Source: an optimization exercise on an open RTL-to-GDS flow (aim: small area). Production flows keep margins and buffers that such runs may drop.
At most, simulation tests tie the RTL to the original design; equivalence was not proved.
Not every run is shown, and edits may drop behaviour that the tests do not exercise.
Only the layout flow was run in run 4; the RTL was not checked for function there.
No activity file was given, so power comes from the tool's default toggle rates.

--- flow/run.sh ---
#!/bin/bash
# synth_recipe.tcl (not shown) runs the flow's synth.tcl, then flattens the netlist and writes it again
# the make line also repeats each setting of config.mk as NAME=value (left out here)
make -C /OpenROAD-flow-scripts/flow DESIGN_CONFIG=/design/flow/config.mk WORK_HOME=/design/flow/orfs CLKGATE_MAP_FILE= SYNTH_SCRIPT=/design/flow/synth_recipe.tcl finish
--- flow/config.mk ---
export PLATFORM = sky130hd
export DESIGN_NAME = vga_core
export DESIGN_NICKNAME = vga_core
export VERILOG_FILES = /design/flow/design.v
export SDC_FILE = /design/flow/constraint.sdc
export NUM_CORES = 4
export LEC_CHECK = 0
export CAP_MARGIN = 20
export CORE_MARGIN = 2
export CORE_UTILIZATION = 40
export SLEW_MARGIN = 20
--- flow/constraint.sdc ---
create_clock -name core_clock -period 10.0 [get_ports {clk_dot}]
set_input_delay 2.0000 -clock core_clock [delete_from_list [all_inputs] [get_ports {clk_dot}]]
set_output_delay 2.0000 -clock core_clock [all_outputs]
set_load 0.01 [all_outputs]
--- flow/design.v ---
`default_nettype none  
module vga_timing
 (
   input  wire         reset,
   input  wire         clk_dot,
   output reg          vid_new_frame,
   output reg          vid_new_line,
   output reg          vid_active,  
   output reg          vga_hsync,
   output reg          vga_vsync
 ); 
 reg  [15:0]   cnt_h;
 reg  [15:0]   cnt_v;
 reg  [1:0]    fsm_h;
 reg  [1:0]    fsm_v;
 reg           hsync_loc;
 reg           vsync_loc;
 reg           vsync_loc_p1;
 reg           h_rollover;
always @ (posedge clk_dot  or posedge reset ) begin : proc_dout
 if ( reset == 1 ) begin
   vga_hsync    <= 1'b0;
   vga_vsync    <= 1'b0;
   vsync_loc_p1 <= 1'b0;
 end else begin
   vga_hsync    <= hsync_loc;
   vga_vsync    <= vsync_loc;
   vsync_loc_p1 <= vsync_loc;
 end
end
always @ (posedge clk_dot  or posedge reset ) begin : proc_vga_h
 if ( reset == 1 ) begin
   hsync_loc     <= 1'b0;
   vid_new_line  <= 1'b0;
   vid_new_frame <= 1'b0;
   vid_active    <= 1'b0;
   cnt_h         <= 16'd1;
   fsm_h         <= 2'd0;
   h_rollover    <= 1'b1;
 end else begin
   h_rollover    <= 1'b0;
   vid_new_line  <= 1'b0;
   vid_new_frame <= 1'b0;
   vid_active    <= 1'b0;
   hsync_loc     <= 1'b0;           
   cnt_h         <= cnt_h + 16'd1;  
   if ( fsm_h == 2'd0 ) begin
     hsync_loc  <= 1'b1;
   end
   if ( fsm_h == 2'd2 && fsm_v == 2'd2 ) begin
     vid_active   <= 1'b1;
   end
   if ( fsm_h == 2'd0 && cnt_h == 16'd128 ) begin
     cnt_h        <= 16'd1;
     fsm_h        <= fsm_h + 2'd1;
   end
   if ( fsm_h == 2'd1   && cnt_h == 16'd88   ) begin
     cnt_h        <= 16'd1;
     fsm_h        <= fsm_h + 2'd1;
     vid_new_line <= 1'b1;
     if ( fsm_v == 2'd2 && cnt_v == 16'd2 ) begin
       vid_new_frame <= 1'b1;
     end
   end
   if ( fsm_h == 2'd2   && cnt_h == 16'd800 ) begin
     cnt_h        <= 16'd1;
     fsm_h        <= fsm_h + 2'd1;
   end
   if ( fsm_h == 2'd3     && cnt_h == 16'd40   ) begin
     cnt_h        <= 16'd1;
     fsm_h        <= fsm_h + 2'd1;
     h_rollover   <= 1'b1;
   end
 end
end  
always @ (posedge clk_dot  or posedge reset ) begin : proc_vga_v
 if ( reset == 1 ) begin
   cnt_v      <= 16'd1;
   vsync_loc  <= 1'b0;
   fsm_v      <= 2'd3;
 end else begin
   if ( h_rollover == 1'b1 ) begin
     cnt_v     <= cnt_v + 16'd1;  
     vsync_loc <= 1'b0;           
     if ( fsm_v == 2'd0 && cnt_v == 16'd4 ) begin
       cnt_v <= 16'd1;
       fsm_v <= fsm_v + 2'd1;
     end
     if ( fsm_v == 2'd1   && cnt_v == 16'd23   ) begin
       cnt_v <= 16'd1;
       fsm_v <= fsm_v + 2'd1;
     end
     if ( fsm_v == 2'd2 && cnt_v == 16'd600 ) begin
       cnt_v <= 16'd1;
       fsm_v <= fsm_v + 2'd1;
     end
     if ( fsm_v == 2'd3   && cnt_v == 16'd1 ) begin
       cnt_v      <= 16'd1;
       fsm_v      <= fsm_v + 2'd1;
       vsync_loc  <= 1'b1;
     end
     if ( fsm_v == 2'd0 && cnt_v != 16'd4 ) begin
       vsync_loc  <= 1'b1;
     end
   end
 end
end  
endmodule  
`default_nettype none  
module vga_core
(
  input  wire         reset,
  input  wire         color_3b,       
  input  wire         mode_bit,       
  input  wire         clk_dot,        
  input  wire  [31:0] random_num,     
  output wire  [23:0] vga_pixel_rgb,  
  output wire         vga_active,     
  output wire         vga_hsync,      
  output wire         vga_vsync       
);
  reg  [15:0]   u0_pel_x;
  reg  [15:0]   u0_pel_y;
  reg  [23:0]   vga_rgb_tp;
  reg  [23:0]   vga_rgb_ball;
  reg  [23:0]   vga_rgb_line;
  reg  [23:0]   vga_rgb;
  wire [7:0]    ramp;
  reg  [15:0]   ball_x_dir;
  reg  [15:0]   ball_y_dir;
  reg  [23:0]   ball_x_pos;
  reg  [23:0]   ball_y_pos;
  reg  [3:0]    dir_chg_sr;
  reg  [23:0]   ball_rgb;
  reg  [3:0]    demo_mode;
  reg           mode_bit_p1;
  reg  [15:0]   line_x_pos;
  reg  [15:0]   line_y_pos;
  reg  [23:0]   line_rgb;
  wire          u0_vid_new_frame;
  wire          u0_vid_new_line;
  wire          u0_vid_active;
  wire          u0_vga_hsync;
  wire          u0_vga_vsync;
  assign vga_active    = u0_vid_active;
  assign vga_hsync     = u0_vga_hsync;
  assign vga_vsync     = u0_vga_vsync;
  assign vga_pixel_rgb = vga_rgb[23:0];
  assign ramp          = { u0_pel_x[6:0], 1'b0 };
always @ ( posedge clk_dot or posedge reset ) begin : proc_out_mux 
 if ( reset == 1 ) begin
  mode_bit_p1 <= 1'b0;
  demo_mode   <= 4'd0;
  vga_rgb     <= 24'd0;
 end else begin
  mode_bit_p1 <= mode_bit;
  if ( color_3b == 0 ) begin
    if ( mode_bit == 0 ) begin
      vga_rgb <= vga_rgb_tp[23:0];
    end else begin
      if ( mode_bit_p1 == 0 ) begin
        demo_mode <= ~demo_mode[3:0];
      end
        if ( demo_mode[0] == 0 ) begin
        vga_rgb <= vga_rgb_ball[23:0];
      end else begin
        vga_rgb <= vga_rgb_line[23:0];
      end 
    end 
  end else begin
    if ( mode_bit == 0 ) begin
      vga_rgb[23:16] <= ( vga_rgb_tp[23:16] >= 8'd128 ) ? 8'hFF : 8'h00;
      vga_rgb[15:8 ] <= ( vga_rgb_tp[15:8 ] >= 8'd128 ) ? 8'hFF : 8'h00;
      vga_rgb[7:0  ] <= ( vga_rgb_tp[7:0  ] >= 8'd128 ) ? 8'hFF : 8'h00;
    end else begin
      if ( mode_bit_p1 == 0 ) begin
        demo_mode <= ~demo_mode[3:0];
      end
        if ( demo_mode[0] == 0 ) begin
        vga_rgb[23:16] <= ( vga_rgb_ball[23:16] >= 8'd128 ) ? 8'hFF : 8'h00;
        vga_rgb[15:8 ] <= ( vga_rgb_ball[15:8 ] >= 8'd128 ) ? 8'hFF : 8'h00;
        vga_rgb[7:0  ] <= ( vga_rgb_ball[7:0  ] >= 8'd128 ) ? 8'hFF : 8'h00;
      end else begin
        vga_rgb[23:16] <= ( vga_rgb_line[23:16] >= 8'd128 ) ? 8'hFF : 8'h00;
        vga_rgb[15:8 ] <= ( vga_rgb_line[15:8 ] >= 8'd128 ) ? 8'hFF : 8'h00;
        vga_rgb[7:0  ] <= ( vga_rgb_line[7:0  ] >= 8'd128 ) ? 8'hFF : 8'h00;
      end 
    end 
  end
 end
end  
always @ ( posedge clk_dot or posedge reset ) begin : proc_line
 if ( reset == 1 ) begin
  line_x_pos   <= 16'd400;
  line_y_pos   <= 16'd300;
  line_rgb     <= 24'd0;
  vga_rgb_line <= 24'd0;
 end else begin
  if ( mode_bit == 0 ) begin
    line_x_pos <= 16'd400;
    line_y_pos <= 16'd300;
    line_rgb   <= random_num[23:0]; 
  end else begin
    if ( u0_vid_new_frame == 1 ) begin
      line_x_pos <= line_x_pos - 1;
      line_y_pos <= line_y_pos - 1;
      if ( line_x_pos == 16'd0 || line_y_pos == 16'd0 ) begin
        line_x_pos <= 16'd400;
        line_y_pos <= 16'd300;
        line_rgb   <= random_num[23:0]; 
      end
    end
    vga_rgb_line[23:0] <= { 8'd0, 8'd0, 8'd0 };
    if ( u0_pel_x == 16'd400 - line_x_pos[15:0] ||
         u0_pel_x == 16'd400 + line_x_pos[15:0] ||
         u0_pel_y == 16'd300 - line_y_pos[15:0] ||
         u0_pel_y == 16'd300 + line_y_pos[15:0]    ) begin
      vga_rgb_line[23:0] <= { 1'b1, line_rgb[22:0] };
    end
  end
 end  
end  
always @ ( posedge clk_dot or posedge reset ) begin : proc_ball
 if ( reset == 1 ) begin
  ball_x_pos   <= {8'd0, 8'd400, 8'd0 };
  ball_y_pos   <= {8'd0, 8'd300, 8'd0 };
  ball_rgb     <= 24'd0;
  ball_x_dir   <= { 2'b01, 10'd0 };
  ball_y_dir   <= { 2'b01, 10'd0 };
  dir_chg_sr   <= 4'd0;
  vga_rgb_ball <= 24'd0;
 end else begin
  if ( mode_bit == 0 ) begin
    ball_x_pos <= {8'd0, 8'd400, 8'd0 };        
    ball_y_pos <= {8'd0, 8'd300, 8'd0 };
    ball_rgb   <= random_num[23:0];             
    ball_x_dir <= { 2'b01, random_num[11:2]  }; 
    ball_y_dir <= { 2'b01, random_num[23:14] }; 
  end else begin
    if ( u0_vid_new_frame == 1 ) begin
      dir_chg_sr <= { dir_chg_sr[2:0], 1'b0 };
      ball_x_pos <= ball_x_pos + { {12{ball_x_dir[11]}}, ball_x_dir[11:0] };
      ball_y_pos <= ball_y_pos + { {12{ball_y_dir[11]}}, ball_y_dir[11:0] };
      if          ( ball_x_pos[23:8] <  32 && dir_chg_sr == 4'd0 ) begin
        ball_x_dir    <= ~ ball_x_dir[11:0];
        dir_chg_sr[0] <= 1;
      end else if ( ball_x_pos[23:8] > 768 && dir_chg_sr == 4'd0 ) begin
        ball_x_dir    <= ~ ball_x_dir[11:0];
        dir_chg_sr[0] <= 1;
      end
      if          ( ball_y_pos[23:8] <  32 && dir_chg_sr == 4'd0 ) begin
        ball_y_dir    <= ~ ball_y_dir[11:0];
        dir_chg_sr[0] <= 1;
      end else if ( ball_y_pos[23:8] > 550 && dir_chg_sr == 4'd0 ) begin
        ball_y_dir    <= ~ ball_y_dir[11:0];
        dir_chg_sr[0] <= 1;
      end
      if ( dir_chg_sr[0] == 1 ) begin
        ball_rgb   <= random_num[23:0]; 
      end
    end
    vga_rgb_ball[23:0] <= { 8'h00, 8'h00, 8'h00 };
    if ( u0_pel_x > ball_x_pos[23:8] - 16'd8  &&
         u0_pel_x < ball_x_pos[23:8] + 16'd8  &&
         u0_pel_y > ball_y_pos[23:8] - 16'd8  &&
         u0_pel_y < ball_y_pos[23:8] + 16'd8     ) begin
      vga_rgb_ball[23:0] <= { 1'b1, ball_rgb[22:0] };
    end
  end
 end  
end  
always @ ( posedge clk_dot or posedge reset ) begin : proc_test_pattern 
 if ( reset == 1 ) begin
  vga_rgb_tp <= 24'd0;
 end else begin
  if          ( u0_pel_x[9:7] == 3'd6 ) begin
    vga_rgb_tp <= { ramp, ramp, ramp }; 
  end else if ( u0_pel_x[9:7] == 3'd5 ) begin
    vga_rgb_tp <= { ramp, ramp, 8'd0 }; 
  end else if ( u0_pel_x[9:7] == 3'd4 ) begin
    vga_rgb_tp <= { 8'd0, ramp, ramp }; 
  end else if ( u0_pel_x[9:7] == 3'd3 ) begin
    vga_rgb_tp <= { 8'd0, ramp, 8'd0 }; 
  end else if ( u0_pel_x[9:7] == 3'd2 ) begin
    vga_rgb_tp <= { ramp, 8'd0, ramp }; 
  end else if ( u0_pel_x[9:7] == 3'd1 ) begin
    vga_rgb_tp <= { ramp, 8'd0, 8'd0 }; 
  end else if ( u0_pel_x[9:7] == 3'd0 ) begin
    vga_rgb_tp <= { 8'd0, 8'd0, ramp }; 
  end
 end  
end  
always @ ( posedge clk_dot or posedge reset ) begin : proc_u0_raster_cnt
 if ( reset == 1 ) begin
  u0_pel_x <= 16'd0;
  u0_pel_y <= 16'd0;
 end else begin
  if ( u0_vid_new_frame == 1 ) begin
    u0_pel_y <= 16'd0;
  end else if ( u0_vid_new_line == 1 ) begin
    if ( u0_pel_y == 16'hFFFF ) begin
      u0_pel_y <= 16'hFFFF; 
    end else begin
      u0_pel_y <= u0_pel_y + 1;
    end
  end  
  if ( u0_vid_new_line == 1 ) begin
    u0_pel_x <= 16'd0;
  end else begin
    if ( u0_pel_x == 16'hFFFF ) begin
      u0_pel_x <= 16'hFFFF; 
    end else begin
      u0_pel_x <= u0_pel_x + 1;
    end
  end   
 end  
end  
vga_timing u0_vga_timing
(
  .reset                           ( reset             ),
  .clk_dot                         ( clk_dot           ),
  .vid_new_frame                   ( u0_vid_new_frame  ),
  .vid_new_line                    ( u0_vid_new_line   ),
  .vid_active                      ( u0_vid_active     ),
  .vga_hsync                       ( u0_vga_hsync      ),
  .vga_vsync                       ( u0_vga_vsync      )
);
endmodule  
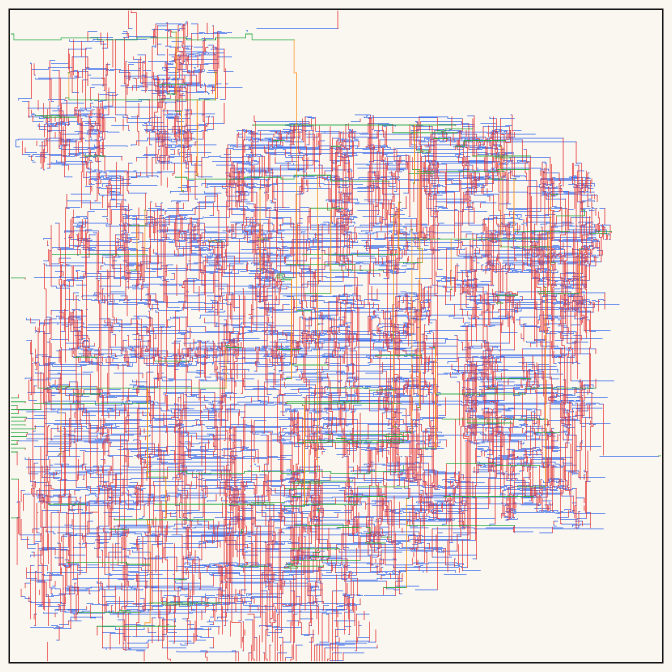
run_1/metal_stack.png
green -> met3  # wire length 2120 µm
orange -> met4  # wire length 1120 µm
red -> met2  # wire length 23.6 mm
blue -> met1  # wire length 23.9 mm
detailed-route via count: 15970
wire length per cell: 17.6 µm

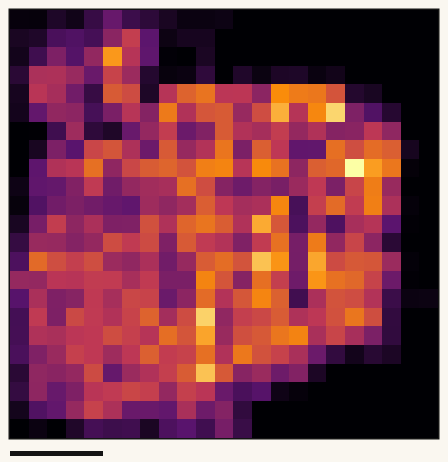
run_1/wire_density.png
Scale bar: 50 µm. The die is cut into 23 by 23 equal tiles; black is low, pale yellow is high, scaled to the fullest tile. Values are wire area over tile area, all layers added.
tiles over half the peak = 28%
mean over tiles = 0.15
nearly empty tiles = 22%
fullest tile = 0.47
densest ninth of the die = middle
final WL: 50.7 mm
total track usage: 19.2%

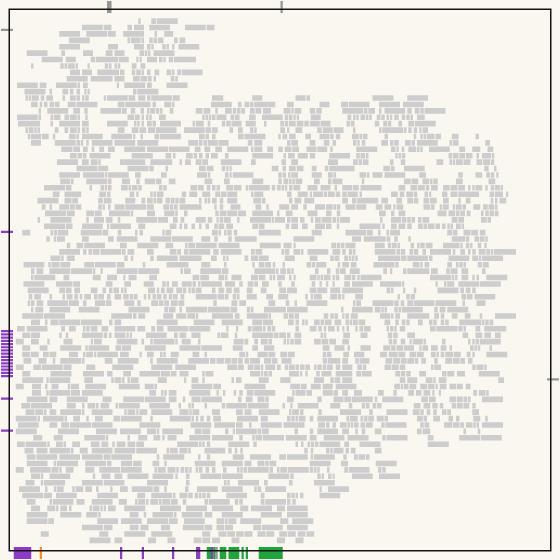
run_1/pins.png
Pins as bars across the die edge, other pins in gray.
green -> vga_pixel_rgb  # pins 24, direction output, edge bottom
purple -> random_num  # pins 32, direction input, edge 18 left, 14 bottom
orange -> reset  # pins 1, direction input, edge bottom
all pins by edge = 40 bottom, 19 left, 3 top, 1 right

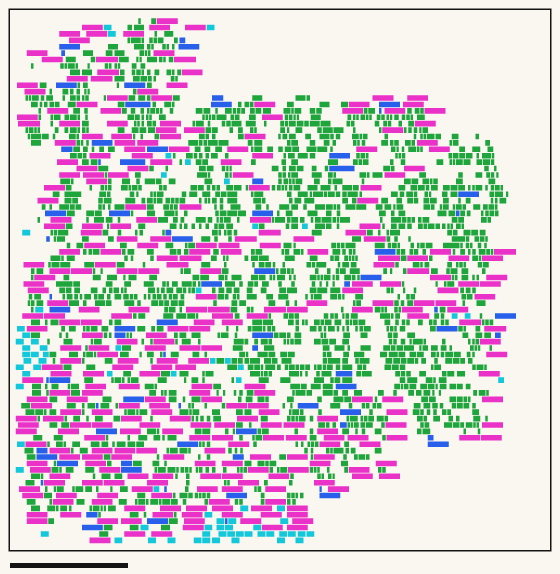
run_1/cell_classes.png
Scale bar: 50 µm.
cyan -> other buffers and delay cells  # cells 72, share of their area 3.1%
green -> all other logic  # cells 1735, share of their area 53%
blue -> clock drivers and dummy loads  # cells 74, share of their area 6.1%
magenta -> flip-flops  # cells 325, share of their area 37%
Util after Layout: 45.2%
final instance area: 22600 µm²
Seq/total area: 36.0%
row cnt: 82
CORE AREA: 50100 µm²

==> flow_summary.toml, run 1 <==
[place]
dp_slack_ps = 5310
port_buffers = 54
place_congestion = 0.870
dp_cells = 2804
placed_area_um2 = 21300
dp_hpwl_mm = 34.8

[hold_path]
min_path_cells = 0
min_to = "u0_vga_timing.vga_hsync$_DFF_PP0_"
min_from = "u0_vga_timing.hsync_loc$_DFF_PP0_"
hold_path_class = "reg -> reg"

[power]
power_density_nw_per_um2 = 139
vdd_drop_max_v = 0.000172
fin_total_pwr_w = 0.00314
leakagePower_nw = 9.89

[grt]
grt_pass1_wl_mm = 82.9
grt-ovfl-total = 0
gr-usage-met2_pct = 31.5
busiest_layer = "met2"
use_met1_pct = 26.5
antenna_found_initial = 0
grt_use_met3_pct = 2.95
grt_max_degree = 89
grt_pass1_vias = 15581

[critical_path]
worstRegToRegCells = 16
reg2reg_from = "ball_x_pos[13]$_DFFE_PP0P_"
crit_path_start = "ball_x_pos[13]$_DFFE_PP0P_"
reg2reg_slack_ps = 5800
cp.arrival_ps = 4680
crit_end = "vga_rgb_ball[6]$_DFFE_PP0P_"
cp.required_ps = 10490
cp_max_fo = 24
cp-end-kind = "register"
setup.worst_path.start_class = "register"
crit_type = "reg -> reg"
r2r-end = "vga_rgb_ball[6]$_DFFE_PP0P_"

[floorplanning]
die_w_um = 229
pin_count = 63
initial_core_util_pct = 40.5
dieArea_um2 = 52500
die_h_um = 229

[final_layout]
final_cell_mix = "dfrtp_1 (305), nor2_1 (219), a21oi_1 (137)"
stdcell_count = 2878
synthToLayoutAreaGrowth_pct = 11.7
nNetsFinal = 2342
drive_gt1_share_pct = 7.93
antenna_cells = 0
final_common_cell = "dfrtp_1"
fillerInstances = 4844

[synthesis]
yosysTopAreaCell = "dfrtp_1"
ys_async_sr_fraction_pct = 100
yosys_register_bits = 325
ys_warn_count = 6
synth.distinct_cells = 78
synth_top_area_share_pct = 37.8
syn_avg_cell_area_um2 = 9.28
netlist_top_cells_area = "dfrtp_1 (38%), ha_1 (8.0%), xnor2_1 (5.3%), nor2_1 (4.1%), mux2i_1 (3.6%)"
syn_area_um2 = 20300
synthFlopType = "dfrtp_1"
syn_inst = 2185
synth_edf_count = 0
seq_area_frac_synth_pct = 40.2
syn_nets = 2353

[cts]
cts_tree = "built"
numClockSinks = 325
post_cts_buffers = 0
clkLatencyLatePin_ps = 590
cts_root_buf = "clkbuf_16"
postCtsResizedCells = 0
hold_buffers = 0
numCtsBuffers = 40
cts.htree.levels = 2
path_clk_slew_ps = 60
clock_path_buffers = 3

[detailed_routing]
dr.pass1.iters = 5
routed.top_layer = "met4"
wl_met3_mm = 2.12
drtAntennaViolNets = 0
vias_per_cell = 5.55
route.met2.wl_mm = 23.6
drt_iter0_markers = 1169
drc = 0
wl_met1_mm = 23.9

[sta]
max_slew.worst_pin.slew_ps = 1050
rsz0062_at_grt = "no"
maxSlewViolCount = 0
hold-worst-slack_ps = 352
fin_crit_sh_pct = 42.0
fin_tns_setup_ps = 0
setup_ws_ps = 5800
max_freq_mhz = 238
setup_viol = 0
max_slew_margin_pct = 29.8
post-route-min-period_ps = 4200
skew_ps = 46.5
hold_viol = 0

[outcome]
status = "no timing/DRC/antenna violations"

[flow_run]
max_cap_violations = 0
run 1: state kept, by name, indices dropped and copies added (netlist names), 2 cells and up:
name,count
ball_y_pos,24
u0_vga_timing.cnt_v,16
u0_vga_timing.fsm_v,2
u0_pel_y,16
line_rgb,23
u0_vga_timing.cnt_h,16
vga_rgb_line,24
line_y_pos,16
u0_vga_timing.fsm_h,2
u0_pel_x,16
ball_y_dir,12
vga_rgb,24
dir_chg_sr,4
ball_x_dir,12
vga_rgb_ball,24
line_x_pos,16
ball_rgb,23
vga_rgb_tp,21
ball_x_pos,24
run 1: kinds of logic after synthesis:
| family | share of synthesized area, % |
|---|---|
| buffers and inverters | 4.73 |
| XOR/XNOR | 8.90 |
| AO/OA/AOI/OAI | 15.9 |
| multiplexers | 6.49 |
| AND/OR/NAND/NOR | 15.5 |
| adder cells (fa/ha/maj) | 8.22 |
| flip-flops | 40.2 |
run 1: cells in the mapped netlist, types with 11 or more instances:
cell,count
dfrtp_1,306
mux2i_1,73
xnor2_1,123
a22o_1,16
or3_1,15
nor4_1,15
mux2_2,52
o21a_1,16
a31oi_1,18
inv_1,116
dfstp_2,19
clkbuf_1,101
nor2_1,220
a211oi_1,29
nor3_1,54
nand3_1,69
and2_1,11
o211ai_1,12
o32ai_1,25
nand2_1,133
nand2b_1,15
nand4_1,34
a21o_1,33
and3_1,19
o21ai_0,121
nor2b_1,18
a21oi_1,138
or4_1,11
ha_1,130
xor2_1,83
run 1: final cells by class:
class / instances / area [µm²] / area share (%)
multi-input combinational: 1618 / 11200 / 49.4
sequential: 325 / 8160 / 36.0
clock buffer: 59 / 1150 / 5.09
tap: 672 / 841 / 3.71
timing repair buffer: 72 / 673 / 2.97
inverter: 117 / 443 / 1.96
clock inverter: 15 / 184 / 0.813
run 1: worst max-delay path: stages (launching register included):
cell	delay (ps)
dfrtp_1	500
or3_1	450
or3_1	360
nor3_1	250
nor3b_1	370
nand2_1	120
xor2_1	160
ha_1	360
o21a_1	130
o211ai_1	90
a21oi_1	150
nand4_1	110
o21bai_1	190
a31oi_1	160
o221ai_2	150
buf_4	280
o32ai_1	260
run 1: power by group:
part | total, W | internal (W) | switching, W | leakage, nW
sequential | 0.00140 | 0.00137 | 0.0000366 | 4.22
combinational | 0.000275 | 0.000120 | 0.000156 | 5.04
clock | 0.00146 | 0.000840 | 0.000617 | 0.631
total | 0.00314 | 0.00233 | 0.000810 | 9.89
run_1/final_congestion.png
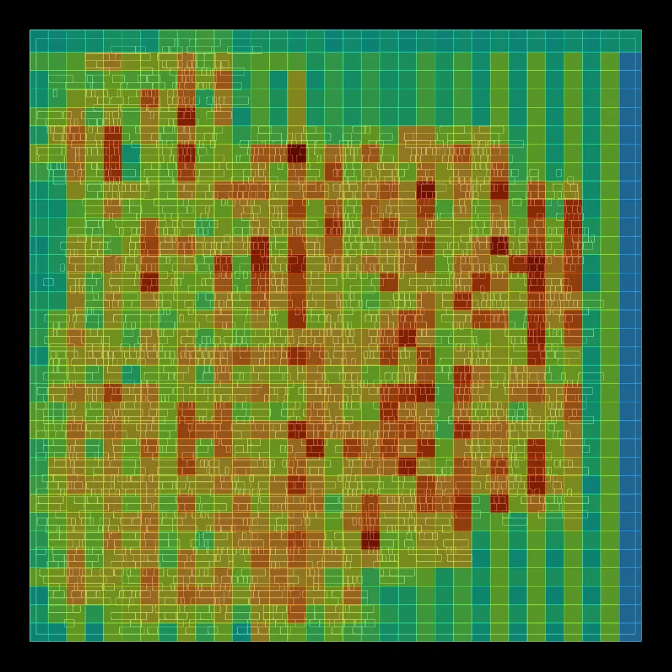

--- run 2 (changed files replaced; the others as in run 1) ---
==> flow/design.v <==
`default_nettype none
module vga_timing
 (
   input  wire         reset,
   input  wire         clk_dot,
   output wire [10:0]  h,
   output wire [9:0]   v,
   output wire [10:0]  hn,
   output wire [9:0]   vn,
   output wire         new_frame,    
   output wire         vid_active,
   output wire         vga_hsync,
   output wire         vga_vsync
 );
 reg  [10:0] h_r;
 reg  [9:0]  v_r;
 wire h_end = ( h_r == 11'd1055 );
 wire v_end = ( v_r == 10'd627 );
 assign hn = h_end ? 11'd0 : h_r + 11'd1;
 assign vn = h_end ? ( v_end ? 10'd0 : v_r + 10'd1 ) : v_r;
 assign h  = h_r;
 assign v  = v_r;
 always @ ( posedge clk_dot or posedge reset ) begin
   if ( reset == 1 ) begin
     h_r <= 11'd837;
     v_r <= 10'd599;
   end else begin
     h_r <= hn;
     v_r <= vn;
   end
 end
 assign new_frame  = ( v_r == 10'd627 ) && ( h_r == 11'd1053 );
 wire h_act  = ( h_r <= 11'd797 ) || ( h_r >= 11'd1054 );
 wire v_act  = ( h_r >= 11'd1054 ) ? ( v_r <= 10'd597 || v_r >= 10'd626 )
                                   : ( v_r <= 10'd598 || v_r == 10'd627 );
 assign vid_active = h_act && v_act;
 assign vga_hsync  = ( h_r >= 11'd839 ) && ( h_r <= 11'd966 );
 wire   p_2_218    = ( h_r >= 11'd839 );
 assign vga_vsync  = ( v_r >= 10'd600 && v_r <= 10'd602 ) ||
                     ( v_r == 10'd599 &&  p_2_218 ) ||
                     ( v_r == 10'd603 && !p_2_218 );
endmodule
`default_nettype none
module vga_core
(
  input  wire         reset,
  input  wire         color_3b,       
  input  wire         mode_bit,       
  input  wire         clk_dot,        
  input  wire  [31:0] random_num,     
  output wire  [23:0] vga_pixel_rgb,  
  output wire         vga_active,     
  output wire         vga_hsync,      
  output wire         vga_vsync       
);
  wire [10:0] h, hn;
  wire [9:0]  v, vn;
  wire        new_frame;
  vga_timing u0_vga_timing
  (
    .reset      ( reset      ),
    .clk_dot    ( clk_dot    ),
    .h          ( h          ),
    .v          ( v          ),
    .hn         ( hn         ),
    .vn         ( vn         ),
    .new_frame  ( new_frame  ),
    .vid_active ( vga_active ),
    .vga_hsync  ( vga_hsync  ),
    .vga_vsync  ( vga_vsync  )
  );
  reg          mode_p1;      
  reg          c3_p1;        
  reg          demo;         
  reg          first;        
  reg  [8:0]   line_d;       
  reg  [22:0]  line_rgb;
  reg  [23:0]  bx;           
  reg  [23:0]  by;           
  reg          x_neg, y_neg;
  reg  [9:0]   x_frac, y_frac;
  reg  [3:0]   dir_chg_sr;
  reg  [22:0]  ball_rgb;
  reg          pix_hit;      
  reg  [22:0]  pix_rgb;
  wire rise = mode_bit & ~mode_p1;
  wire line_wrap = ( line_d == 9'd300 );
  always @ ( posedge clk_dot or posedge reset ) begin
    if ( reset == 1 ) begin
      line_d   <= 9'd0;
      line_rgb <= 23'd0;
    end else if ( mode_bit == 0 ) begin
      line_d   <= 9'd0;
      line_rgb <= random_num[22:0];
    end else if ( new_frame == 1 ) begin
      if ( line_wrap ) begin
        line_d   <= 9'd0;
        line_rgb <= random_num[22:0];
      end else begin
        line_d   <= line_d + 9'd1;
      end
    end
  end
  wire [11:0] x_dir = x_neg ? { 2'b10, ~x_frac } : { 2'b01, x_frac };
  wire [11:0] y_dir = y_neg ? { 2'b10, ~y_frac } : { 2'b01, y_frac };
  wire [15:0] bxi = bx[23:8];
  wire [15:0] byi = by[23:8];
  wire x_out = ( bxi < 16'd24 ) || ( bxi > 16'd760 );
  wire y_out = ( byi < 16'd24 ) || ( byi > 16'd542 );
  wire unlocked = ( dir_chg_sr == 4'd0 );
  wire x_bounce = unlocked && x_out;
  wire y_bounce = unlocked && y_out;
  always @ ( posedge clk_dot or posedge reset ) begin
    if ( reset == 1 ) begin
      bx         <= 24'h008800;    
      by         <= 24'h002400;    
      x_neg      <= 1'b0;
      y_neg      <= 1'b0;
      x_frac     <= 10'd0;
      y_frac     <= 10'd0;
      dir_chg_sr <= 4'd0;
      ball_rgb   <= 23'd0;
    end else if ( mode_bit == 0 ) begin
      bx         <= 24'h008800;
      by         <= 24'h002400;
      x_neg      <= 1'b0;
      y_neg      <= 1'b0;
      x_frac     <= random_num[11:2];
      y_frac     <= random_num[23:14];
      ball_rgb   <= random_num[22:0];
    end else if ( new_frame == 1 ) begin
      bx         <= bx + { {12{x_dir[11]}}, x_dir };
      by         <= by + { {12{y_dir[11]}}, y_dir };
      if ( x_bounce ) x_neg <= ~x_neg;
      if ( y_bounce ) y_neg <= ~y_neg;
      dir_chg_sr <= { dir_chg_sr[2:0], x_bounce | y_bounce };
      if ( dir_chg_sr[0] == 1 ) ball_rgb <= random_num[22:0];
    end
  end
  wire [11:0] dxh = { 1'b0, hn } - { 1'b0, bxi[10:0] };
  wire [10:0] dyv = { 1'b0, vn } - { 1'b0, byi[9:0] };
  wire ball_hit = ( bxi[15:11] == 5'd0 ) && ( dxh[11:4] == 8'd0 ) && ( dxh[3:0] != 4'd0 ) &&
                  ( byi[15:10] == 6'd0 ) && ( dyv[10:4] == 7'd0 ) && ( dyv[3:0] != 4'd0 );
  wire [10:0] ld = { 2'd0, line_d };
  wire line_hit = ( hn == ld ) || ( hn + ld == 11'd800 ) ||
                  ( { 1'b0, vn } == ld ) || ( { 1'b0, vn } + ld + first == 11'd600 );
  always @ ( posedge clk_dot or posedge reset ) begin
    if ( reset == 1 ) begin
      mode_p1 <= 1'b0;
      demo    <= 1'b0;
      first   <= 1'b1;
      pix_hit <= 1'b0;
      pix_rgb <= 23'd0;
    end else begin
      mode_p1 <= mode_bit;
      if ( rise ) demo <= ~demo;
      if ( new_frame ) first <= 1'b0;
      if ( mode_p1 ) begin
        pix_hit <= demo ? line_hit : ball_hit;
        pix_rgb <= demo ? line_rgb : ball_rgb;
      end
    end
  end
  always @ ( posedge clk_dot ) c3_p1 <= color_3b;
  wire [2:0] bar = h[9:7];
  wire r_en = bar[0] ^ bar[1];
  wire g_en = bar[2] | ( bar[1] & bar[0] );
  wire b_en = ~bar[0];
  wire [7:0] ramp = { h[6:0], 1'b0 };
  wire [23:0] tp  = { r_en ? ramp : 8'd0, g_en ? ramp : 8'd0, b_en ? ramp : 8'd0 };
  wire [23:0] dp  = pix_hit ? { 1'b1, pix_rgb } : 24'd0;
  wire [23:0] raw = mode_p1 ? dp : tp;
  assign vga_pixel_rgb = c3_p1 ? { {8{raw[23]}}, {8{raw[15]}}, {8{raw[7]}} } : raw;
endmodule
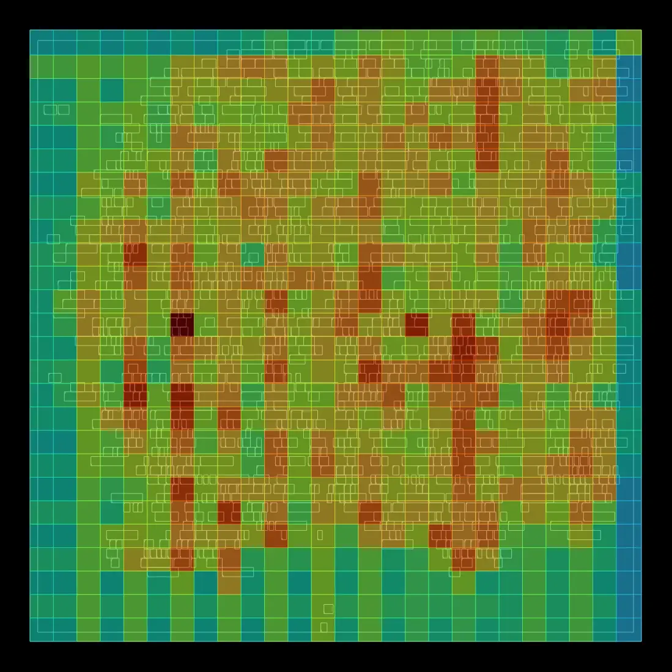
run_2/final_congestion.png
GRT busiest layer: met2
met2 GRT Util: 31.7%
total track usage: 19.5%
wire length per cell: 17.8 µm

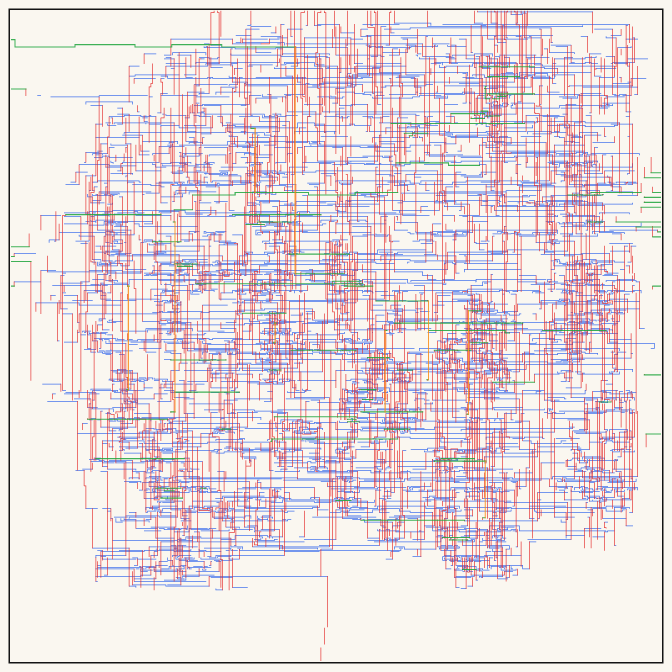
run_2/metal_stack.png
red -> met2  # wire length 14600 µm
green -> met3  # wire length 990 µm
blue -> met1  # wire length 15500 µm
orange -> met4  # wire length 255 µm

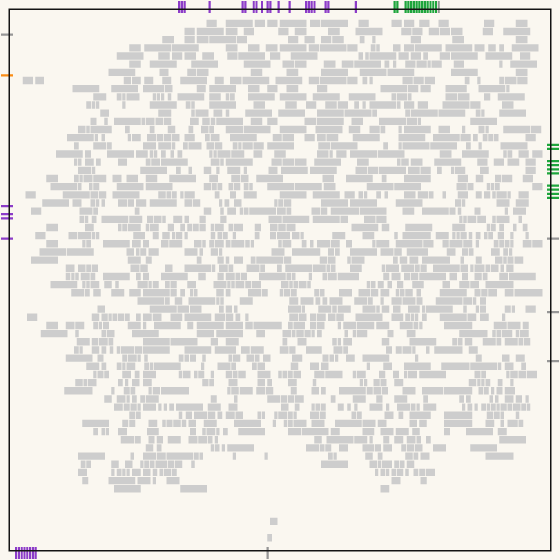
run_2/pins.png
Pins as bars across the die edge, other pins in gray.
purple -> random_num  # pins 32, direction input, edge 20 top, 8 bottom, 4 left
orange -> reset  # pins 1, direction input, edge left
green -> vga_pixel_rgb  # pins 24, direction output, edge 14 top, 10 right
all pins by edge = 35 top, 13 right, 9 bottom, 6 left
IO Port Bufs: 54
chip width: 180 µm
Die Span Y: 180 µm

==> run 2 against run 1 <==
- register-to-register slack lost 730 ps
- die area fell by 38%
- first-iteration DRC count is 42% lower
- power shrank 43%
- non-clock buffer count shrank 4
- highest routed layer unchanged
==> flow_summary.toml, run 2 <==
[cts]
numCtsBuffers = 17
cts_tree = "built"
clock_path_buffers = 2
numClockSinks = 178
hold_buffers = 0
path_clk_slew_ps = 80
cts.htree.levels = 4
postCtsResizedCells = 0
cts_root_buf = "clkbuf_16"
clkLatencyLatePin_ps = 440
post_cts_buffers = 0

[sta]
fin_tns_setup_ps = 0
max_slew.worst_pin.slew_ps = 1030
setup_ws_ps = 4920
skew_ps = 18.5
maxSlewViolCount = 0
max_slew_margin_pct = 31.3
setup_viol = 0
fin_crit_sh_pct = 50.8
rsz0062_at_grt = "no"
max_freq_mhz = 197
hold_viol = 0
hold-worst-slack_ps = 484
post-route-min-period_ps = 5080

[floorplanning]
initial_core_util_pct = 40.6
row_count = 64
coreArea_um2 = 30500
dieArea_um2 = 32400
pin_count = 63

[synthesis]
synth.distinct_cells = 85
synth_most_common_cell = "dfrtp_1"
synthTopCellsByCount = "dfrtp_1 (161), a21oi_1 (102), nand2_1 (102)"
synth_top_area_share_pct = 32.6
syn_avg_cell_area_um2 = 9.39
yosys_register_bits = 178
syn_area_um2 = 12400
ys_async_sr_fraction_pct = 99.4
seq_area_frac_synth_pct = 36.1
yosysTopAreaCell = "dfrtp_1"
synth_edf_count = 0
syn_inst = 1318
netlist_top_cells_area = "dfrtp_1 (33%), ha_1 (9.9%), mux2_1 (4.4%), a21oi_1 (4.1%), dfstp_2 (3.4%)"
ys_warn_count = 2
synthFlopType = "dfrtp_1"
syn_nets = 1459

[final_layout]
finish.utilization_pct = 45.5
final_common_cell = "dfrtp_1"
synthToLayoutAreaGrowth_pct = 12.2
final_cell_mix = "dfrtp_1 (160), a21oi_1 (102), nand2_1 (102)"
drive_gt1_share_pct = 8.36
finalInstanceArea_um2 = 13900
antenna_cells = 0
reg.largest.list = "bx (24), by (24)"
nNetsFinal = 1491
fillerInstances = 2869

[critical_path]
cp_max_fo = 7
crit_chain = "nor4bb_1 > nand2_1 > nor4b_1 > nand2b_1 > a221oi_1 > o32ai_1 > clkdlybuf4s50_1"
crit_type = "reg -> out"
cp.arrival_ps = 3080
setup.worst_path.start_class = "register"
cp-end-kind = "output pin"
slowest_stage = "dfstp_2"
crit_family = "simple AND/OR/NAND/NOR gates"
critPathBufInv = 1
cp.required_ps = 8000
slowest_delay_ps = 580

[detailed_routing]
drc = 0
routed-via-count = 9965
drtAntennaViolNets = 0
drt_iter0_markers = 679
vias_per_cell = 5.67
routed_wl_mm = 31.3
dr.pass1.iters = 5

[grt]
grt-ovfl-total = 0
grt_pass1_vias = 9653
antenna_found_initial = 0
grt_max_degree = 69
grt_pass1_wl_mm = 51.2

[hold_path]
hold_path_class = "reg -> reg"

[power]
leakagePower_nw = 6.04
vdd_drop_max_v = 0.000122
power_density_nw_per_um2 = 129

[place]
placed_area_um2 = 13300
dp_slack_ps = 5130
dp_hpwl_mm = 22.7
place_congestion = 0.898

[flow_run]
max_cap_violations = 0

[outcome]
status = "no timing/DRC/antenna violations"
[run 2: kinds of logic after synthesis]
logic type	Yosys count	share of synthesized area [%]
compound gates	336	18.1
xor+xnor	82	5.80
fa+ha+maj	105	11.0
buf+inv	118	3.79
flops	178	36.1
mux	100	8.80
simple gates	399	16.3
[run 2: area by class of cell]
| type | instances | area (µm²) | area share, % |
|---|---|---|---|
| clock inverter | 14 | 160 | 1.15 |
| multi-input combinational | 1022 | 7440 | 53.6 |
| sequential | 178 | 4470 | 32.2 |
| timing repair buffer | 68 | 641 | 4.62 |
| tap | 396 | 495 | 3.57 |
| inverter | 63 | 241 | 1.74 |
| clock buffer | 18 | 429 | 3.09 |
[run 2: path summary, 6_finish.rpt]
path,cells after the start,endpoint,slack [ps],start
worst max-delay path,7,vga_active,4920,u0_vga_timing.v_r[6]$_DFF_PP1_
worst min-delay path,1,ball_rgb[7]$_DFFE_PP0P_,480,ball_rgb[7]$_DFFE_PP0P_
worst max register to register,14,pix_hit$_DFFE_PP0P_,5070,u0_vga_timing.h_r[5]$_DFF_PP0_
worst min register to register,1,ball_rgb[7]$_DFFE_PP0P_,480,ball_rgb[7]$_DFFE_PP0P_
max in group asynchronous,3,pix_rgb[13]$_DFFE_PP0P_,6780,reset
min in group asynchronous,2,by[0]$_DFFE_PP0P_,1970,reset
[run 2: routing by layer]
metal  global-route usage, %  share of wire, %  up-vias
met3                    2.39               3.2       21
met1                    28.1                49     4869
met4                    3.45              0.82        0
li1                        -                 -     4901
met5                       0                 0        -
met2                    31.7                47      174
[run 2: where the power goes]
part           internal (W)  leakage (nW)  switching [W]  total [W]
sequential         0.000777          2.19      0.0000370   0.000814
clock              0.000337         0.286       0.000332   0.000668
combinational      0.000152          3.57       0.000161   0.000312
total               0.00127          6.04       0.000529    0.00179
[run 2: through the flow]
step	power (W)	instances
final	0.00179	1759
after global routing	0.00188	1759
after CTS	0.00182	1759
after detailed placement	0.00114	1727
after global placement	0.00114	1727
after floorplan	0.00102	1318
run_2/wire_density.png
Scale bar: 50 µm. The die is cut into 36 by 36 equal tiles; black is low, pale yellow is high, scaled to the fullest tile. Values are wire area over tile area, all layers added.
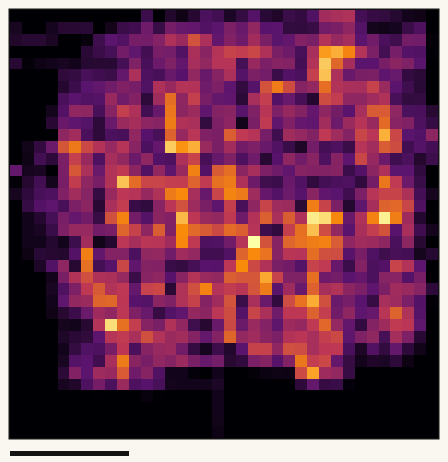

--- run 3 (diff from run 2) ---
--- a/flow/design.v
+++ b/flow/design.v
@@ -79,3 +79,3 @@
   reg  [23:0]  by;           
-  reg          x_neg, y_neg;
+  reg          x_neg, y_neg;      
   reg  [9:0]   x_frac, y_frac;
@@ -103,4 +103,2 @@
   end
-  wire [11:0] x_dir = x_neg ? { 2'b10, ~x_frac } : { 2'b01, x_frac };
-  wire [11:0] y_dir = y_neg ? { 2'b10, ~y_frac } : { 2'b01, y_frac };
   wire [15:0] bxi = bx[23:8];
@@ -112,2 +110,12 @@
   wire y_bounce = unlocked && y_out;
+  reg        busy, x_flip, y_flip, x_c, y_c;
+  wire [4:0] bit_i = h[4:0];
+  wire       shift = busy & ~h[10];              
+  wire       last  = busy & ( h[4:0] == 5'd23 ) & ~h[10];
+  wire       x_g   = ( bit_i < 5'd10 ) ? x_frac[bit_i[3:0]] : ( bit_i == 5'd10 );
+  wire       y_g   = ( bit_i < 5'd10 ) ? y_frac[bit_i[3:0]] : ( bit_i == 5'd10 );
+  wire       x_d   = x_neg ^ x_g;
+  wire       y_d   = y_neg ^ y_g;
+  wire       x_s   = bx[0] ^ x_d ^ x_c;
+  wire       y_s   = by[0] ^ y_d ^ y_c;
   always @ ( posedge clk_dot or posedge reset ) begin
@@ -122,2 +130,7 @@
       ball_rgb   <= 23'd0;
+      busy       <= 1'b0;
+      x_flip     <= 1'b0;
+      y_flip     <= 1'b0;
+      x_c        <= 1'b0;
+      y_c        <= 1'b0;
     end else if ( mode_bit == 0 ) begin
@@ -130,9 +143,30 @@
       ball_rgb   <= random_num[22:0];
-    end else if ( new_frame == 1 ) begin
-      bx         <= bx + { {12{x_dir[11]}}, x_dir };
-      by         <= by + { {12{y_dir[11]}}, y_dir };
-      if ( x_bounce ) x_neg <= ~x_neg;
-      if ( y_bounce ) y_neg <= ~y_neg;
-      dir_chg_sr <= { dir_chg_sr[2:0], x_bounce | y_bounce };
-      if ( dir_chg_sr[0] == 1 ) ball_rgb <= random_num[22:0];
+      busy       <= 1'b0;
+      x_flip     <= 1'b0;
+      y_flip     <= 1'b0;
+      x_c        <= 1'b0;
+      y_c        <= 1'b0;
+    end else begin
+      if ( new_frame == 1 ) begin
+        busy       <= 1'b1;
+        x_flip     <= x_bounce;
+        y_flip     <= y_bounce;
+        dir_chg_sr <= { dir_chg_sr[2:0], x_bounce | y_bounce };
+        if ( dir_chg_sr[0] == 1 ) ball_rgb <= random_num[22:0];
+      end
+      if ( shift ) begin
+        bx  <= { x_s, bx[23:1] };
+        by  <= { y_s, by[23:1] };
+        x_c <= ( bx[0] & x_d ) | ( bx[0] & x_c ) | ( x_d & x_c );
+        y_c <= ( by[0] & y_d ) | ( by[0] & y_c ) | ( y_d & y_c );
+      end
+      if ( last ) begin
+        busy   <= 1'b0;
+        x_c    <= 1'b0;
+        y_c    <= 1'b0;
+        x_neg  <= x_neg ^ x_flip;
+        y_neg  <= y_neg ^ y_flip;
+        x_flip <= 1'b0;
+        y_flip <= 1'b0;
+      end
     end
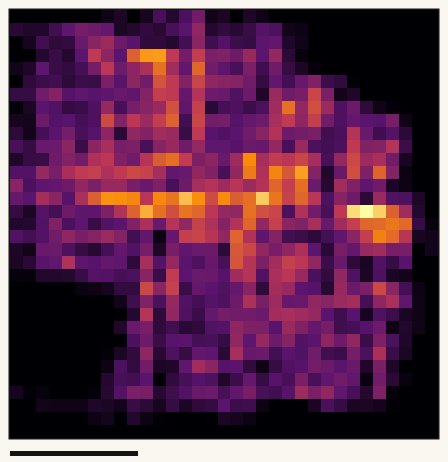
run_3/wire_density.png
Scale bar: 50 µm. The die is cut into 33 by 33 equal tiles; black is low, pale yellow is high, scaled to the fullest tile. Values are wire area over tile area, all layers added.
mean over tiles = 0.14
nearly empty tiles = 24%
emptiest ninth of the die = bottom left
fullest tile = 0.64
wire length per cell: 17.7 µm
total track usage: 19.2%
detailed-route via count: 8161
final WL: 25.9 mm

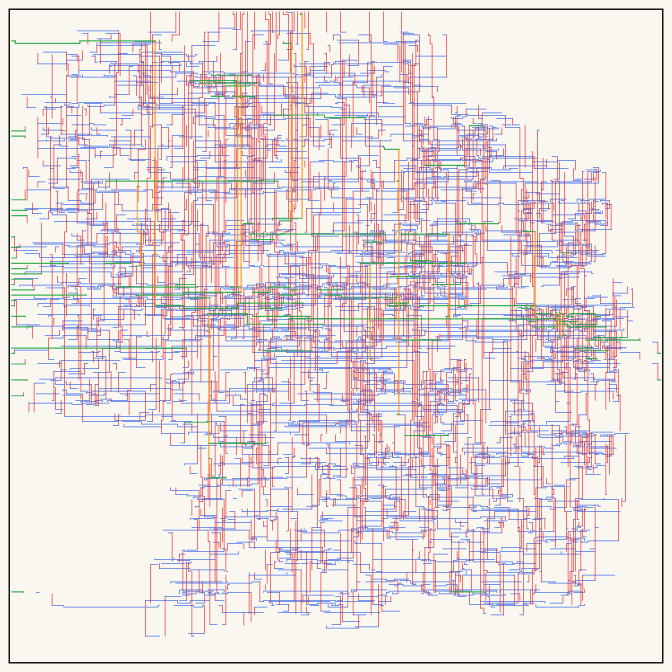
run_3/metal_stack.png
blue -> met1  # wire length 12300 µm
green -> met3  # wire length 933 µm
orange -> met4  # wire length 489 µm
red -> met2  # wire length 12200 µm

==> run 3 against run 2 <==
- still clean on timing, DRC and antenna
- setup slack worse by 88 ps
- cell count down 17%
- die area down 13%
- flip-flop and latch count up 5
- synthesized cell count down 17%
- register-to-register slack better by 90 ps
- fmax down 1.7%
- via count down 18%
- design area down 13%
- global-route usage down 0.33 points
- critical path depth unchanged
- largest cell class unchanged
==> flow_summary.toml, run 3 <==
[critical_path]
reg2reg_from = "u0_vga_timing.h_r[0]$_DFF_PP1_"
critPathBufInv = 2
crit_path_start = "u0_vga_timing.h_r[0]$_DFF_PP1_"
cp.required_ps = 8000
setup.worst_path.start_class = "register"
slowest_delay_ps = 770
crit_chain = "ha_1 > nand4_1 > nor2_1 > a221oi_1 > buf_4 > a311oi_1 > clkdlybuf4s50_1"
cp_max_fo = 13
crit_family = "buffers and inverters"
cp-end-kind = "output pin"
slowest_stage = "dfstp_2"
cp.arrival_ps = 3170
crit_type = "reg -> out"

[synthesis]
yosys_register_bits = 183
ys_warn_count = 2
netlist_top_cells_area = "dfrtp_1 (39%), mux2_2 (7.4%), ha_1 (5.9%), nand2_1 (5.3%), dfstp_2 (3.9%)"
yosys.area_share.simple_pct = 16.1
synth.distinct_cells = 76
syn_inst = 1090
syn_nets = 1183
synth_compound_area_share_pct = 15.7
synth_fa_ha_area_share_pct = 7.47
synth_edf_count = 0
synthFlopType = "dfrtp_1"
yosysTopAreaCell = "dfrtp_1"
syn_area_um2 = 10700
muxShareOfSynthArea_pct = 10.9
seq_area_frac_synth_pct = 43.0
ys_async_sr_fraction_pct = 99.5
synth_top_area_share_pct = 38.9
syn_avg_cell_area_um2 = 9.79
synthTopCellsByCount = "dfrtp_1 (166), nand2_1 (151), nor2_1 (80)"
synth_xor_area_share_pct = 2.79
synth_most_common_cell = "dfrtp_1"

[final_layout]
final_common_cell = "dfrtp_1"
fillerInstances = 2506
finalInstanceArea_um2 = 12100
reg.largest.list = "bx (24), by (24)"
synthToLayoutAreaGrowth_pct = 13.3
final_cell_mix = "dfrtp_1 (165), nand2_1 (151), nor2_1 (80)"
stdcell_count = 1465
antenna_cells = 0
nNetsFinal = 1210

[sta]
maxSlewViolCount = 0
max_freq_mhz = 193
fin_crit_sh_pct = 51.7
hold_viol = 0
max_slew.worst_pin.slew_ps = 1060
max_slew_margin_pct = 29.0
setup_viol = 0
post-route-min-period_ps = 5170
fin_tns_setup_ps = 0
hold-worst-slack_ps = 504
rsz0062_at_grt = "no"

[outcome]
status = "no timing/DRC/antenna violations"

[detailed_routing]
drtAntennaViolNets = 0
wl_met1_mm = 12.3
drc = 0
dr.pass1.iters = 6
route.met2.wl_mm = 12.2
vias_per_cell = 5.57
routed.top_layer = "met4"

[hold_path]
hold_path_class = "reg -> reg"
min_from = "y_frac[3]$_DFFE_PP0N_"

[cts]
postCtsResizedCells = 0
numCtsBuffers = 17
hold_buffers = 0
path_clk_slew_ps = 70
numClockSinks = 183
clock_path_buffers = 2
cts.htree.levels = 4
clkLatencyLatePin_ps = 440
cts_tree = "built"
cts_root_buf = "clkbuf_16"
post_cts_buffers = 0

[place]
dp_hpwl_mm = 17.8
port_buffers = 54
placed_area_um2 = 11500
place_congestion = 0.942
dp_cells = 1433

[power]
vdd_drop_max_v = 0.0000937
leakagePower_nw = 5.07
power_density_nw_per_um2 = 151

[grt]
grt-ovfl-total = 0
antenna_found_initial = 0
grt_max_degree = 100
grt_pass1_wl_mm = 42.9
grt_pass1_vias = 7879

[floorplanning]
die_h_um = 167
coreArea_um2 = 26100
dieArea_um2 = 28000
pin_count = 63
row_count = 59
initial_core_util_pct = 40.9
die_w_um = 167
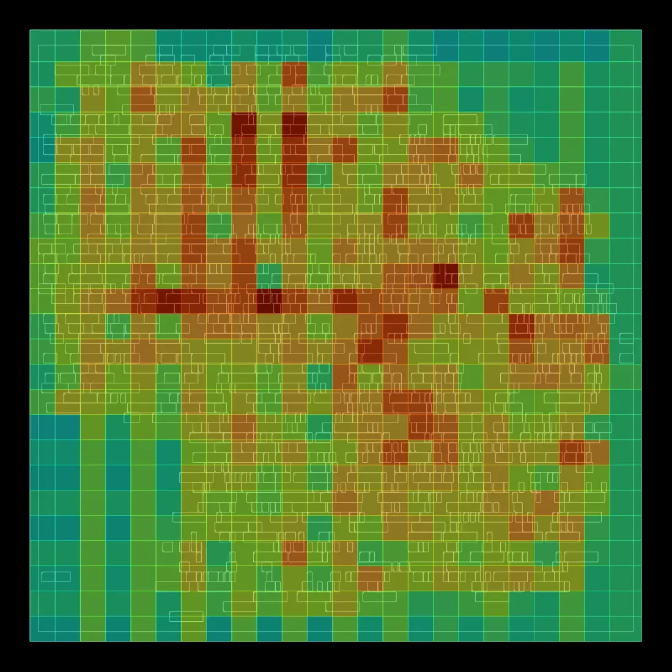
run_3/final_congestion.png
met1 usage: 27.2%
met2 GRT Util: 30.2%
Util after Layout: 46.3%
met3 Resource Use GR: 3.10%

## run 3: cell count changes after synthesis, moves of 46 or more
cell	previous run	this run
nand2_1	102	151
a21boi_0	1	47
ha_1	98	50
mux2_1	48	0
a21oi_1	102	42
mux2_2	22	70
## run 3: final timing paths
check,slack [ps],end,depth (start not counted)
max in group asynchronous,6670,line_d[6]$_DFFE_PP0P_,3
min in group asynchronous,2080,bx[2]$_DFFE_PP0P_,2
setup / recovery,4830,vga_hsync,7
hold reg to reg,500,y_frac[3]$_DFFE_PP0N_,1
setup reg to reg,5160,pix_hit$_DFFE_PP0P_,15
hold / removal,500,y_frac[3]$_DFFE_PP0N_,1
## run 3: cells by family after synthesis
family,Yosys count
buffers and inverters,108
xor gates and xnor gates,34
DFF,183
AOI/OAI and AO/OA,241
muxes,102
and+or+nand+nor,362
adders and majority gates,60
## run 3: through the flow
step | power [W] | setup slack [ps]
2_1_floorplan | 0.00104 | 3080
6_report | 0.00183 | 4830
4_1_cts | 0.00185 | 4850
3_3_place_gp | 0.00115 | 5210
5_1_grt | 0.00191 | 4620
3_5_place_dp | 0.00116 | 5200
## run 3: cell type report
| class | count | area (µm²) | area share, % |
|---|---|---|---|
| clock buffer | 17 | 425 | 3.52 |
| tap | 335 | 419 | 3.47 |
| clock inverter | 15 | 175 | 1.45 |
| timing repair buffer | 64 | 614 | 5.08 |
| sequential | 183 | 4600 | 38.0 |
| inverter | 52 | 203 | 1.68 |
| multi-input combinational | 799 | 5660 | 46.8 |
## run 3: report_power, final
group | internal, W | total (W) | switching (W) | leakage (nW)
clock network | 0.000339 | 0.000688 | 0.000349 | 0.290
logic | 0.000154 | 0.000302 | 0.000148 | 2.52
registers | 0.000802 | 0.000839 | 0.0000363 | 2.26
## run 3: worst register-to-register path: cells and delay by family (launching register included)
family / cells / cell delay, ps
compound gates: 7 / 1150
buf+inv: 1 / 110
simple gates: 4 / 1540
flops: 1 / 770
fa+ha+maj: 3 / 1210
## run 3: layer usage
layer | global-route usage, % | vias to the layer above
li1 | - | 3941
met1 | 27.2 | 4024
met2 | 30.2 | 164
met3 | 3.10 | 32
met4 | 5.78 | 0
met5 | 0 | -
run_3/pins.png
Pins as bars across the die edge, other pins in gray.
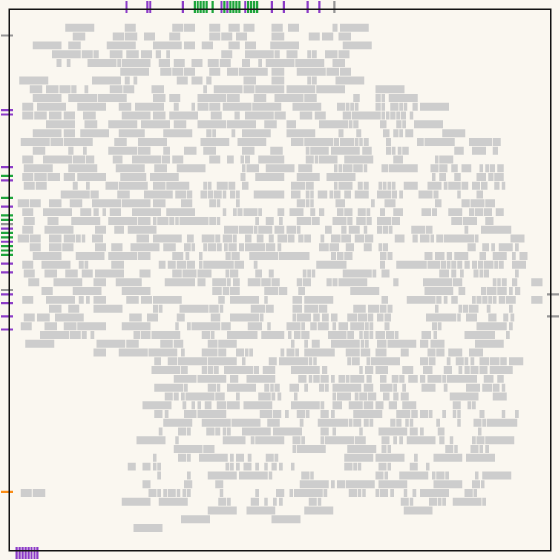

--- run 4 (diff from run 3) ---
--- a/flow/design.v
+++ b/flow/design.v
@@ -16,4 +16,5 @@
  reg  [9:0]  v_r;
- wire h_end = ( h_r == 11'd1055 );
- wire v_end = ( v_r == 10'd627 );
+ wire h_end = h_r[10] & ( &h_r[4:0] );                                
+ wire v_end = v_r[9] & v_r[6] & v_r[5] & v_r[4] & v_r[1] & v_r[0];    
+ wire h_hi  = h_r[10] & h_r[4] & h_r[3] & h_r[2] & h_r[1];            
  assign hn = h_end ? 11'd0 : h_r + 11'd1;
@@ -31,9 +32,9 @@
  end
- assign new_frame  = ( v_r == 10'd627 ) && ( h_r == 11'd1053 );
- wire h_act  = ( h_r <= 11'd797 ) || ( h_r >= 11'd1054 );
- wire v_act  = ( h_r >= 11'd1054 ) ? ( v_r <= 10'd597 || v_r >= 10'd626 )
-                                   : ( v_r <= 10'd598 || v_r == 10'd627 );
+ assign new_frame  = v_end & h_r[10] & h_r[4] & h_r[3] & h_r[2] & ~h_r[1] & h_r[0];
+ wire h_act  = ( !h_r[10] && h_r[9:0] <= 10'd797 ) || h_hi;
+ wire v_act  = h_hi ? ( v_r <= 10'd597 || v_r >= 10'd626 )
+                    : ( v_r <= 10'd598 || v_end );
  assign vid_active = h_act && v_act;
- assign vga_hsync  = ( h_r >= 11'd839 ) && ( h_r <= 11'd966 );
- wire   p_2_218    = ( h_r >= 11'd839 );
+ assign vga_hsync  = !h_r[10] && ( h_r[9:0] >= 10'd839 ) && ( h_r[9:0] <= 10'd966 );
+ wire   p_2_218    = h_r[10] || ( h_r[9:0] >= 10'd839 );
  assign vga_vsync  = ( v_r >= 10'd600 && v_r <= 10'd602 ) ||
@@ -114,4 +115,5 @@
   wire       last  = busy & ( h[4:0] == 5'd23 ) & ~h[10];
-  wire       x_g   = ( bit_i < 5'd10 ) ? x_frac[bit_i[3:0]] : ( bit_i == 5'd10 );
-  wire       y_g   = ( bit_i < 5'd10 ) ? y_frac[bit_i[3:0]] : ( bit_i == 5'd10 );
+  wire       lo10  = ( bit_i < 5'd10 );
+  wire       x_g   = lo10 ? x_frac[0] : ( bit_i == 5'd10 );
+  wire       y_g   = lo10 ? y_frac[0] : ( bit_i == 5'd10 );
   wire       x_d   = x_neg ^ x_g;
@@ -131,4 +133,2 @@
       busy       <= 1'b0;
-      x_flip     <= 1'b0;
-      y_flip     <= 1'b0;
       x_c        <= 1'b0;
@@ -144,4 +144,2 @@
       busy       <= 1'b0;
-      x_flip     <= 1'b0;
-      y_flip     <= 1'b0;
       x_c        <= 1'b0;
@@ -151,6 +149,8 @@
         busy       <= 1'b1;
-        x_flip     <= x_bounce;
-        y_flip     <= y_bounce;
         dir_chg_sr <= { dir_chg_sr[2:0], x_bounce | y_bounce };
         if ( dir_chg_sr[0] == 1 ) ball_rgb <= random_num[22:0];
+      end
+      if ( shift & lo10 ) begin
+        x_frac <= { x_frac[0], x_frac[9:1] };
+        y_frac <= { y_frac[0], y_frac[9:1] };
       end
@@ -168,5 +168,9 @@
         y_neg  <= y_neg ^ y_flip;
-        x_flip <= 1'b0;
-        y_flip <= 1'b0;
-      end
+      end
+    end
+  end
+  always @ ( posedge clk_dot ) begin
+    if ( new_frame ) begin
+      x_flip <= x_bounce;
+      y_flip <= y_bounce;
     end
@@ -178,4 +182,15 @@
   wire [10:0] ld = { 2'd0, line_d };
-  wire line_hit = ( hn == ld ) || ( hn + ld == 11'd800 ) ||
-                  ( { 1'b0, vn } == ld ) || ( { 1'b0, vn } + ld + first == 11'd600 );
+  function sum_is;
+    input [10:0] a, b, k;
+    input        cin;
+    reg   [11:0] c;
+    reg   [10:0] co;
+    begin
+      c  = { 1'b0, a ^ b ^ k };
+      co = ( k & a & b ) | ( ~k & ( a | b ) );
+      sum_is = ( c[0] == cin ) && ( c[11:1] == co );
+    end
+  endfunction
+  wire line_hit = ( hn == ld ) || sum_is( hn, ld, 11'd800, 1'b0 ) ||
+                  ( { 1'b0, vn } == ld ) || sum_is( { 1'b0, vn }, ld, 11'd600, first );
   always @ ( posedge clk_dot or posedge reset ) begin
@@ -186,3 +201,2 @@
       pix_hit <= 1'b0;
-      pix_rgb <= 23'd0;
     end else begin
@@ -191,7 +205,7 @@
       if ( new_frame ) first <= 1'b0;
-      if ( mode_p1 ) begin
-        pix_hit <= demo ? line_hit : ball_hit;
-        pix_rgb <= demo ? line_rgb : ball_rgb;
-      end
-    end
+      if ( mode_p1 ) pix_hit <= demo ? line_hit : ball_hit;
+    end
+  end
+  always @ ( posedge clk_dot ) begin
+    if ( mode_p1 ) pix_rgb <= demo ? line_rgb : ball_rgb;
   end
==> flow/flow/run.sh (new file) <==
#!/bin/bash
# Own flow: the standard layout (standard.sh, unchanged synthesis), with
# the smallest buffer on the ports and a clock tree of small buffers without
# dummy loads.  Each tool's output is in orfs/logs; make's own output is in
# flow_make.log here.
set -euo pipefail
CTS="-sink_clustering_enable -repair_clock_nets -sink_clustering_size 30 -sink_clustering_max_diameter 100 -buf_list {sky130_fd_sc_hd__clkbuf_4 sky130_fd_sc_hd__clkbuf_8} -dont_use_dummy_load"
bash standard.sh "BUFFER_PORTS_ARGS=-buffer_cell sky130_fd_sc_hd__buf_1" "CTS_ARGS=$CTS" finish > flow_make.log 2>&1
==> flow/standard.sh (new file) <==
#!/bin/bash
# synth_recipe.tcl (not shown) runs the flow's synth.tcl, then flattens the netlist and writes it again
# the make line also repeats each setting of config.mk as NAME=value (left out here)
make -C /OpenROAD-flow-scripts/flow DESIGN_CONFIG=/design/flow/config.mk WORK_HOME=/design/flow/orfs CLKGATE_MAP_FILE= SYNTH_SCRIPT=/design/flow/synth_recipe.tcl "${@:-finish}"
removed: flow/run.sh
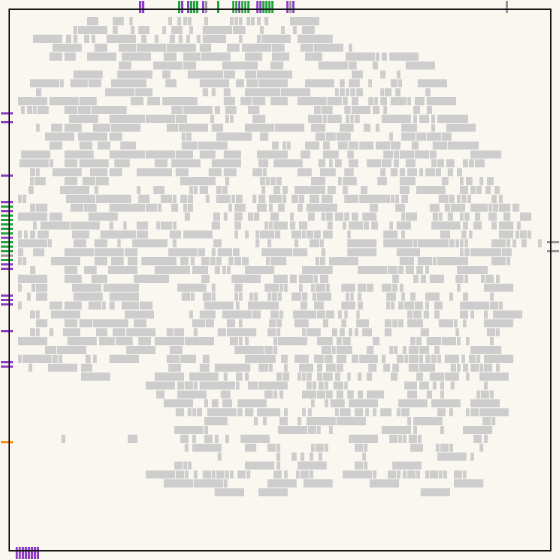
run_4/pins.png
Pins as bars across the die edge, other pins in gray.
orange -> reset  # pins 1, direction input, edge left
green -> vga_pixel_rgb  # pins 24, direction output, edge 14 top, 10 left
purple -> random_num  # pins 32, direction input, edge 14 left, 10 top, 8 bottom
all pins by edge = 27 top, 26 left, 8 bottom, 2 right

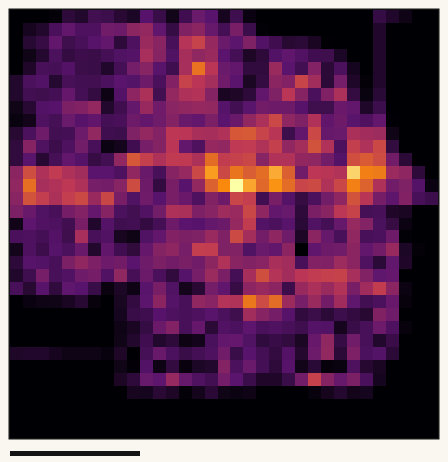
run_4/wire_density.png
Scale bar: 50 µm. The die is cut into 33 by 33 equal tiles; black is low, pale yellow is high, scaled to the fullest tile. Values are wire area over tile area, all layers added.
densest ninth of the die = middle
fullest tile = 0.66
emptiest ninth of the die = bottom left
mean over tiles = 0.14
detailed-route via count: 7425
wire length per cell: 17.2 µm
total track usage: 18.7%

==> run 4 against run 3 <==
- still clean
- setup slack improved by 610 ps
- utilization decreased by 3.1 points
- combinational power decreased by 24%
- die area decreased by 2.5%
- critical path type unchanged
- highest routed layer unchanged
==> flow_summary.toml, run 4 <==
[power]
vdd_drop_max_v = 0.0000972
power_density_nw_per_um2 = 133
leakagePower_nw = 4.68

[detailed_routing]
routed_wl_mm = 23.9
dr.pass1.iters = 7
drc = 0
drtAntennaViolNets = 0
drt_iter0_markers = 572

[outcome]
status = "no timing/DRC/antenna violations"

[critical_path]
cp.arrival_ps = 2560
crit_type = "reg -> out"
worstRegToRegCells = 16
slowest_delay_ps = 570
critPathBufInv = 1
reg2reg_from = "u0_vga_timing.h_r[0]$_DFF_PP1_"
crit_chain = "nand3_1 > or4_1 > nor3_2 > nand2b_1 > a222oi_1 > o31ai_1 > buf_1"
reg2reg_slack_ps = 5590
cp-end-kind = "output pin"
cp_max_fo = 5
setup.worst_path.start_class = "register"
cp.required_ps = 8000
slowest_stage = "dfstp_2"

[sta]
fin_crit_sh_pct = 45.6
rsz0062_at_grt = "no"
max_slew_margin_pct = 27.1
max_slew.worst_pin.slew_ps = 1080
setup_viol = 0
hold_viol = 0
maxSlewViolCount = 0

[cts]
numClockSinks = 183
hold_buffers = 0
numCtsBuffers = 17
cts_tree = "built"
cts.htree.levels = 4
postCtsResizedCells = 0
post_cts_buffers = 0
cts_root_buf = "clkbuf_8"

[synthesis]
synth_xor_area_share_pct = 3.45
synth_edf_count = 25
synthTopCellsByCount = "nand2_1 (145), dfrtp_1 (141), inv_1 (63)"
yosys_register_bits = 183
syn_area_um2 = 10400
syn_inst = 1025
syn_nets = 1117
muxShareOfSynthArea_pct = 10.9
synth_compound_area_share_pct = 13.6
yosys.area_share.simple_pct = 15.2
ys_async_sr_fraction_pct = 85.8
synth_fa_ha_area_share_pct = 7.03
netlist_top_cells_area = "dfrtp_1 (34%), edfxtp_1 (7.2%), ha_1 (6.3%), mux2_2 (5.6%), nand2_1 (5.2%)"
synth_most_common_cell = "nand2_1"
yosysTopAreaCell = "dfrtp_1"

[floorplanning]
pin_count = 63
initial_core_util_pct = 40.4
coreArea_um2 = 25800
row_count = 59
dieArea_um2 = 27300
die_w_um = 165
die_h_um = 165

[final_layout]
final_common_cell = "nand2_1"
final_cell_mix = "nand2_1 (145), dfrtp_1 (141), inv_1 (62)"
nNetsFinal = 1150
synthToLayoutAreaGrowth_pct = 6.99
reg.largest.list = "bx (24), by (24)"

[grt]
grt-ovfl-total = 0
grt_pass1_vias = 7344
grt_pass1_wl_mm = 39.7
antenna_found_initial = 0
grt_max_degree = 89

[hold_path]
min_from = "first$_DFFE_PP1P_"
min_path_cells = 1
hold_path_class = "reg -> reg"

[place]
place_congestion = 0.865
port_buffers = 54

[flow_run]
max_cap_violations = 0
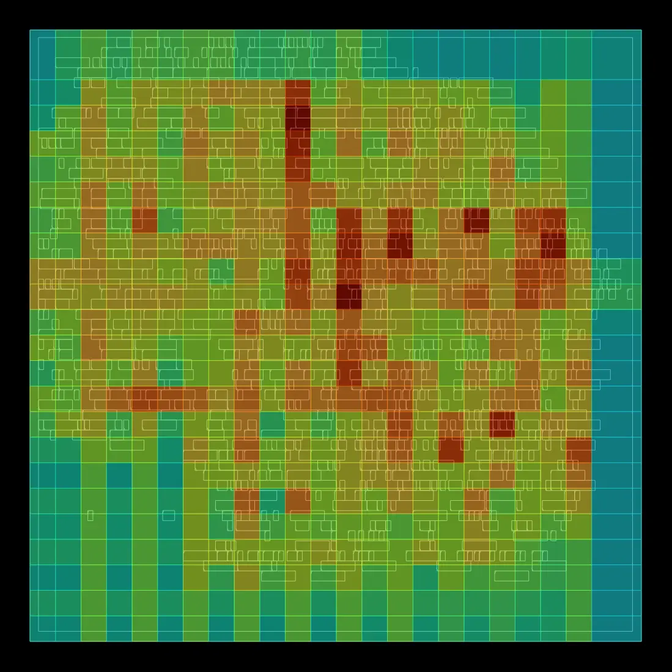
run_4/final_congestion.png
met1 usage: 26.3%
met3 Resource Use GR: 4.52%
Util after Layout: 43.2%

-- run 4: per-layer routing --
metal,wire length [µm],part of all wire (%),GRT usage [%]
met1,11500,48,26.3
met2,11000,46,29.1
met3,1140,4.8,4.52
met4,297,1.2,4.19
met5,0,0,0
-- run 4: layout make-up --
cell class	instances	area, µm²
clock buffer	17	234
sequential	183	4720
timing repair buffer	64	279
tap	335	419
fill	2511	14600
multi-input combinational	729	5230
inverter	63	241
-- run 4: per-stage QoR --
stage	utilization [%]	std cells	worst slack [ps]	area, µm²	hold slack [ps]
after floorplan	-	1025	3790	10400	460
after global placement	42.3	1374	5660	10900	476
after detailed placement	42.3	1374	5620	10900	484
after CTS	43.2	1391	5410	11100	493
after global routing	43.2	1391	5220	11100	500
final	43.2	1391	5440	11100	493
-- run 4: logic make-up (layout without fill, tap and decap cells) --
| group | Yosys count | after routing |
|---|---|---|
| flops | 183 | 183 |
| compound gates | 201 | 201 |
| fa+ha+maj | 56 | 56 |
| mux | 96 | 96 |
| xor+xnor | 41 | 41 |
| buf+inv | 113 | 144 |
| simple gates | 335 | 335 |
-- run 4: worst max-delay path by stage --
stage / start / end / slack, ps / cells after the start
final: u0_vga_timing.v_r[9]$_DFF_PP1_ / vga_active / 5440 / 7
after global routing: u0_vga_timing.v_r[4]$_DFF_PP1_ / vga_active / 5220 / 7
after CTS: u0_vga_timing.v_r[9]$_DFF_PP1_ / vga_active / 5410 / 7
after detailed placement: u0_vga_timing.h_r[0]$_DFF_PP1_ / pix_hit$_DFFE_PP0P_ / 5620 / 13
after global placement: u0_vga_timing.h_r[0]$_DFF_PP1_ / pix_hit$_DFFE_PP0P_ / 5660 / 13
after floorplan: reset / ball_rgb[0]$_DFFE_PP0P_ / 3790 / 1
-- run 4: power breakdown --
group / total, W / switching, W / internal [W] / leakage, nW
Sequential: 0.000856 / 0.0000321 / 0.000824 / 2.21
Clock: 0.000391 / 0.000241 / 0.000151 / 0.122
Combinational: 0.000230 / 0.000118 / 0.000112 / 2.35
-- run 4: worst reg2reg max path, delay by kind of cell, from the launching register on --
kind                       cells  cell delay (ps)
AOI/OAI and AO/OA              3             1070
xor gates and xnor gates       1              150
adders and majority gates      3              780
DFF                            1              570
and+or+nand+nor                9             1730
run_4/cell_classes.png
Scale bar: 50 µm.
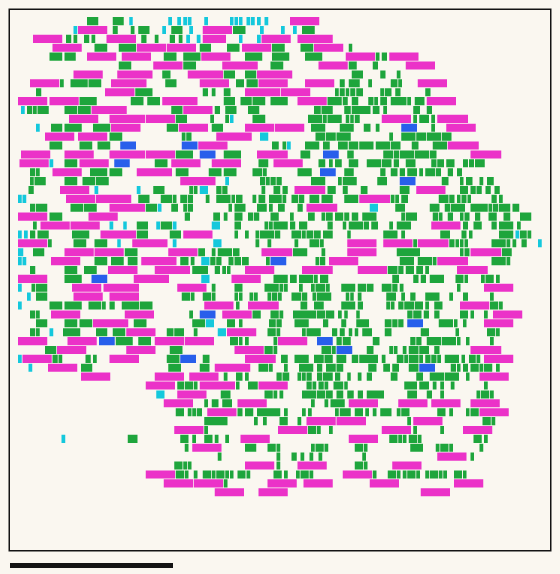

## Run 5: files that changed since run 4, shown whole
==> flow/design.v <==
`default_nettype none
module vga_timing
 (
   input  wire         reset,
   input  wire         clk_dot,
   output wire [10:0]  h,
   output wire [9:0]   v,
   output wire [10:0]  hn,
   output wire [9:0]   vn,
   output wire         new_frame,    
   output wire         vid_active,
   output wire         vga_hsync,
   output wire         vga_vsync
 );
 reg  [10:0] h_r;
 reg  [9:0]  v_r;
 wire h_end = h_r[10] & ( &h_r[4:0] );                                
 wire v_end = v_r[9] & v_r[6] & v_r[5] & v_r[4] & v_r[1] & v_r[0];    
 wire h_hi  = h_r[10] & h_r[4] & h_r[3] & h_r[2] & h_r[1];            
 assign hn = h_end ? 11'd0 : h_r + 11'd1;
 assign vn = h_end ? ( v_end ? 10'd0 : v_r + 10'd1 ) : v_r;
 assign h  = h_r;
 assign v  = v_r;
 always @ ( posedge clk_dot or posedge reset ) begin
   if ( reset == 1 ) begin
     h_r <= 11'd837;
     v_r <= 10'd599;
   end else begin
     h_r <= hn;
     v_r <= vn;
   end
 end
 reg act_r;
 wire h_1053 = h_r[10] & h_r[4] & h_r[3] & h_r[2] & ~h_r[1] & h_r[0];
 wire h_797  = ( h_r == 11'd797 );
 always @ ( posedge clk_dot or posedge reset ) begin
   if ( reset == 1 )   act_r <= 1'b0;
   else if ( h_1053 )  act_r <= ( v_r <= 10'd597 ) || ( v_r >= 10'd626 );
   else if ( h_797 )   act_r <= 1'b0;
 end
 assign vid_active = act_r;
 assign new_frame  = v_end & h_1053;
 assign vga_hsync  = !h_r[10] && ( h_r[9:0] >= 10'd839 ) && ( h_r[9:0] <= 10'd966 );
 wire   p_2_218    = h_r[10] || ( h_r[9:0] >= 10'd839 );
 assign vga_vsync  = ( v_r >= 10'd600 && v_r <= 10'd602 ) ||
                     ( v_r == 10'd599 &&  p_2_218 ) ||
                     ( v_r == 10'd603 && !p_2_218 );
endmodule
`default_nettype none
module vga_core
(
  input  wire         reset,
  input  wire         color_3b,       
  input  wire         mode_bit,       
  input  wire         clk_dot,        
  input  wire  [31:0] random_num,     
  output wire  [23:0] vga_pixel_rgb,  
  output wire         vga_active,     
  output wire         vga_hsync,      
  output wire         vga_vsync       
);
  wire [10:0] h, hn;
  wire [9:0]  v, vn;
  wire        new_frame;
  vga_timing u0_vga_timing
  (
    .reset      ( reset      ),
    .clk_dot    ( clk_dot    ),
    .h          ( h          ),
    .v          ( v          ),
    .hn         ( hn         ),
    .vn         ( vn         ),
    .new_frame  ( new_frame  ),
    .vid_active ( vga_active ),
    .vga_hsync  ( vga_hsync  ),
    .vga_vsync  ( vga_vsync  )
  );
  reg          init;         
  reg          mode_p1;      
  reg          c3_p1;        
  reg          demo;         
  reg          first;        
  reg  [8:0]   line_d;       
  reg  [22:0]  line_rgb;
  reg  [23:0]  bx;           
  reg  [23:0]  by;           
  reg          x_neg, y_neg;      
  reg  [9:0]   x_frac, y_frac;    
  reg  [2:0]   lock;         
  reg  [22:0]  ball_rgb;
  reg          line_v, ball_v, dir_v;   
  reg          pix_hit;      
  reg  [22:0]  pix_rgb;
  always @ ( posedge clk_dot or posedge reset ) begin
    if ( reset == 1 ) init <= 1'b1;
    else              init <= 1'b0;
  end
  wire start = init | ~mode_bit;    
  wire rise  = mode_bit & ( ~mode_p1 | init );
  wire line_wrap = ( line_d == 9'd300 );
  wire line_load = ~mode_bit | ( new_frame & line_wrap );
  always @ ( posedge clk_dot ) begin
    if ( start ) begin
      line_d <= 9'd0;
    end else if ( new_frame == 1 ) begin
      line_d <= line_wrap ? 9'd0 : line_d + 9'd1;
    end
    line_v <= line_load | ( line_v & ~init );
    if ( line_load ) line_rgb <= random_num[22:0];
  end
  wire [15:0] bxi = bx[23:8];
  wire [15:0] byi = by[23:8];
  wire x_out = ( bxi < 16'd24 ) || ( bxi > 16'd760 );
  wire y_out = ( byi < 16'd24 ) || ( byi > 16'd542 );
  wire unlocked = ( lock == 3'd0 );
  wire sr0      = lock[0] & ~lock[1];
  wire x_bounce = unlocked && x_out;
  wire y_bounce = unlocked && y_out;
  reg        busy, x_flip, y_flip, x_c, y_c;
  wire [4:0] bit_i = h[4:0];
  wire       shift = busy & ~h[10];              
  wire       last  = shift & ( bit_i == 5'd23 );
  wire       lo10  = ( bit_i < 5'd10 );
  wire       x_g   = lo10 ? ( dir_v & x_frac[0] ) : ( bit_i == 5'd10 );
  wire       y_g   = lo10 ? ( dir_v & y_frac[0] ) : ( bit_i == 5'd10 );
  wire       x_d   = x_neg ^ x_g;
  wire       y_d   = y_neg ^ y_g;
  wire       x_s   = bx[0] ^ x_d ^ x_c;
  wire       y_s   = by[0] ^ y_d ^ y_c;
  always @ ( posedge clk_dot ) begin
    if ( start ) begin
      bx     <= 24'h008800;    
      by     <= 24'h002400;    
      x_neg  <= 1'b0;
      y_neg  <= 1'b0;
      busy   <= 1'b0;
    end else begin
      if ( new_frame ) busy <= 1'b1;
      if ( shift ) begin
        bx <= { x_s, bx[23:1] };
        by <= { y_s, by[23:1] };
      end
      if ( last ) begin
        busy  <= 1'b0;
        x_neg <= x_neg ^ x_flip;
        y_neg <= y_neg ^ y_flip;
      end
    end
    x_c <= shift & ~last & ( ( bx[0] & x_d ) | ( bx[0] & x_c ) | ( x_d & x_c ) );
    y_c <= shift & ~last & ( ( by[0] & y_d ) | ( by[0] & y_c ) | ( y_d & y_c ) );
    if ( new_frame ) begin
      x_flip <= x_bounce;
      y_flip <= y_bounce;
    end
    if ( init ) begin
      lock <= 3'd0;
    end else if ( mode_bit & new_frame ) begin
      lock <= { lock[1:0], x_bounce | y_bounce | sr0 };
    end
  end
  wire ball_load = ~mode_bit | ( new_frame & sr0 );
  always @ ( posedge clk_dot ) begin
    ball_v <= ball_load | ( ball_v & ~init );
    dir_v  <= ~mode_bit | ( dir_v & ~init );
    if ( ball_load ) ball_rgb <= random_num[22:0];
    if ( mode_bit == 0 ) begin
      x_frac <= random_num[11:2];
      y_frac <= random_num[23:14];
    end else if ( shift & lo10 ) begin
      x_frac <= { x_frac[0], x_frac[9:1] };
      y_frac <= { y_frac[0], y_frac[9:1] };
    end
  end
  function inc_eq;   
    input [6:0] a, c;
    reg   [7:0] t;
    integer i;
    begin
      t[0] = 1'b1;
      for ( i = 0; i < 7; i = i + 1 ) t[i+1] = t[i] & c[i];
      inc_eq = ( a == ( c ^ t[6:0] ) ) && !t[7];
    end
  endfunction
  function win;
    input [6:0] a, c;
    input [3:0] b, e;
    begin
      win = ( ( a == c ) && ( b > e ) ) || ( inc_eq( a, c ) && ( b < e ) );
    end
  endfunction
  wire ball_hit = ( bxi[15:11] == 5'd0 ) && win( hn[10:4], bxi[10:4], hn[3:0], bxi[3:0] ) &&
                  ( byi[15:10] == 6'd0 ) && win( { 1'b0, vn[9:4] }, { 1'b0, byi[9:4] }, vn[3:0], byi[3:0] );
  wire [10:0] ld = { 2'd0, line_d };
  function sum_is;
    input [10:0] a, b, k;
    input        cin;
    reg   [11:0] c;
    reg   [10:0] co;
    begin
      c  = { 1'b0, a ^ b ^ k };
      co = ( k & a & b ) | ( ~k & ( a | b ) );
      sum_is = ( c[0] == cin ) && ( c[11:1] == co );
    end
  endfunction
  wire line_hit = ( hn == ld ) || sum_is( hn, ld, 11'd800, 1'b0 ) ||
                  ( { 1'b0, vn } == ld ) || sum_is( { 1'b0, vn }, ld, 11'd600, first );
  always @ ( posedge clk_dot or posedge reset ) begin
    if ( reset == 1 ) begin
      demo <= 1'b0;
    end else begin
      if ( rise ) demo <= ~demo;
    end
  end
  always @ ( posedge clk_dot ) begin
    mode_p1 <= mode_bit;
    c3_p1   <= color_3b;
    first   <= init | ( first & ~new_frame );
    if ( init )         pix_hit <= 1'b0;
    else if ( mode_p1 ) pix_hit <= demo ? line_hit : ball_hit;
    if ( mode_p1 ) pix_rgb <= demo ? ( line_v ? line_rgb : 23'd0 ) : ( ball_v ? ball_rgb : 23'd0 );
  end
  wire [2:0] bar = h[9:7];
  wire r_en = bar[0] ^ bar[1];
  wire g_en = bar[2] | ( bar[1] & bar[0] );
  wire b_en = ~bar[0];
  wire [7:0] ramp = { h[6:0], 1'b0 };
  wire [23:0] tp  = { r_en ? ramp : 8'd0, g_en ? ramp : 8'd0, b_en ? ramp : 8'd0 };
  wire [23:0] dp  = pix_hit ? { 1'b1, pix_rgb } : 24'd0;
  wire [23:0] raw = mode_p1 ? dp : tp;
  assign vga_pixel_rgb = c3_p1 ? { {8{raw[23]}}, {8{raw[15]}}, {8{raw[7]}} } : raw;
endmodule
==> flow/flow/run.sh <==
#!/bin/bash
# Own flow: the standard layout (standard.sh, unchanged synthesis), with
# the smallest buffer on the ports and a clock tree of small buffers without
# dummy loads.  Each tool's output is in orfs/logs; make's own output is in
# flow_make.log here.
set -euo pipefail
CTS="-sink_clustering_enable -repair_clock_nets -sink_clustering_size 30 -sink_clustering_max_diameter 100 -buf_list {sky130_fd_sc_hd__clkbuf_4 sky130_fd_sc_hd__clkbuf_8} -dont_use_dummy_load"
bash standard.sh "BUFFER_PORTS_ARGS=-buffer_cell sky130_fd_sc_hd__buf_1" "CTS_ARGS=$CTS"  finish > flow_make.log 2>&1
==> flow/config.mk <==
export PLATFORM = sky130hd
export DESIGN_NAME = vga_core
export DESIGN_NICKNAME = vga_core
export VERILOG_FILES = /design/flow/design.v
export SDC_FILE = /design/flow/constraint.sdc
export NUM_CORES = 4
export LEC_CHECK = 0
export CAP_MARGIN = 20
export CORE_MARGIN = 2
export CORE_UTILIZATION = 65
export SLEW_MARGIN = 20
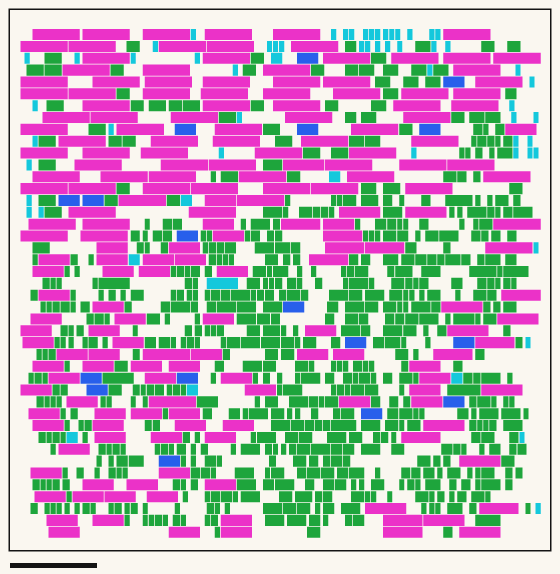
run_5/cell_classes.png
Scale bar: 20 µm.
green -> all other logic  # cells 668, share of their area 45%
magenta -> flip-flops  # cells 187, share of their area 50%
blue -> cells driving clock nets  # cells 17, share of their area 2.4%
cyan -> other buffers and delay cells  # cells 62, share of their area 2.8%

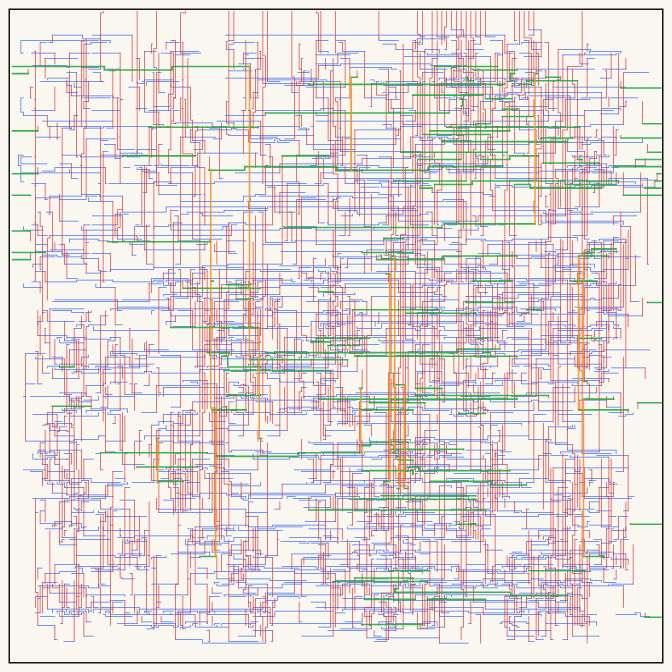
run_5/metal_stack.png
blue -> met1  # wire length 9190 µm
green -> met3  # wire length 1450 µm
orange -> met4  # wire length 404 µm
red -> met2  # wire length 9430 µm
wire length per cell: 18.4 µm
final WL: 20.5 mm
total track usage: 27.9%
detailed-route via count: 6879

==> run 5 against run 4 <==
- area after synthesis decreased by 10%
- via count decreased by 7.4%
- register-to-register slack improved by 450 ps
- sequential share of layout area up 6.0 points
- critical path depth is 2 higher
- highest routed layer unchanged
- critical endpoint is now vga_vsync
- flip-flop and latch count increased by 4
- combinational power down 42%
- wire length decreased by 14%
- design area decreased by 11%
- synthesized cell count is 12% lower
==> flow_summary.toml, run 5 <==
[critical_path]
slowest_delay_ps = 590
crit_family = "simple AND/OR/NAND/NOR gates"
reg2reg_slack_ps = 6040
reg2reg_from = "u0_vga_timing.h_r[0]$_DFF_PP1_"
setup.worst_path.start_class = "register"
crit_cells = 9
crit_chain = "ha_1 > nand2_2 > nand2_1 > a21oi_1 > nor2b_1 > nor2_1 > or3b_2 > a211oi_1 > buf_1"
slowest_stage = "dfstp_2"
cp.arrival_ps = 2840
cp_max_fo = 5
worstRegToRegCells = 13
critPathBufInv = 1
crit_path_start = "u0_vga_timing.h_r[0]$_DFF_PP1_"
crit_type = "reg -> out"
r2r-end = "pix_hit$_SDFFE_PP0P_"
cp.required_ps = 8000
crit_end = "vga_vsync"
cp-end-kind = "output pin"

[cts]
hold_buffers = 0
numClockSinks = 187
cts_tree = "built"
post_cts_buffers = 0
path_clk_slew_ps = 90
cts_root_buf = "clkbuf_8"
cts.htree.levels = 4
postCtsResizedCells = 0
numCtsBuffers = 17
clkLatencyLatePin_ps = 470
clock_path_buffers = 2

[detailed_routing]
dr.pass1.iters = 5
drt_iter0_markers = 597
drtAntennaViolNets = 0
vias_per_cell = 6.18
drc = 0

[power]
vdd_drop_max_v = 0.000188
leakagePower_nw = 3.61
power_density_nw_per_um2 = 140
fin_total_pwr_w = 0.00139

[place]
dp_slack_ps = 5660
dp_hpwl_mm = 14.8
place_congestion = 0.899
placed_area_um2 = 9640
port_buffers = 54

[synthesis]
seq_area_frac_synth_pct = 51.2
ys_async_sr_fraction_pct = 12.8
ys_warn_count = 2
synth_edf_count = 91
yosys_register_bits = 187
syn_area_um2 = 9350
netlist_top_cells_area = "edfxtp_1 (29%), dfxtp_1 (15%), ha_1 (6.3%), nand2_1 (5.3%), a21oi_1 (3.5%)"
yosysTopAreaCell = "edfxtp_1"
syn_nets = 985
synth.distinct_cells = 79
synthTopCellsByCount = "nand2_1 (133), edfxtp_1 (91), dfxtp_1 (72)"
synth_most_common_cell = "nand2_1"
synth_top_area_share_pct = 29.2
synthFlopType = "edfxtp_1"
syn_inst = 900
syn_avg_cell_area_um2 = 10.4

[sta]
hold-worst-slack_ps = 455
post-route-min-period_ps = 4840
fin_tns_setup_ps = 0
maxSlewViolCount = 0
setup_ws_ps = 5160
max_freq_mhz = 207
fin_crit_sh_pct = 48.4
max_slew_margin_pct = 30.3
rsz0062_at_grt = "no"
skew_ps = 39.9
setup_viol = 0
hold_viol = 0
max_slew.worst_pin.slew_ps = 1040

[final_layout]
synthToLayoutAreaGrowth_pct = 5.83
reg.largest.list = "bx (24), by (24)"
drive_gt1_share_pct = 9.42
nNetsFinal = 1021
finalInstanceArea_um2 = 9900
final_common_cell = "nand2_1"
final_cell_mix = "nand2_1 (132), edfxtp_1 (91), dfxtp_1 (72)"
antenna_cells = 0

[grt]
grt-ovfl-total = 0
antenna_found_initial = 0
grt_max_degree = 52
grt_pass1_wl_mm = 32.4
grt_pass1_vias = 6472
busiest_layer = "met2"

[floorplanning]
initial_core_util_pct = 66.9
pin_count = 63
die_h_um = 124
die_w_um = 124
dieArea_um2 = 15400
row_count = 43
coreArea_um2 = 14000

[flow_run]
max_cap_violations = 0

[outcome]
status = "no timing/DRC/antenna violations"

[hold_path]
hold_path_class = "reg -> reg"
min_from = "by[1]$_SDFFE_PP0P_"
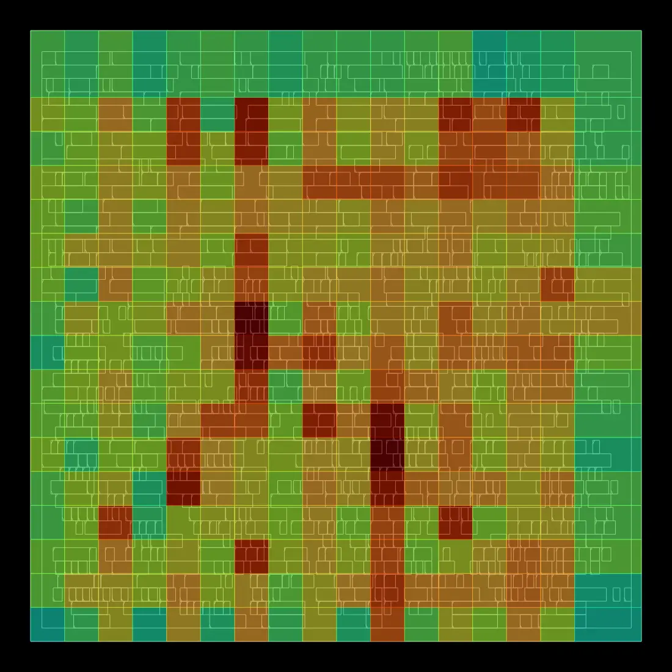
run_5/final_congestion.png
met3 Resource Use GR: 5.91%
Util after Layout: 70.8%
met2 GRT Util: 42.1%
met1 usage: 40.1%

[run 5: cell types whose count changed in the layout (fill, tap and decap cells not counted), sizes merged, moves of 23 or more]
cell / delta
edfxtp: +66
mux2: -54
a21boi: -43
dfxtp: +71
a21oi: +28
dfrtp: -129
a22o: +23
[run 5: cells by family (layout without fill, tap and decap cells)]
kind of cell | count (synthesis) | count (layout) | share of synthesized area, %
xor+xnor | 52 | 52 | 4.87
simple gates | 311 | 311 | 16.8
buf+inv | 96 | 130 | 4.20
fa+ha+maj | 49 | 49 | 6.71
other cells | 1 | 1 | 0.0401
flops | 187 | 187 | 51.2
compound gates | 179 | 179 | 13.2
mux | 25 | 25 | 2.98
[run 5: power by group]
group / internal, W / leakage [nW] / switching, W
Combinational: 0.0000538 / 1.73 / 0.0000792
Clock: 0.000150 / 0.122 / 0.000223
Sequential: 0.000857 / 1.76 / 0.0000231
Total: 0.00106 / 3.61 / 0.000326
[run 5: worst min path at each step]
stage                                 to  slack (ps)  depth (start not counted)
global route          bx[0]$_SDFFE_PP0P_         480                          2
global placement    lock[2]$_SDFFE_PP0P_         440                          2
CTS                   by[0]$_SDFFE_PP0P_         460                          2
floorplan           lock[2]$_SDFFE_PP0P_         430                          2
finish                by[0]$_SDFFE_PP0P_         460                          2
detailed placement    by[0]$_SDFFE_PP0P_         450                          2
[run 5: cell type report]
class	count	area, µm²
multi-input cells	617	4180
repair buffers	62	275
inverters	51	191
well taps	180	225
fillers	1049	4090
flip-flops and latches	187	4790
clock buffers	17	234
[run 5: worst reg2reg max path, stage by stage, from the launching register on]
cell and delay (ps):
dfstp_2 590, ha_1 270, and3_1 180, ha_1 300
and2_1 540, o21ai_0 370, ha_1 410, a21oi_1 80
o21a_1 210, nor4_1 270, o2111a_1 240, o211ai_1 90
a21oi_1 200, a31o_1 160
[run 5: stage by stage]
step / utilization [%] / cells
after floorplan: - / 900
after global placement: 68.9 / 1096
after detailed placement: 68.9 / 1096
after CTS: 70.6 / 1113
after global routing: 70.8 / 1114
final: 70.8 / 1114
[run 5: metal layers]
layer | vias to the layer above | routed length [µm] | share of wire [%]
met3 | 32 | 1450 | 7.1
li1 | 3275 | - | -
met2 | 251 | 9430 | 46
met5 | - | 0 | 0
met4 | 0 | 404 | 2.0
met1 | 3321 | 9190 | 45
run_5/pins.png
Pins as bars across the die edge, other pins in gray.
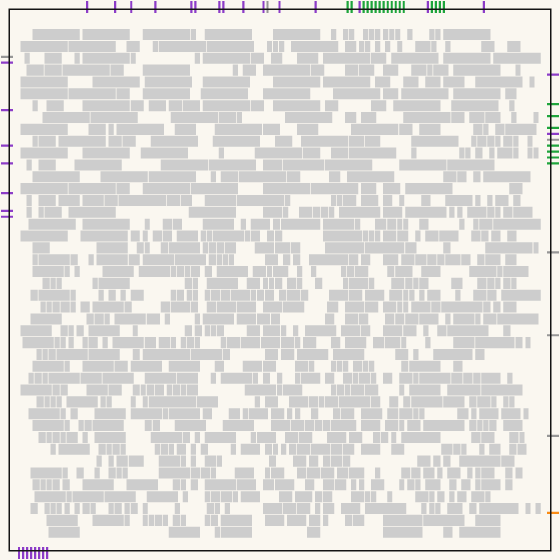

--- run 6 (diff from run 5) ---
--- a/flow/flow/run.sh
+++ b/flow/flow/run.sh
@@ -6,3 +6,3 @@
 set -euo pipefail
-CTS="-sink_clustering_enable -repair_clock_nets -sink_clustering_size 30 -sink_clustering_max_diameter 100 -buf_list {sky130_fd_sc_hd__clkbuf_4 sky130_fd_sc_hd__clkbuf_8} -dont_use_dummy_load"
+CTS="-sink_clustering_enable -repair_clock_nets -sink_clustering_size 50 -sink_clustering_max_diameter 300 -buf_list {sky130_fd_sc_hd__clkbuf_16} -dont_use_dummy_load"
 bash standard.sh "BUFFER_PORTS_ARGS=-buffer_cell sky130_fd_sc_hd__buf_1" "CTS_ARGS=$CTS"  finish > flow_make.log 2>&1
--- a/flow/config.mk
+++ b/flow/config.mk
@@ -9,3 +9,3 @@
 export CORE_MARGIN = 2
-export CORE_UTILIZATION = 65
+export CORE_UTILIZATION = 40
 export SLEW_MARGIN = 20
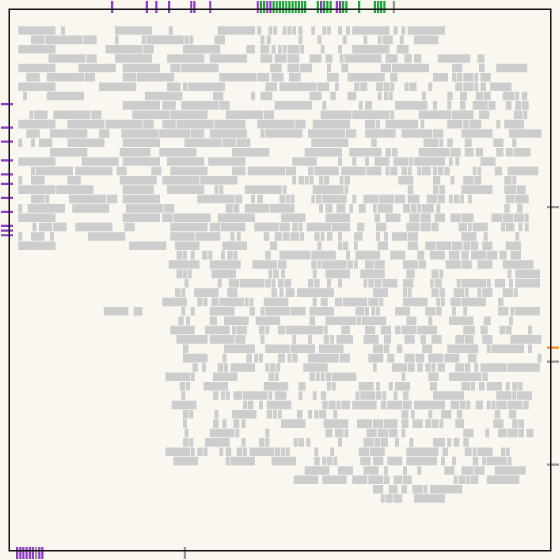
run_6/pins.png
Pins as bars across the die edge, other pins in gray.
orange -> reset  # pins 1, direction input, edge right
green -> vga_pixel_rgb  # pins 24, direction output, edge top
purple -> random_num  # pins 32, direction input, edge 13 top, 11 left, 8 bottom
all pins by edge = 38 top, 11 left, 10 bottom, 4 right

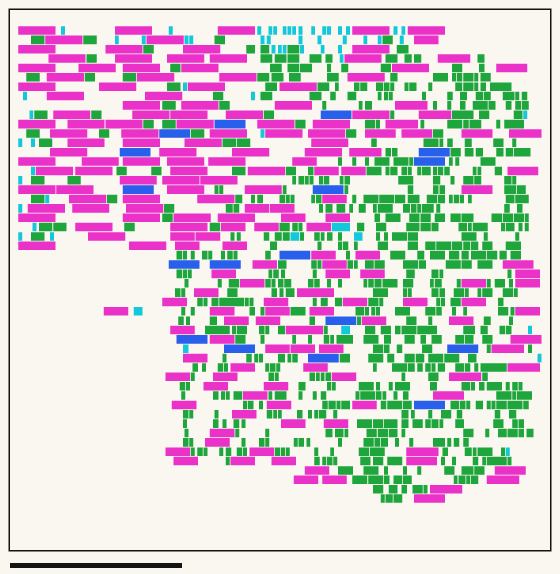
run_6/cell_classes.png
Scale bar: 50 µm.
green -> all other logic  # cells 668, share of their area 44%
blue -> cells driving clock nets  # cells 17, share of their area 4.3%
cyan -> other buffers and delay cells  # cells 59, share of their area 2.5%
magenta -> flip-flops  # cells 187, share of their area 49%

==> run 6 against run 5 <==
- clock-buffer cell count stayed put
- synthesized cell count did not move
- flip-flop and latch count is the same
- critical path type unchanged
- clock power grew 46%
- wire length grew 2.8%
- sequential share of layout area down 1.6 points
==> flow_summary.toml, run 6 <==
[detailed_routing]
drtAntennaViolNets = 0
vias_per_cell = 5.34
routed.top_layer = "met4"
wl_met1_mm = 10.1
routed-via-count = 6638
wl_met3_um = 855
drc = 0
dr.pass1.iters = 5
route.met2.wl_mm = 9.72
drt_iter0_markers = 527

[floorplanning]
row_count = 55
coreArea_um2 = 22800
dieArea_um2 = 24600
pin_count = 63
initial_core_util_pct = 41.1
die_w_um = 157
die_h_um = 157

[sta]
fin_crit_sh_pct = 48.4
max_slew_margin_pct = 35.8
skew_ps = 38.0
maxSlewViolCount = 0
post-route-min-period_ps = 4840
setup_ws_ps = 5160
setup_viol = 0
rsz0062_at_grt = "no"
fin_tns_setup_ps = 0
hold_viol = 0
max_slew.worst_pin.slew_ps = 963
max_freq_mhz = 207

[critical_path]
cp-end-kind = "output pin"
cp.required_ps = 8000
reg2reg_from = "u0_vga_timing.h_r[0]$_DFF_PP1_"
crit_type = "reg -> out"
worstRegToRegCells = 14
reg2reg_slack_ps = 5950
setup.worst_path.start_class = "register"
cp_max_fo = 5
cp.arrival_ps = 2840
crit_end = "vga_vsync"
crit_path_start = "u0_vga_timing.h_r[0]$_DFF_PP1_"
r2r-end = "pix_hit$_SDFFE_PP0P_"

[grt]
grt_pass1_vias = 6287
grt_use_met3_pct = 3.25
use_met1_pct = 24.6
grt_pass1_wl_mm = 33.7
grt_max_degree = 52
antenna_found_initial = 0
busiest_layer = "met2"
grt-ovfl-total = 0
gr-usage-met2_pct = 28.5

[synthesis]
synth_most_common_cell = "nand2_1"
synth_top_area_share_pct = 29.2
yosys_register_bits = 187
netlist_top_cells_area = "edfxtp_1 (29%), dfxtp_1 (15%), ha_1 (6.3%), nand2_1 (5.3%), a21oi_1 (3.5%)"
synthTopCellsByCount = "nand2_1 (133), edfxtp_1 (91), dfxtp_1 (72)"
ys_warn_count = 2
synthFlopType = "edfxtp_1"
yosysTopAreaCell = "edfxtp_1"
synth.distinct_cells = 79
seq_area_frac_synth_pct = 51.2
syn_avg_cell_area_um2 = 10.4
syn_area_um2 = 9350
synth_edf_count = 91
syn_nets = 985
syn_inst = 900
ys_async_sr_fraction_pct = 12.8

[final_layout]
reg.largest.list = "bx (24), by (24)"
drive_gt1_share_pct = 9.45
finish.utilization_pct = 44.9
nNetsFinal = 1018
final_common_cell = "nand2_1"
final_cell_mix = "nand2_1 (132), edfxtp_1 (91), dfxtp_1 (72)"
synthToLayoutAreaGrowth_pct = 9.43
antenna_cells = 0
stdcell_count = 1244

[power]
switching_share_pct = 22.8
seqPwrFrac_pct = 56.4
p_int_w = 0.00121
power_density_nw_per_um2 = 153
leakagePower_nw = 3.68
vdd_drop_max_v = 0.0000879
p_comb_share_pct = 8.7
clock_power_share_pct = 35.0
p_switching_w = 0.000357

[hold_path]
hold_path_class = "reg -> reg"

[cts]
cts_tree = "built"
post_cts_buffers = 0
numCtsBuffers = 17
hold_buffers = 0
cts_root_buf = "clkbuf_16"
path_clk_slew_ps = 60
numClockSinks = 187
clkLatencyLatePin_ps = 450
cts.htree.levels = 4
clock_path_buffers = 2
postCtsResizedCells = 0

[outcome]
status = "no timing/DRC/antenna violations"

[place]
dp_cells = 1226
port_buffers = 54
dp_slack_ps = 5550
dp_hpwl_mm = 14.8
place_congestion = 0.812

[flow_run]
max_cap_violations = 0
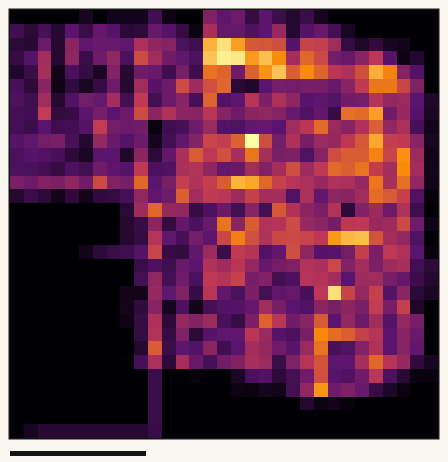
run_6/wire_density.png
Scale bar: 50 µm. The die is cut into 31 by 31 equal tiles; black is low, pale yellow is high, scaled to the fullest tile. Values are wire area over tile area, all layers added.
tiles over half the peak = 14%
emptiest ninth of the die = bottom left
fullest tile = 0.53
nearly empty tiles = 25%
mean over tiles = 0.13
total track usage: 17.7%
final WL: 21.0 mm
wire length per cell: 16.9 µm

-- run 6: critical path, stage by stage, from the launching register on --
cell and delay, ps:
dfstp_2 580, ha_1 270, nand2_2 150, nand2_1 90, a21oi_1 60, nor2b_1 250, nor2_1 100, or3b_2 490
a211oi_1 240, buf_1 190
-- run 6: final cells by class --
| class | count | area (µm²) |
|---|---|---|
| Tap cell | 313 | 392 |
| Timing Repair Buffer | 59 | 249 |
| Multi-Input combinational cell | 617 | 4190 |
| Clock buffer | 17 | 425 |
| Sequential cell | 187 | 4790 |
| Fill cell | 2179 | 12500 |
| Inverter | 51 | 191 |
-- run 6: cells by family after synthesis --
| kind of cell | share of synthesized area (%) |
|---|---|
| XOR/XNOR | 4.87 |
| other | 0.0401 |
| AO/OA/AOI/OAI | 13.2 |
| multiplexers | 2.98 |
| adder cells (fa/ha/maj) | 6.71 |
| AND/OR/NAND/NOR | 16.8 |
| flip-flops | 51.2 |
| buffers and inverters | 4.20 |
-- run 6: power groups by stage --
stage / clock [W] / combinational, W / sequential [W]
floorplan: 0 / 0.0000905 / 0.000885
global placement: 0 / 0.000134 / 0.000898
detailed placement: 0 / 0.000136 / 0.000899
CTS: 0.000563 / 0.000136 / 0.000883
global route: 0.000588 / 0.000149 / 0.000885
finish: 0.000547 / 0.000136 / 0.000882
-- run 6: how the worst min path moves through the flow --
| stage | startpoint | to | cells past startpoint |
|---|---|---|---|
| floorplan | lock[2]$_SDFFE_PP0P_ | lock[2]$_SDFFE_PP0P_ | 2 |
| global placement | by[1]$_SDFFE_PP0P_ | by[0]$_SDFFE_PP0P_ | 2 |
| detailed placement | lock[2]$_SDFFE_PP0P_ | lock[2]$_SDFFE_PP0P_ | 2 |
| CTS | lock[2]$_SDFFE_PP0P_ | lock[2]$_SDFFE_PP0P_ | 2 |
| global route | by[4]$_SDFFE_PP0P_ | by[3]$_SDFFE_PP0P_ | 2 |
| finish | bx[1]$_SDFFE_PP0P_ | bx[0]$_SDFFE_PP0P_ | 2 |
-- run 6: stage by stage --
stage                     area [µm²]  power [W]  hold WS [ps]
final                          10200    0.00157           448
after CTS                      10200    0.00158           454
after global placement          9790    0.00103           441
after floorplan                 9350   0.000975           432
after detailed placement        9790    0.00103           446
after global routing           10200    0.00162           468
run_6/metal_stack.png
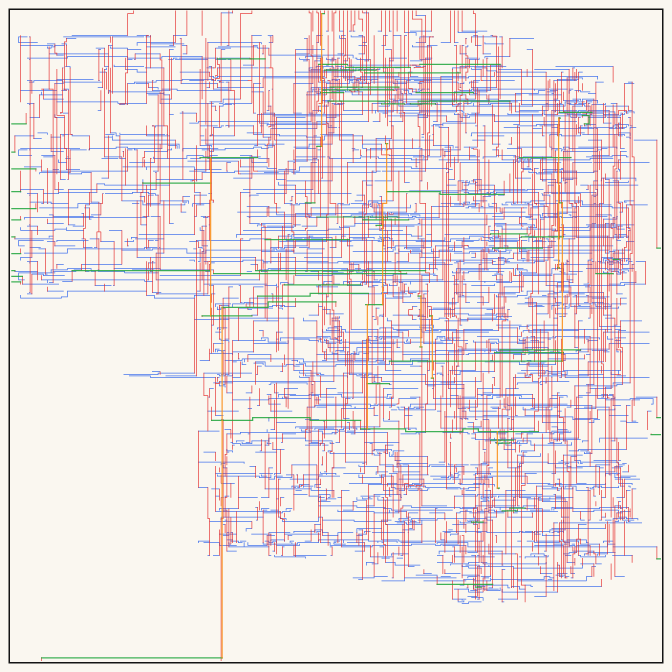

--- run 7 (diff from run 6) ---
--- a/flow/flow/run.sh
+++ b/flow/flow/run.sh
@@ -6,3 +6,3 @@
 set -euo pipefail
-CTS="-sink_clustering_enable -repair_clock_nets -sink_clustering_size 50 -sink_clustering_max_diameter 300 -buf_list {sky130_fd_sc_hd__clkbuf_16} -dont_use_dummy_load"
+CTS="-sink_clustering_enable -repair_clock_nets -sink_clustering_size 30 -sink_clustering_max_diameter 100 -buf_list {sky130_fd_sc_hd__clkbuf_8} -dont_use_dummy_load"
 bash standard.sh "BUFFER_PORTS_ARGS=-buffer_cell sky130_fd_sc_hd__buf_1" "CTS_ARGS=$CTS"  finish > flow_make.log 2>&1
--- a/flow/config.mk
+++ b/flow/config.mk
@@ -9,3 +9,3 @@
 export CORE_MARGIN = 2
-export CORE_UTILIZATION = 40
+export CORE_UTILIZATION = 80
 export SLEW_MARGIN = 20
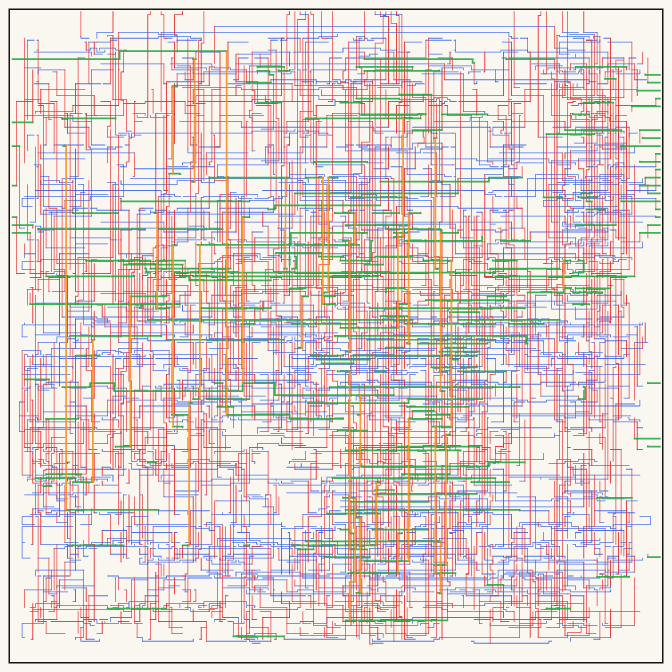
run_7/metal_stack.png
green -> met3  # wire length 1840 µm
red -> met2  # wire length 10700 µm
blue -> met1  # wire length 9080 µm
orange -> met4  # wire length 748 µm

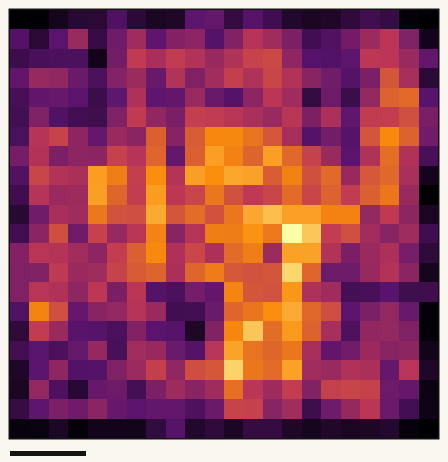
run_7/wire_density.png
Scale bar: 20 µm. The die is cut into 22 by 22 equal tiles; black is low, pale yellow is high, scaled to the fullest tile. Values are wire area over tile area, all layers added.
fullest tile = 0.74
mean over tiles = 0.30
tiles over half the peak = 30%
densest ninth of the die = middle
nearly empty tiles = 2.1%
wire length per cell: 20.8 µm
final WL: 22.4 mm
detailed-route via count: 7175

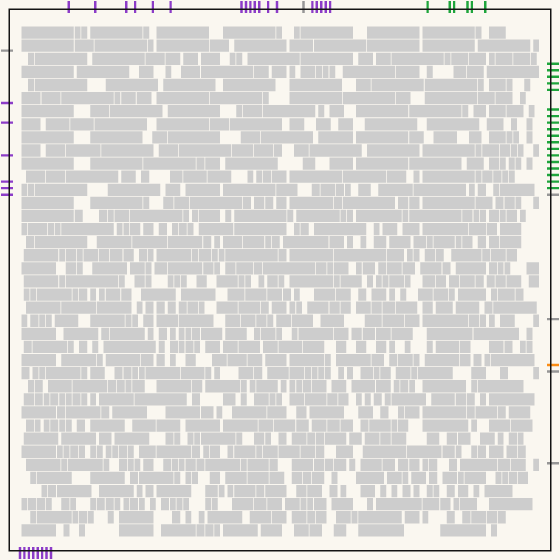
run_7/pins.png
Pins as bars across the die edge, other pins in gray.
green -> vga_pixel_rgb  # pins 24, direction output, edge 18 right, 6 top
orange -> reset  # pins 1, direction input, edge right
purple -> random_num  # pins 32, direction input, edge 18 top, 8 bottom, 6 left
all pins by edge = 25 top, 23 right, 8 bottom, 7 left

==> run 7 against run 6 <==
- area after synthesis unchanged
- design area down 4.1%
- clock-buffer cell count unchanged
- critical path depth unchanged
- clock skew up 6.5 ps
- cell count down 14%
- die area down 49%
==> flow_summary.toml, run 7 <==
[outcome]
status = "no timing/DRC/antenna violations"

[cts]
cts.htree.levels = 4
clock_path_buffers = 2
hold_buffers = 0
postCtsResizedCells = 0
path_clk_slew_ps = 100
clkLatencyLatePin_ps = 470
numCtsBuffers = 17
numClockSinks = 187
cts_root_buf = "clkbuf_8"
cts_tree = "built"
post_cts_buffers = 0

[synthesis]
ys_async_sr_fraction_pct = 12.8
yosysTopAreaCell = "edfxtp_1"
seq_area_frac_synth_pct = 51.2
synth_top_family_by_area = "simple AND/OR/NAND/NOR gates"
syn_nets = 985
synth_fa_ha_area_share_pct = 6.71
yosys.area_share.simple_pct = 16.8
yosys_register_bits = 187
ys_warn_count = 2
synth.distinct_cells = 79
muxShareOfSynthArea_pct = 2.98
synthTopCellsByCount = "nand2_1 (133), edfxtp_1 (91), dfxtp_1 (72)"
netlist_top_cells_area = "edfxtp_1 (29%), dfxtp_1 (15%), ha_1 (6.3%), nand2_1 (5.3%), a21oi_1 (3.5%)"
synthFlopType = "edfxtp_1"
synth_xor_area_share_pct = 4.87
synth_edf_count = 91
syn_avg_cell_area_um2 = 10.4
syn_inst = 900
synth_top_area_share_pct = 29.2
synth_compound_area_share_pct = 13.2
syn_area_um2 = 9350
synth_most_common_cell = "nand2_1"

[final_layout]
drive_gt1_share_pct = 9.01
reg.largest.list = "bx (24), by (24)"
ff_latch_area_um2 = 4790
nNetsFinal = 1019
fillerInstances = 605
final_common_cell = "nand2_1"
final_cell_mix = "nand2_1 (133), edfxtp_1 (91), dfxtp_1 (72)"
multi_input_area_um2 = 4180
finish.utilization_pct = 86.0
antenna_cells = 0
synthToLayoutAreaGrowth_pct = 4.99

[grt]
grt_max_degree = 52
grt_pass1_wl_mm = 35.6
antenna_found_initial = 0
grt_pass1_vias = 6914
grt_usage_pct = 36.5
grt-ovfl-total = 0

[power]
vdd_drop_max_v = 0.000204
p_comb_share_pct = 10.4
switching_share_pct = 24.1
clock_power_share_pct = 26.7
leakagePower_nw = 3.60
p_int_w = 0.00106
power_density_nw_per_um2 = 142
seqPwrFrac_pct = 62.9
p_switching_w = 0.000337

[detailed_routing]
drtAntennaViolNets = 0
vias_per_cell = 6.67
dr.pass1.iters = 5
drc = 0
drt_iter0_markers = 1058

[floorplanning]
die_w_um = 112
row_count = 39
initial_core_util_pct = 81.9
coreArea_um2 = 11400
pin_count = 63
dieArea_um2 = 12600
die_h_um = 112

[place]
dp_slack_ps = 5710
dp_hpwl_mm = 15.9
place_congestion = 0.901
port_buffers = 54

[sta]
rsz0062_at_grt = "no"
max_slew.worst_pin.slew_ps = 1100
post-route-min-period_ps = 4760
fin_crit_sh_pct = 47.6
hold_viol = 0
setup_ws_ps = 5240
hold-worst-slack_ps = 450
skew_ps = 44.5
fin_tns_setup_ps = 0
max_freq_mhz = 210
maxSlewViolCount = 0
setup_viol = 0
max_slew_margin_pct = 26.6

[critical_path]
setup.worst_path.start_class = "register"
cp.arrival_ps = 2760
cp_max_fo = 5
crit_type = "reg -> out"
cp.required_ps = 8000
cp-end-kind = "output pin"

[flow_run]
max_cap_violations = 0

[hold_path]
hold_path_class = "reg -> reg"
## run 7: cell counts after synthesis
Identical to the previous run, type by type.
## run 7: path summary, 6_finish.rpt
| path | depth (start not counted) | to | slack, ps | startpoint |
|---|---|---|---|---|
| max | 9 | vga_vsync | 5240 | u0_vga_timing.h_r[0]$_DFF_PP1_ |
| min | 2 | by[20]$_SDFFE_PP0P_ | 450 | by[21]$_SDFFE_PP0P_ |
| max reg2reg | 13 | pix_hit$_SDFFE_PP0P_ | 5790 | u0_vga_timing.h_r[0]$_DFF_PP1_ |
| min reg2reg | 2 | by[20]$_SDFFE_PP0P_ | 450 | by[21]$_SDFFE_PP0P_ |
| max in group asynchronous | 2 | u0_vga_timing.v_r[7]$_DFF_PP0_ | 7690 | reset |
| min in group asynchronous | 2 | u0_vga_timing.h_r[4]$_DFF_PP0_ | 1700 | reset |
## run 7: final cells by class
class	count	area share, %
clock buffer	17	2.38
inverter	51	1.95
multi-input combinational	617	42.6
sequential	187	48.8
tap	143	1.82
timing repair buffer	60	2.52
## run 7: cell families (layout without fill, tap and decap cells)
group | Yosys count | in the layout
compound gates | 179 | 179
xor+xnor | 52 | 52
fa+ha+maj | 49 | 49
buf+inv | 96 | 128
flops | 187 | 187
mux | 25 | 25
other cells | 1 | 1
simple gates | 311 | 311
## run 7: power by group through the flow
stage,combinational [W],sequential (W),clock [W]
finish,0.000145,0.000880,0.000374
global route,0.000154,0.000882,0.000400
CTS,0.000142,0.000878,0.000376
detailed placement,0.000141,0.000895,0
global placement,0.000135,0.000891,0
floorplan,0.0000905,0.000885,0
## run 7: layer usage
| metal | GRT usage (%) | routed length [µm] | share of wire, % |
|---|---|---|---|
| met5 | 0 | 0 | 0 |
| met4 | 13.6 | 747 | 3.3 |
| met3 | 7.34 | 1840 | 8.2 |
| met2 | 59.1 | 10700 | 48 |
| met1 | 49.5 | 9080 | 41 |
## run 7: worst max-delay path: stages, from the launching register on
cell	delay, ps
dfstp_2	590
ha_1	270
nand2_2	150
nand2_1	90
a21oi_1	70
nor2b_1	160
nor2_1	90
or3b_2	490
a211oi_1	240
buf_1	170
## run 7: through the flow
step | std cells | instance area [µm²] | total power (W)
after global placement | 1058 | 9590 | 0.00103
after detailed placement | 1058 | 9590 | 0.00104
after CTS | 1075 | 9820 | 0.00140
after global routing | 1075 | 9820 | 0.00144
final | 1075 | 9820 | 0.00140
after floorplan | 900 | 9350 | 0.000975
run_7/final_congestion.png
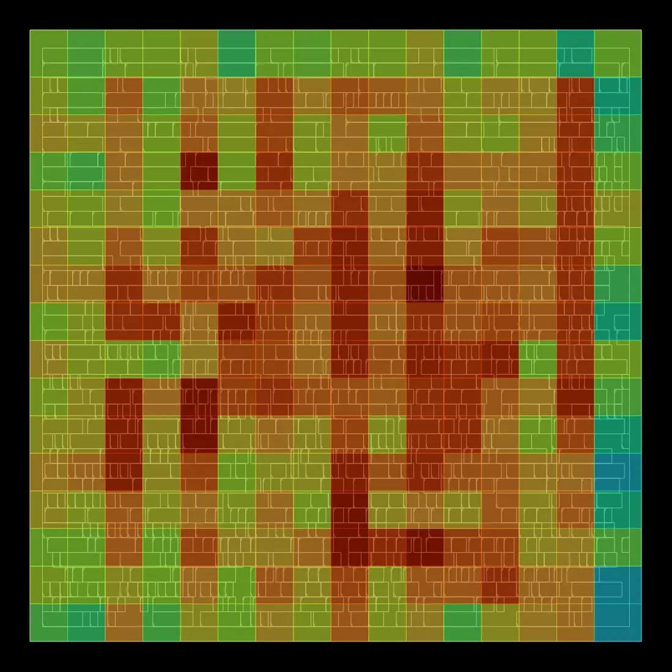

--- run 8 (diff from run 7) ---
--- a/flow/flow/run.sh
+++ b/flow/flow/run.sh
@@ -7,2 +7,2 @@
 CTS="-sink_clustering_enable -repair_clock_nets -sink_clustering_size 30 -sink_clustering_max_diameter 100 -buf_list {sky130_fd_sc_hd__clkbuf_8} -dont_use_dummy_load"
-bash standard.sh "BUFFER_PORTS_ARGS=-buffer_cell sky130_fd_sc_hd__buf_1" "CTS_ARGS=$CTS"  finish > flow_make.log 2>&1
+bash standard.sh "BUFFER_PORTS_ARGS=-buffer_cell sky130_fd_sc_hd__buf_1" "CTS_ARGS=$CTS" RECOVER_POWER=100 finish > flow_make.log 2>&1
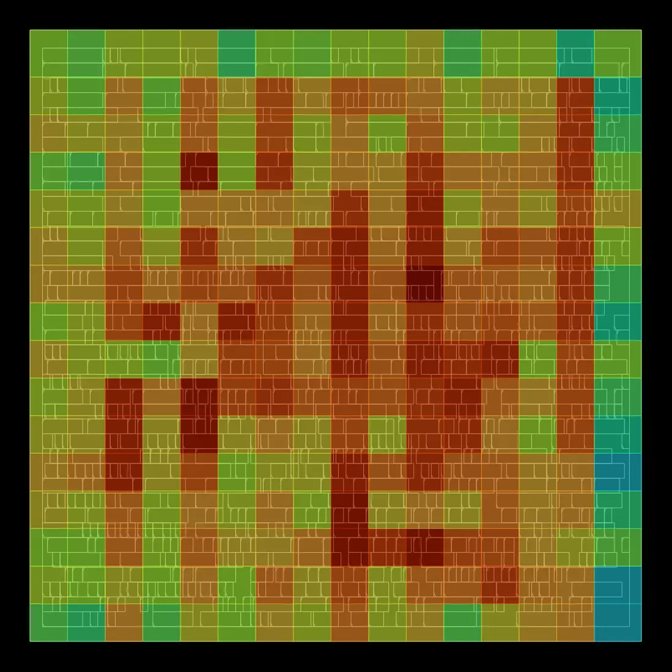
run_8/final_congestion.png
met3 Resource Use GR: 7.34%
total track usage: 36.5%
met2 GRT Util: 59.1%
Util after Layout: 85.4%

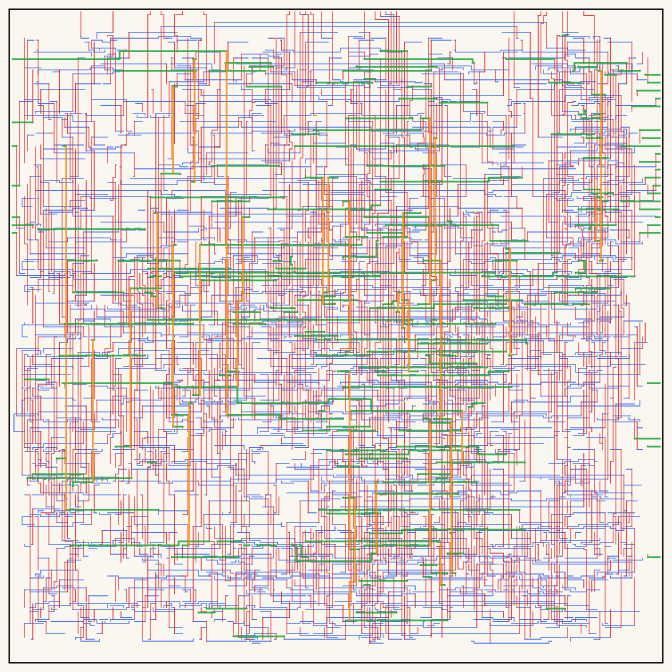
run_8/metal_stack.png
orange -> met4  # wire length 715 µm
blue -> met1  # wire length 9010 µm
red -> met2  # wire length 10800 µm
green -> met3  # wire length 1780 µm
wire length per cell: 20.7 µm
final WL: 22.3 mm
detailed-route via count: 7183

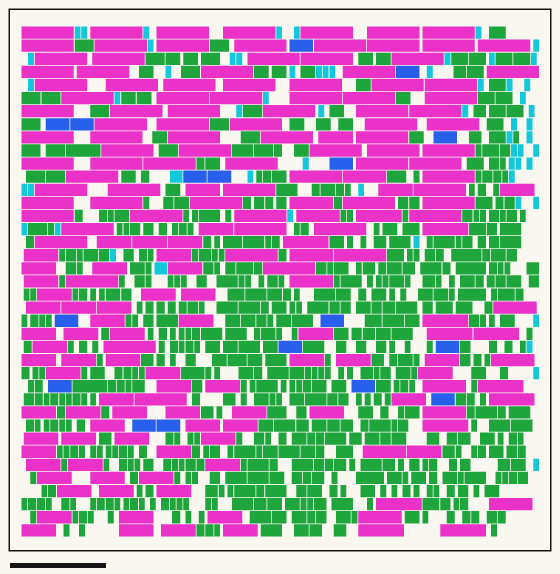
run_8/cell_classes.png
Scale bar: 20 µm.
magenta -> flip-flops  # cells 187, share of their area 50%
blue -> cells driving clock nets  # cells 17, share of their area 2.4%
green -> all other logic  # cells 668, share of their area 45%
cyan -> other buffers and delay cells  # cells 60, share of their area 2.4%
Seq/total area: 49.1%
row cnt: 39

==> run 8 against run 7 <==
- the layout now fails its checks (max-capacitance violations, max-slew violations)
- first-iteration DRC count shrank 8.7%
- area after synthesis is the same
- fmax shrank 13%
- synthesized cell count is the same
- die area is the same
- worst hold slack gained 0.85 ps
- critical endpoint is now vga_pixel_rgb[17]
==> flow_summary.toml, run 8 <==
[synthesis]
synthTopCellsByCount = "nand2_1 (133), edfxtp_1 (91), dfxtp_1 (72)"
synth.distinct_cells = 79
synth_edf_count = 91
syn_nets = 985
synthFlopType = "edfxtp_1"
netlist_top_cells_area = "edfxtp_1 (29%), dfxtp_1 (15%), ha_1 (6.3%), nand2_1 (5.3%), a21oi_1 (3.5%)"
ys_warn_count = 2
seq_area_frac_synth_pct = 51.2
ys_async_sr_fraction_pct = 12.8
yosys_register_bits = 187
syn_area_um2 = 9350
synth_top_area_share_pct = 29.2
syn_inst = 900
yosysTopAreaCell = "edfxtp_1"
synth_most_common_cell = "nand2_1"
syn_avg_cell_area_um2 = 10.4

[final_layout]
final_cell_mix = "nand2_1 (135), edfxtp_1 (91), dfxtp_1 (72)"
antenna_cells = 0
ff_latch_area_um2 = 4790
fillerInstances = 621
multi_input_area_um2 = 4130
stdcell_count = 1075
reg.largest.list = "bx (24), by (24)"
final_common_cell = "nand2_1"
nNetsFinal = 1019
drive_gt1_share_pct = 6.87
synthToLayoutAreaGrowth_pct = 4.28

[floorplanning]
dieArea_um2 = 12600
die_h_um = 112
coreArea_um2 = 11400
die_w_um = 112
initial_core_util_pct = 81.9
pin_count = 63

[critical_path]
cp.arrival_ps = 3460
cp_max_fo = 33
crit_end = "vga_pixel_rgb[17]"
r2r-end = "pix_hit$_SDFFE_PP0P_"
setup.worst_path.start_class = "register"
cp-end-kind = "output pin"
reg2reg_slack_ps = 5620
worstRegToRegCells = 13
crit_path_start = "mode_p1$_DFF_P_"
reg2reg_from = "u0_vga_timing.h_r[0]$_DFF_PP1_"
crit_type = "reg -> out"
cp.required_ps = 8000

[power]
power_density_nw_per_um2 = 143
p_seq_w = 0.000880
powerComb_w = 0.000144
p_comb_share_pct = 10.3
p_int_w = 0.00106
switching_share_pct = 24.1
seqPwrFrac_pct = 62.9
power_leader = "sequential cells"
vdd_drop_max_v = 0.000203
clock_power_share_pct = 26.8
leakagePower_nw = 3.55
p_switching_w = 0.000337
p_clk_w = 0.000375

[sta]
hold_viol = 0
post-route-min-period_ps = 5460
fin_crit_sh_pct = 54.6
fin_tns_setup_ps = 0
max_slew_margin_pct = -33.2
max_slew.worst_pin.slew_ps = 2000
rsz0062_at_grt = "no"
skew_ps = 43.4
max_freq_mhz = 183
maxSlewViolCount = 116
setup_viol = 0

[detailed_routing]
dr.pass1.iters = 6
drtAntennaViolNets = 0
vias_per_cell = 6.68
drt_iter0_markers = 966
drc = 0

[cts]
cts_tree = "built"
numCtsBuffers = 17
cts_root_buf = "clkbuf_8"
clock_path_buffers = 2
numClockSinks = 187
post_cts_buffers = 0
hold_buffers = 0
cts.htree.levels = 4
postCtsResizedCells = 0
clkLatencyLatePin_ps = 470
path_clk_slew_ps = 100

[grt]
antenna_found_initial = 0
grt_pass1_vias = 6914
grt_max_degree = 52
grt_pass1_wl_mm = 35.6
grt-ovfl-total = 0

[outcome]
status = "complete, but fails checks"
violations = "max-capacitance violations, max-slew violations"

[hold_path]
hold_path_class = "reg -> reg"

[place]
dp_cells = 1058
port_buffers = 54
dp_hpwl_mm = 15.9
place_congestion = 0.901

[flow_run]
max_cap_violations = 3
==> run 8: worst min path at each step <==
stage	start	to	cells after the start	slack, ps
finish	by[21]$_SDFFE_PP0P_	by[20]$_SDFFE_PP0P_	2	450
detailed placement	bx[3]$_SDFFE_PP0P_	bx[3]$_SDFFE_PP0P_	2	450
global route	bx[3]$_SDFFE_PP0P_	bx[3]$_SDFFE_PP0P_	2	480
floorplan	lock[2]$_SDFFE_PP0P_	lock[2]$_SDFFE_PP0P_	2	430
global placement	lock[2]$_SDFFE_PP0P_	lock[2]$_SDFFE_PP0P_	2	440
CTS	by[21]$_SDFFE_PP0P_	by[20]$_SDFFE_PP0P_	2	450
==> run 8: metrics by stage <==
| stage | hold slack, ps | worst slack (ps) | utilization, % | power, W | instance area (µm²) |
|---|---|---|---|---|---|
| global placement | 437 | 5790 | 84.0 | 0.00103 | 9590 |
| global route | 477 | 4270 | 85.4 | 0.00143 | 9750 |
| floorplan | 432 | 5870 | - | 0.000975 | 9350 |
| detailed placement | 448 | 5710 | 84.0 | 0.00104 | 9590 |
| CTS | 449 | 5230 | 86.0 | 0.00140 | 9820 |
| finish | 451 | 4540 | 85.4 | 0.00140 | 9750 |
==> run 8: cell families after synthesis <==
family | count (synthesis) | synth area share (%)
other | 1 | 0.0401
xor gates and xnor gates | 52 | 4.87
adders and majority gates | 49 | 6.71
DFF | 187 | 51.2
muxes | 25 | 2.98
buffers and inverters | 96 | 4.20
and+or+nand+nor | 311 | 16.8
AOI/OAI and AO/OA | 179 | 13.2
==> run 8: metal layers <==
metal  global-route usage, %  vias to the layer above  wire, µm
met5                       0                        -         0
met4                    13.6                        0       714
met3                    7.34                       65      1780
met2                    59.1                      411     10800
met1                    49.5                     3439      9010
li1                        -                     3268         -
==> run 8: area by class of cell <==
type	instances	area share (%)
inverter	51	1.96
multi-input combinational	617	42.3
sequential	187	49.1
clock buffer	17	2.40
tap	143	1.83
timing repair buffer	60	2.39
==> run 8: critical path, stage by stage, from the launching register on <==
cell	delay, ps
dfxtp_1	350
clkbuf_1	1210
inv_1	270
nand2_1	200
o21ai_0	120
and2_0	330
a221o_1	370
buf_1	140
--- run 9 (diff from run 8) ---
==> flow/flow/run.sh (replaced) <==
#!/bin/bash
# Own flow: the standard layout (standard.sh, unchanged synthesis), with
# the smallest buffer on the ports and a clock tree of small buffers without
# dummy loads.  Each tool's output is in orfs/logs; make's own output is in
# flow_make.log here.
set -euo pipefail
CTS="-sink_clustering_enable -repair_clock_nets -sink_clustering_size 20 -sink_clustering_max_diameter 60 -buf_list {sky130_fd_sc_hd__clkbuf_8 sky130_fd_sc_hd__clkbuf_16} -dont_use_dummy_load"
bash standard.sh "BUFFER_PORTS_ARGS=-buffer_cell sky130_fd_sc_hd__buf_1" "CTS_ARGS=$CTS"  finish > flow_make.log 2>&1
--- a/flow/config.mk
+++ b/flow/config.mk
@@ -9,3 +9,3 @@
 export CORE_MARGIN = 2
-export CORE_UTILIZATION = 80
+export CORE_UTILIZATION = 40
 export SLEW_MARGIN = 20
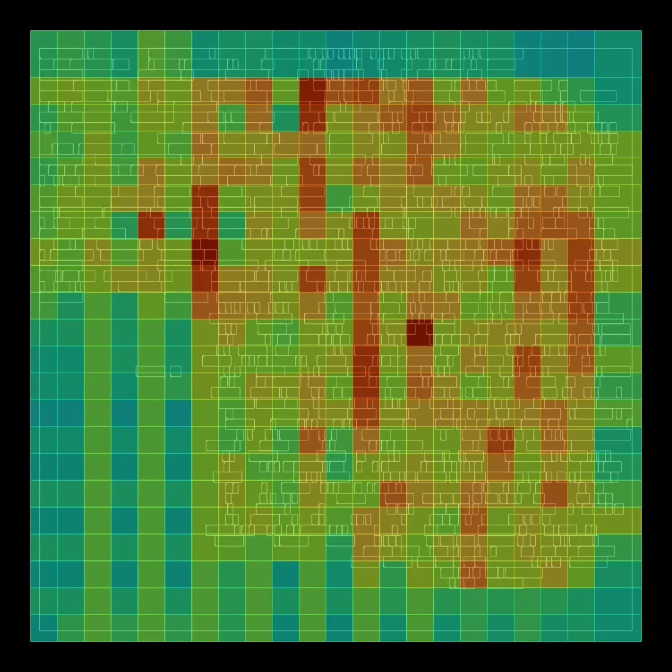
run_9/final_congestion.png
Util after Layout: 44.9%
total track usage: 17.7%
met3 Resource Use GR: 3.25%
met1 usage: 24.6%
wire length per cell: 16.9 µm

==> run 9 against run 8 <==
- now clean on timing, DRC and antenna
- critical path depth grew 2
- area after synthesis is the same
- sequential power is essentially flat
- sequential share of layout area shrank 2.3 points
- clock-buffer cell count is the same
- fmax grew 13%
- worst hold slack lost 2.8 ps
- design area grew 4.9%
- clock power grew 46%
- via count shrank 7.6%
- clock skew shrank 5.4 ps
- largest cell class unchanged
- largest power group unchanged
==> flow_summary.toml, run 9 <==
[floorplanning]
row_count = 55
coreArea_um2 = 22800
initial_core_util_pct = 41.1
die_w_um = 157
pin_count = 63
die_h_um = 157
dieArea_um2 = 24600

[place]
port_buffers = 54
dp_slack_ps = 5550
dp_hpwl_mm = 14.8
place_congestion = 0.812

[synthesis]
syn_nets = 985
syn_avg_cell_area_um2 = 10.4
ys_async_sr_fraction_pct = 12.8
ys_warn_count = 2
netlist_top_cells_area = "edfxtp_1 (29%), dfxtp_1 (15%), ha_1 (6.3%), nand2_1 (5.3%), a21oi_1 (3.5%)"
syn_area_um2 = 9350
synth.distinct_cells = 79
seq_area_frac_synth_pct = 51.2
yosysTopAreaCell = "edfxtp_1"
syn_inst = 900
synth_edf_count = 91
yosys_register_bits = 187
synth_most_common_cell = "nand2_1"
synth_top_area_share_pct = 29.2
synthFlopType = "edfxtp_1"
synthTopCellsByCount = "nand2_1 (133), edfxtp_1 (91), dfxtp_1 (72)"

[critical_path]
crit_type = "reg -> out"
slowest_delay_ps = 580
cp_max_fo = 5
worstRegToRegCells = 14
r2r-end = "pix_hit$_SDFFE_PP0P_"
cp-end-kind = "output pin"
slowest_stage = "dfstp_2"
setup.worst_path.start_class = "register"
reg2reg_from = "u0_vga_timing.h_r[0]$_DFF_PP1_"
crit_chain = "ha_1 > nand2_2 > nand2_1 > a21oi_1 > nor2b_1 > nor2_1 > or3b_2 > a211oi_1 > buf_1"
reg2reg_slack_ps = 5950
cp.required_ps = 8000
cp.arrival_ps = 2840

[cts]
post_cts_buffers = 0
numClockSinks = 187
cts_tree = "built"
hold_buffers = 0
clkLatencyLatePin_ps = 450
cts_root_buf = "clkbuf_16"
path_clk_slew_ps = 60
numCtsBuffers = 17
postCtsResizedCells = 0
cts.htree.levels = 4
clock_path_buffers = 2

[sta]
setup_viol = 0
fin_crit_sh_pct = 48.4
skew_ps = 38.0
max_freq_mhz = 207
post-route-min-period_ps = 4840
setup_ws_ps = 5160
rsz0062_at_grt = "no"
hold_viol = 0
maxSlewViolCount = 0
max_slew_margin_pct = 35.8
fin_tns_setup_ps = 0
max_slew.worst_pin.slew_ps = 963

[grt]
gr-usage-met2_pct = 28.5
grt-ovfl-total = 0
grt_pass1_wl_mm = 33.7
antenna_found_initial = 0
busiest_layer = "met2"
grt_pass1_vias = 6287
grt_max_degree = 52

[power]
vdd_drop_max_v = 0.0000879
power_density_nw_per_um2 = 153
leakagePower_nw = 3.68

[hold_path]
min_path_cells = 2
min_from = "bx[1]$_SDFFE_PP0P_"
min_to = "bx[0]$_SDFFE_PP0P_"
hold_path_class = "reg -> reg"

[final_layout]
nNetsFinal = 1018
antenna_cells = 0
synthToLayoutAreaGrowth_pct = 9.43
final_cell_mix = "nand2_1 (132), edfxtp_1 (91), dfxtp_1 (72)"
final_common_cell = "nand2_1"
reg.largest.list = "bx (24), by (24)"
drive_gt1_share_pct = 9.45

[flow_run]
max_cap_violations = 0

[outcome]
status = "no timing/DRC/antenna violations"

[detailed_routing]
dr.pass1.iters = 5
vias_per_cell = 5.34
drc = 0
routed_wl_mm = 21.0
drt_iter0_markers = 527
drtAntennaViolNets = 0
routed-via-count = 6638
-- run 9: changes by cell type in the layout (fill, tap and decap cells not counted), moves of 4 or more --
cell	change
clkbuf_16	+17
clkbuf_1	-4
and2_0	-7
and2_1	+7
clkbuf_8	-17
-- run 9: cell type report --
type	count	area (µm²)
clock buffer	17	425
fill	2179	12500
inverter	51	191
multi-input combinational	617	4190
sequential	187	4790
tap	313	392
timing repair buffer	59	249
-- run 9: where the power goes --
part / switching [W] / internal, W
logic: 0.0000817 / 0.0000540
registers: 0.0000241 / 0.000858
clock network: 0.000251 / 0.000296
total: 0.000357 / 0.00121
-- run 9: worst max-delay path: cells and delay by family (launching register included) --
kind	cells	cell delay, ps
AO/OA/AOI/OAI	2	300
adder cells (fa/ha/maj)	1	270
buffers and inverters	1	190
flip-flops	1	580
AND/OR/NAND/NOR	5	1080
-- run 9: worst max-delay path by stage --
stage / cells after the start / start / slack, ps / end
final: 9 / u0_vga_timing.h_r[0]$_DFF_PP1_ / 5160 / vga_vsync
after global routing: 9 / u0_vga_timing.h_r[0]$_DFF_PP1_ / 4970 / vga_vsync
after CTS: 9 / u0_vga_timing.h_r[0]$_DFF_PP1_ / 5090 / vga_vsync
after detailed placement: 9 / u0_vga_timing.h_r[0]$_DFF_PP1_ / 5550 / vga_vsync
after global placement: 9 / u0_vga_timing.h_r[0]$_DFF_PP1_ / 5550 / vga_vsync
after floorplan: 5 / mode_p1$_DFF_P_ / 5870 / vga_pixel_rgb[10]
-- run 9: metal layers --
layer	vias to the layer above	share of wire, %
li1	3278	-
met1	3207	48
met2	129	46
met3	24	4.1
met4	0	1.6
met5	-	0
-- run 9: kinds of logic after synthesis --
kind of cell	after synthesis	share of synthesized area, %
simple gates	311	16.8
flops	187	51.2
compound gates	179	13.2
buf+inv	96	4.20
xor+xnor	52	4.87
fa+ha+maj	49	6.71
mux	25	2.98
other cells	1	0.0401
-- run 9: through the flow --
step                      hold slack, ps  cell area [µm²]  total power (W)  utilization (%)  std cells
after floorplan                      432             9350         0.000975                -        900
after global placement               441             9790          0.00103             43.0       1226
after detailed placement             446             9790          0.00103             43.0       1226
after CTS                            454            10200          0.00158             44.9       1243
after global routing                 468            10200          0.00162             44.9       1244
final                                448            10200          0.00157             44.9       1244

Setup slack of run 9, layout unchanged: 5.159 ns with ideal ports, 5.112 ns with driving cells assumed (clock clkbuf_16, inputs buf_2), 5.586 ns with port delays also shifted by the 0.474 ns mid clock arrival.
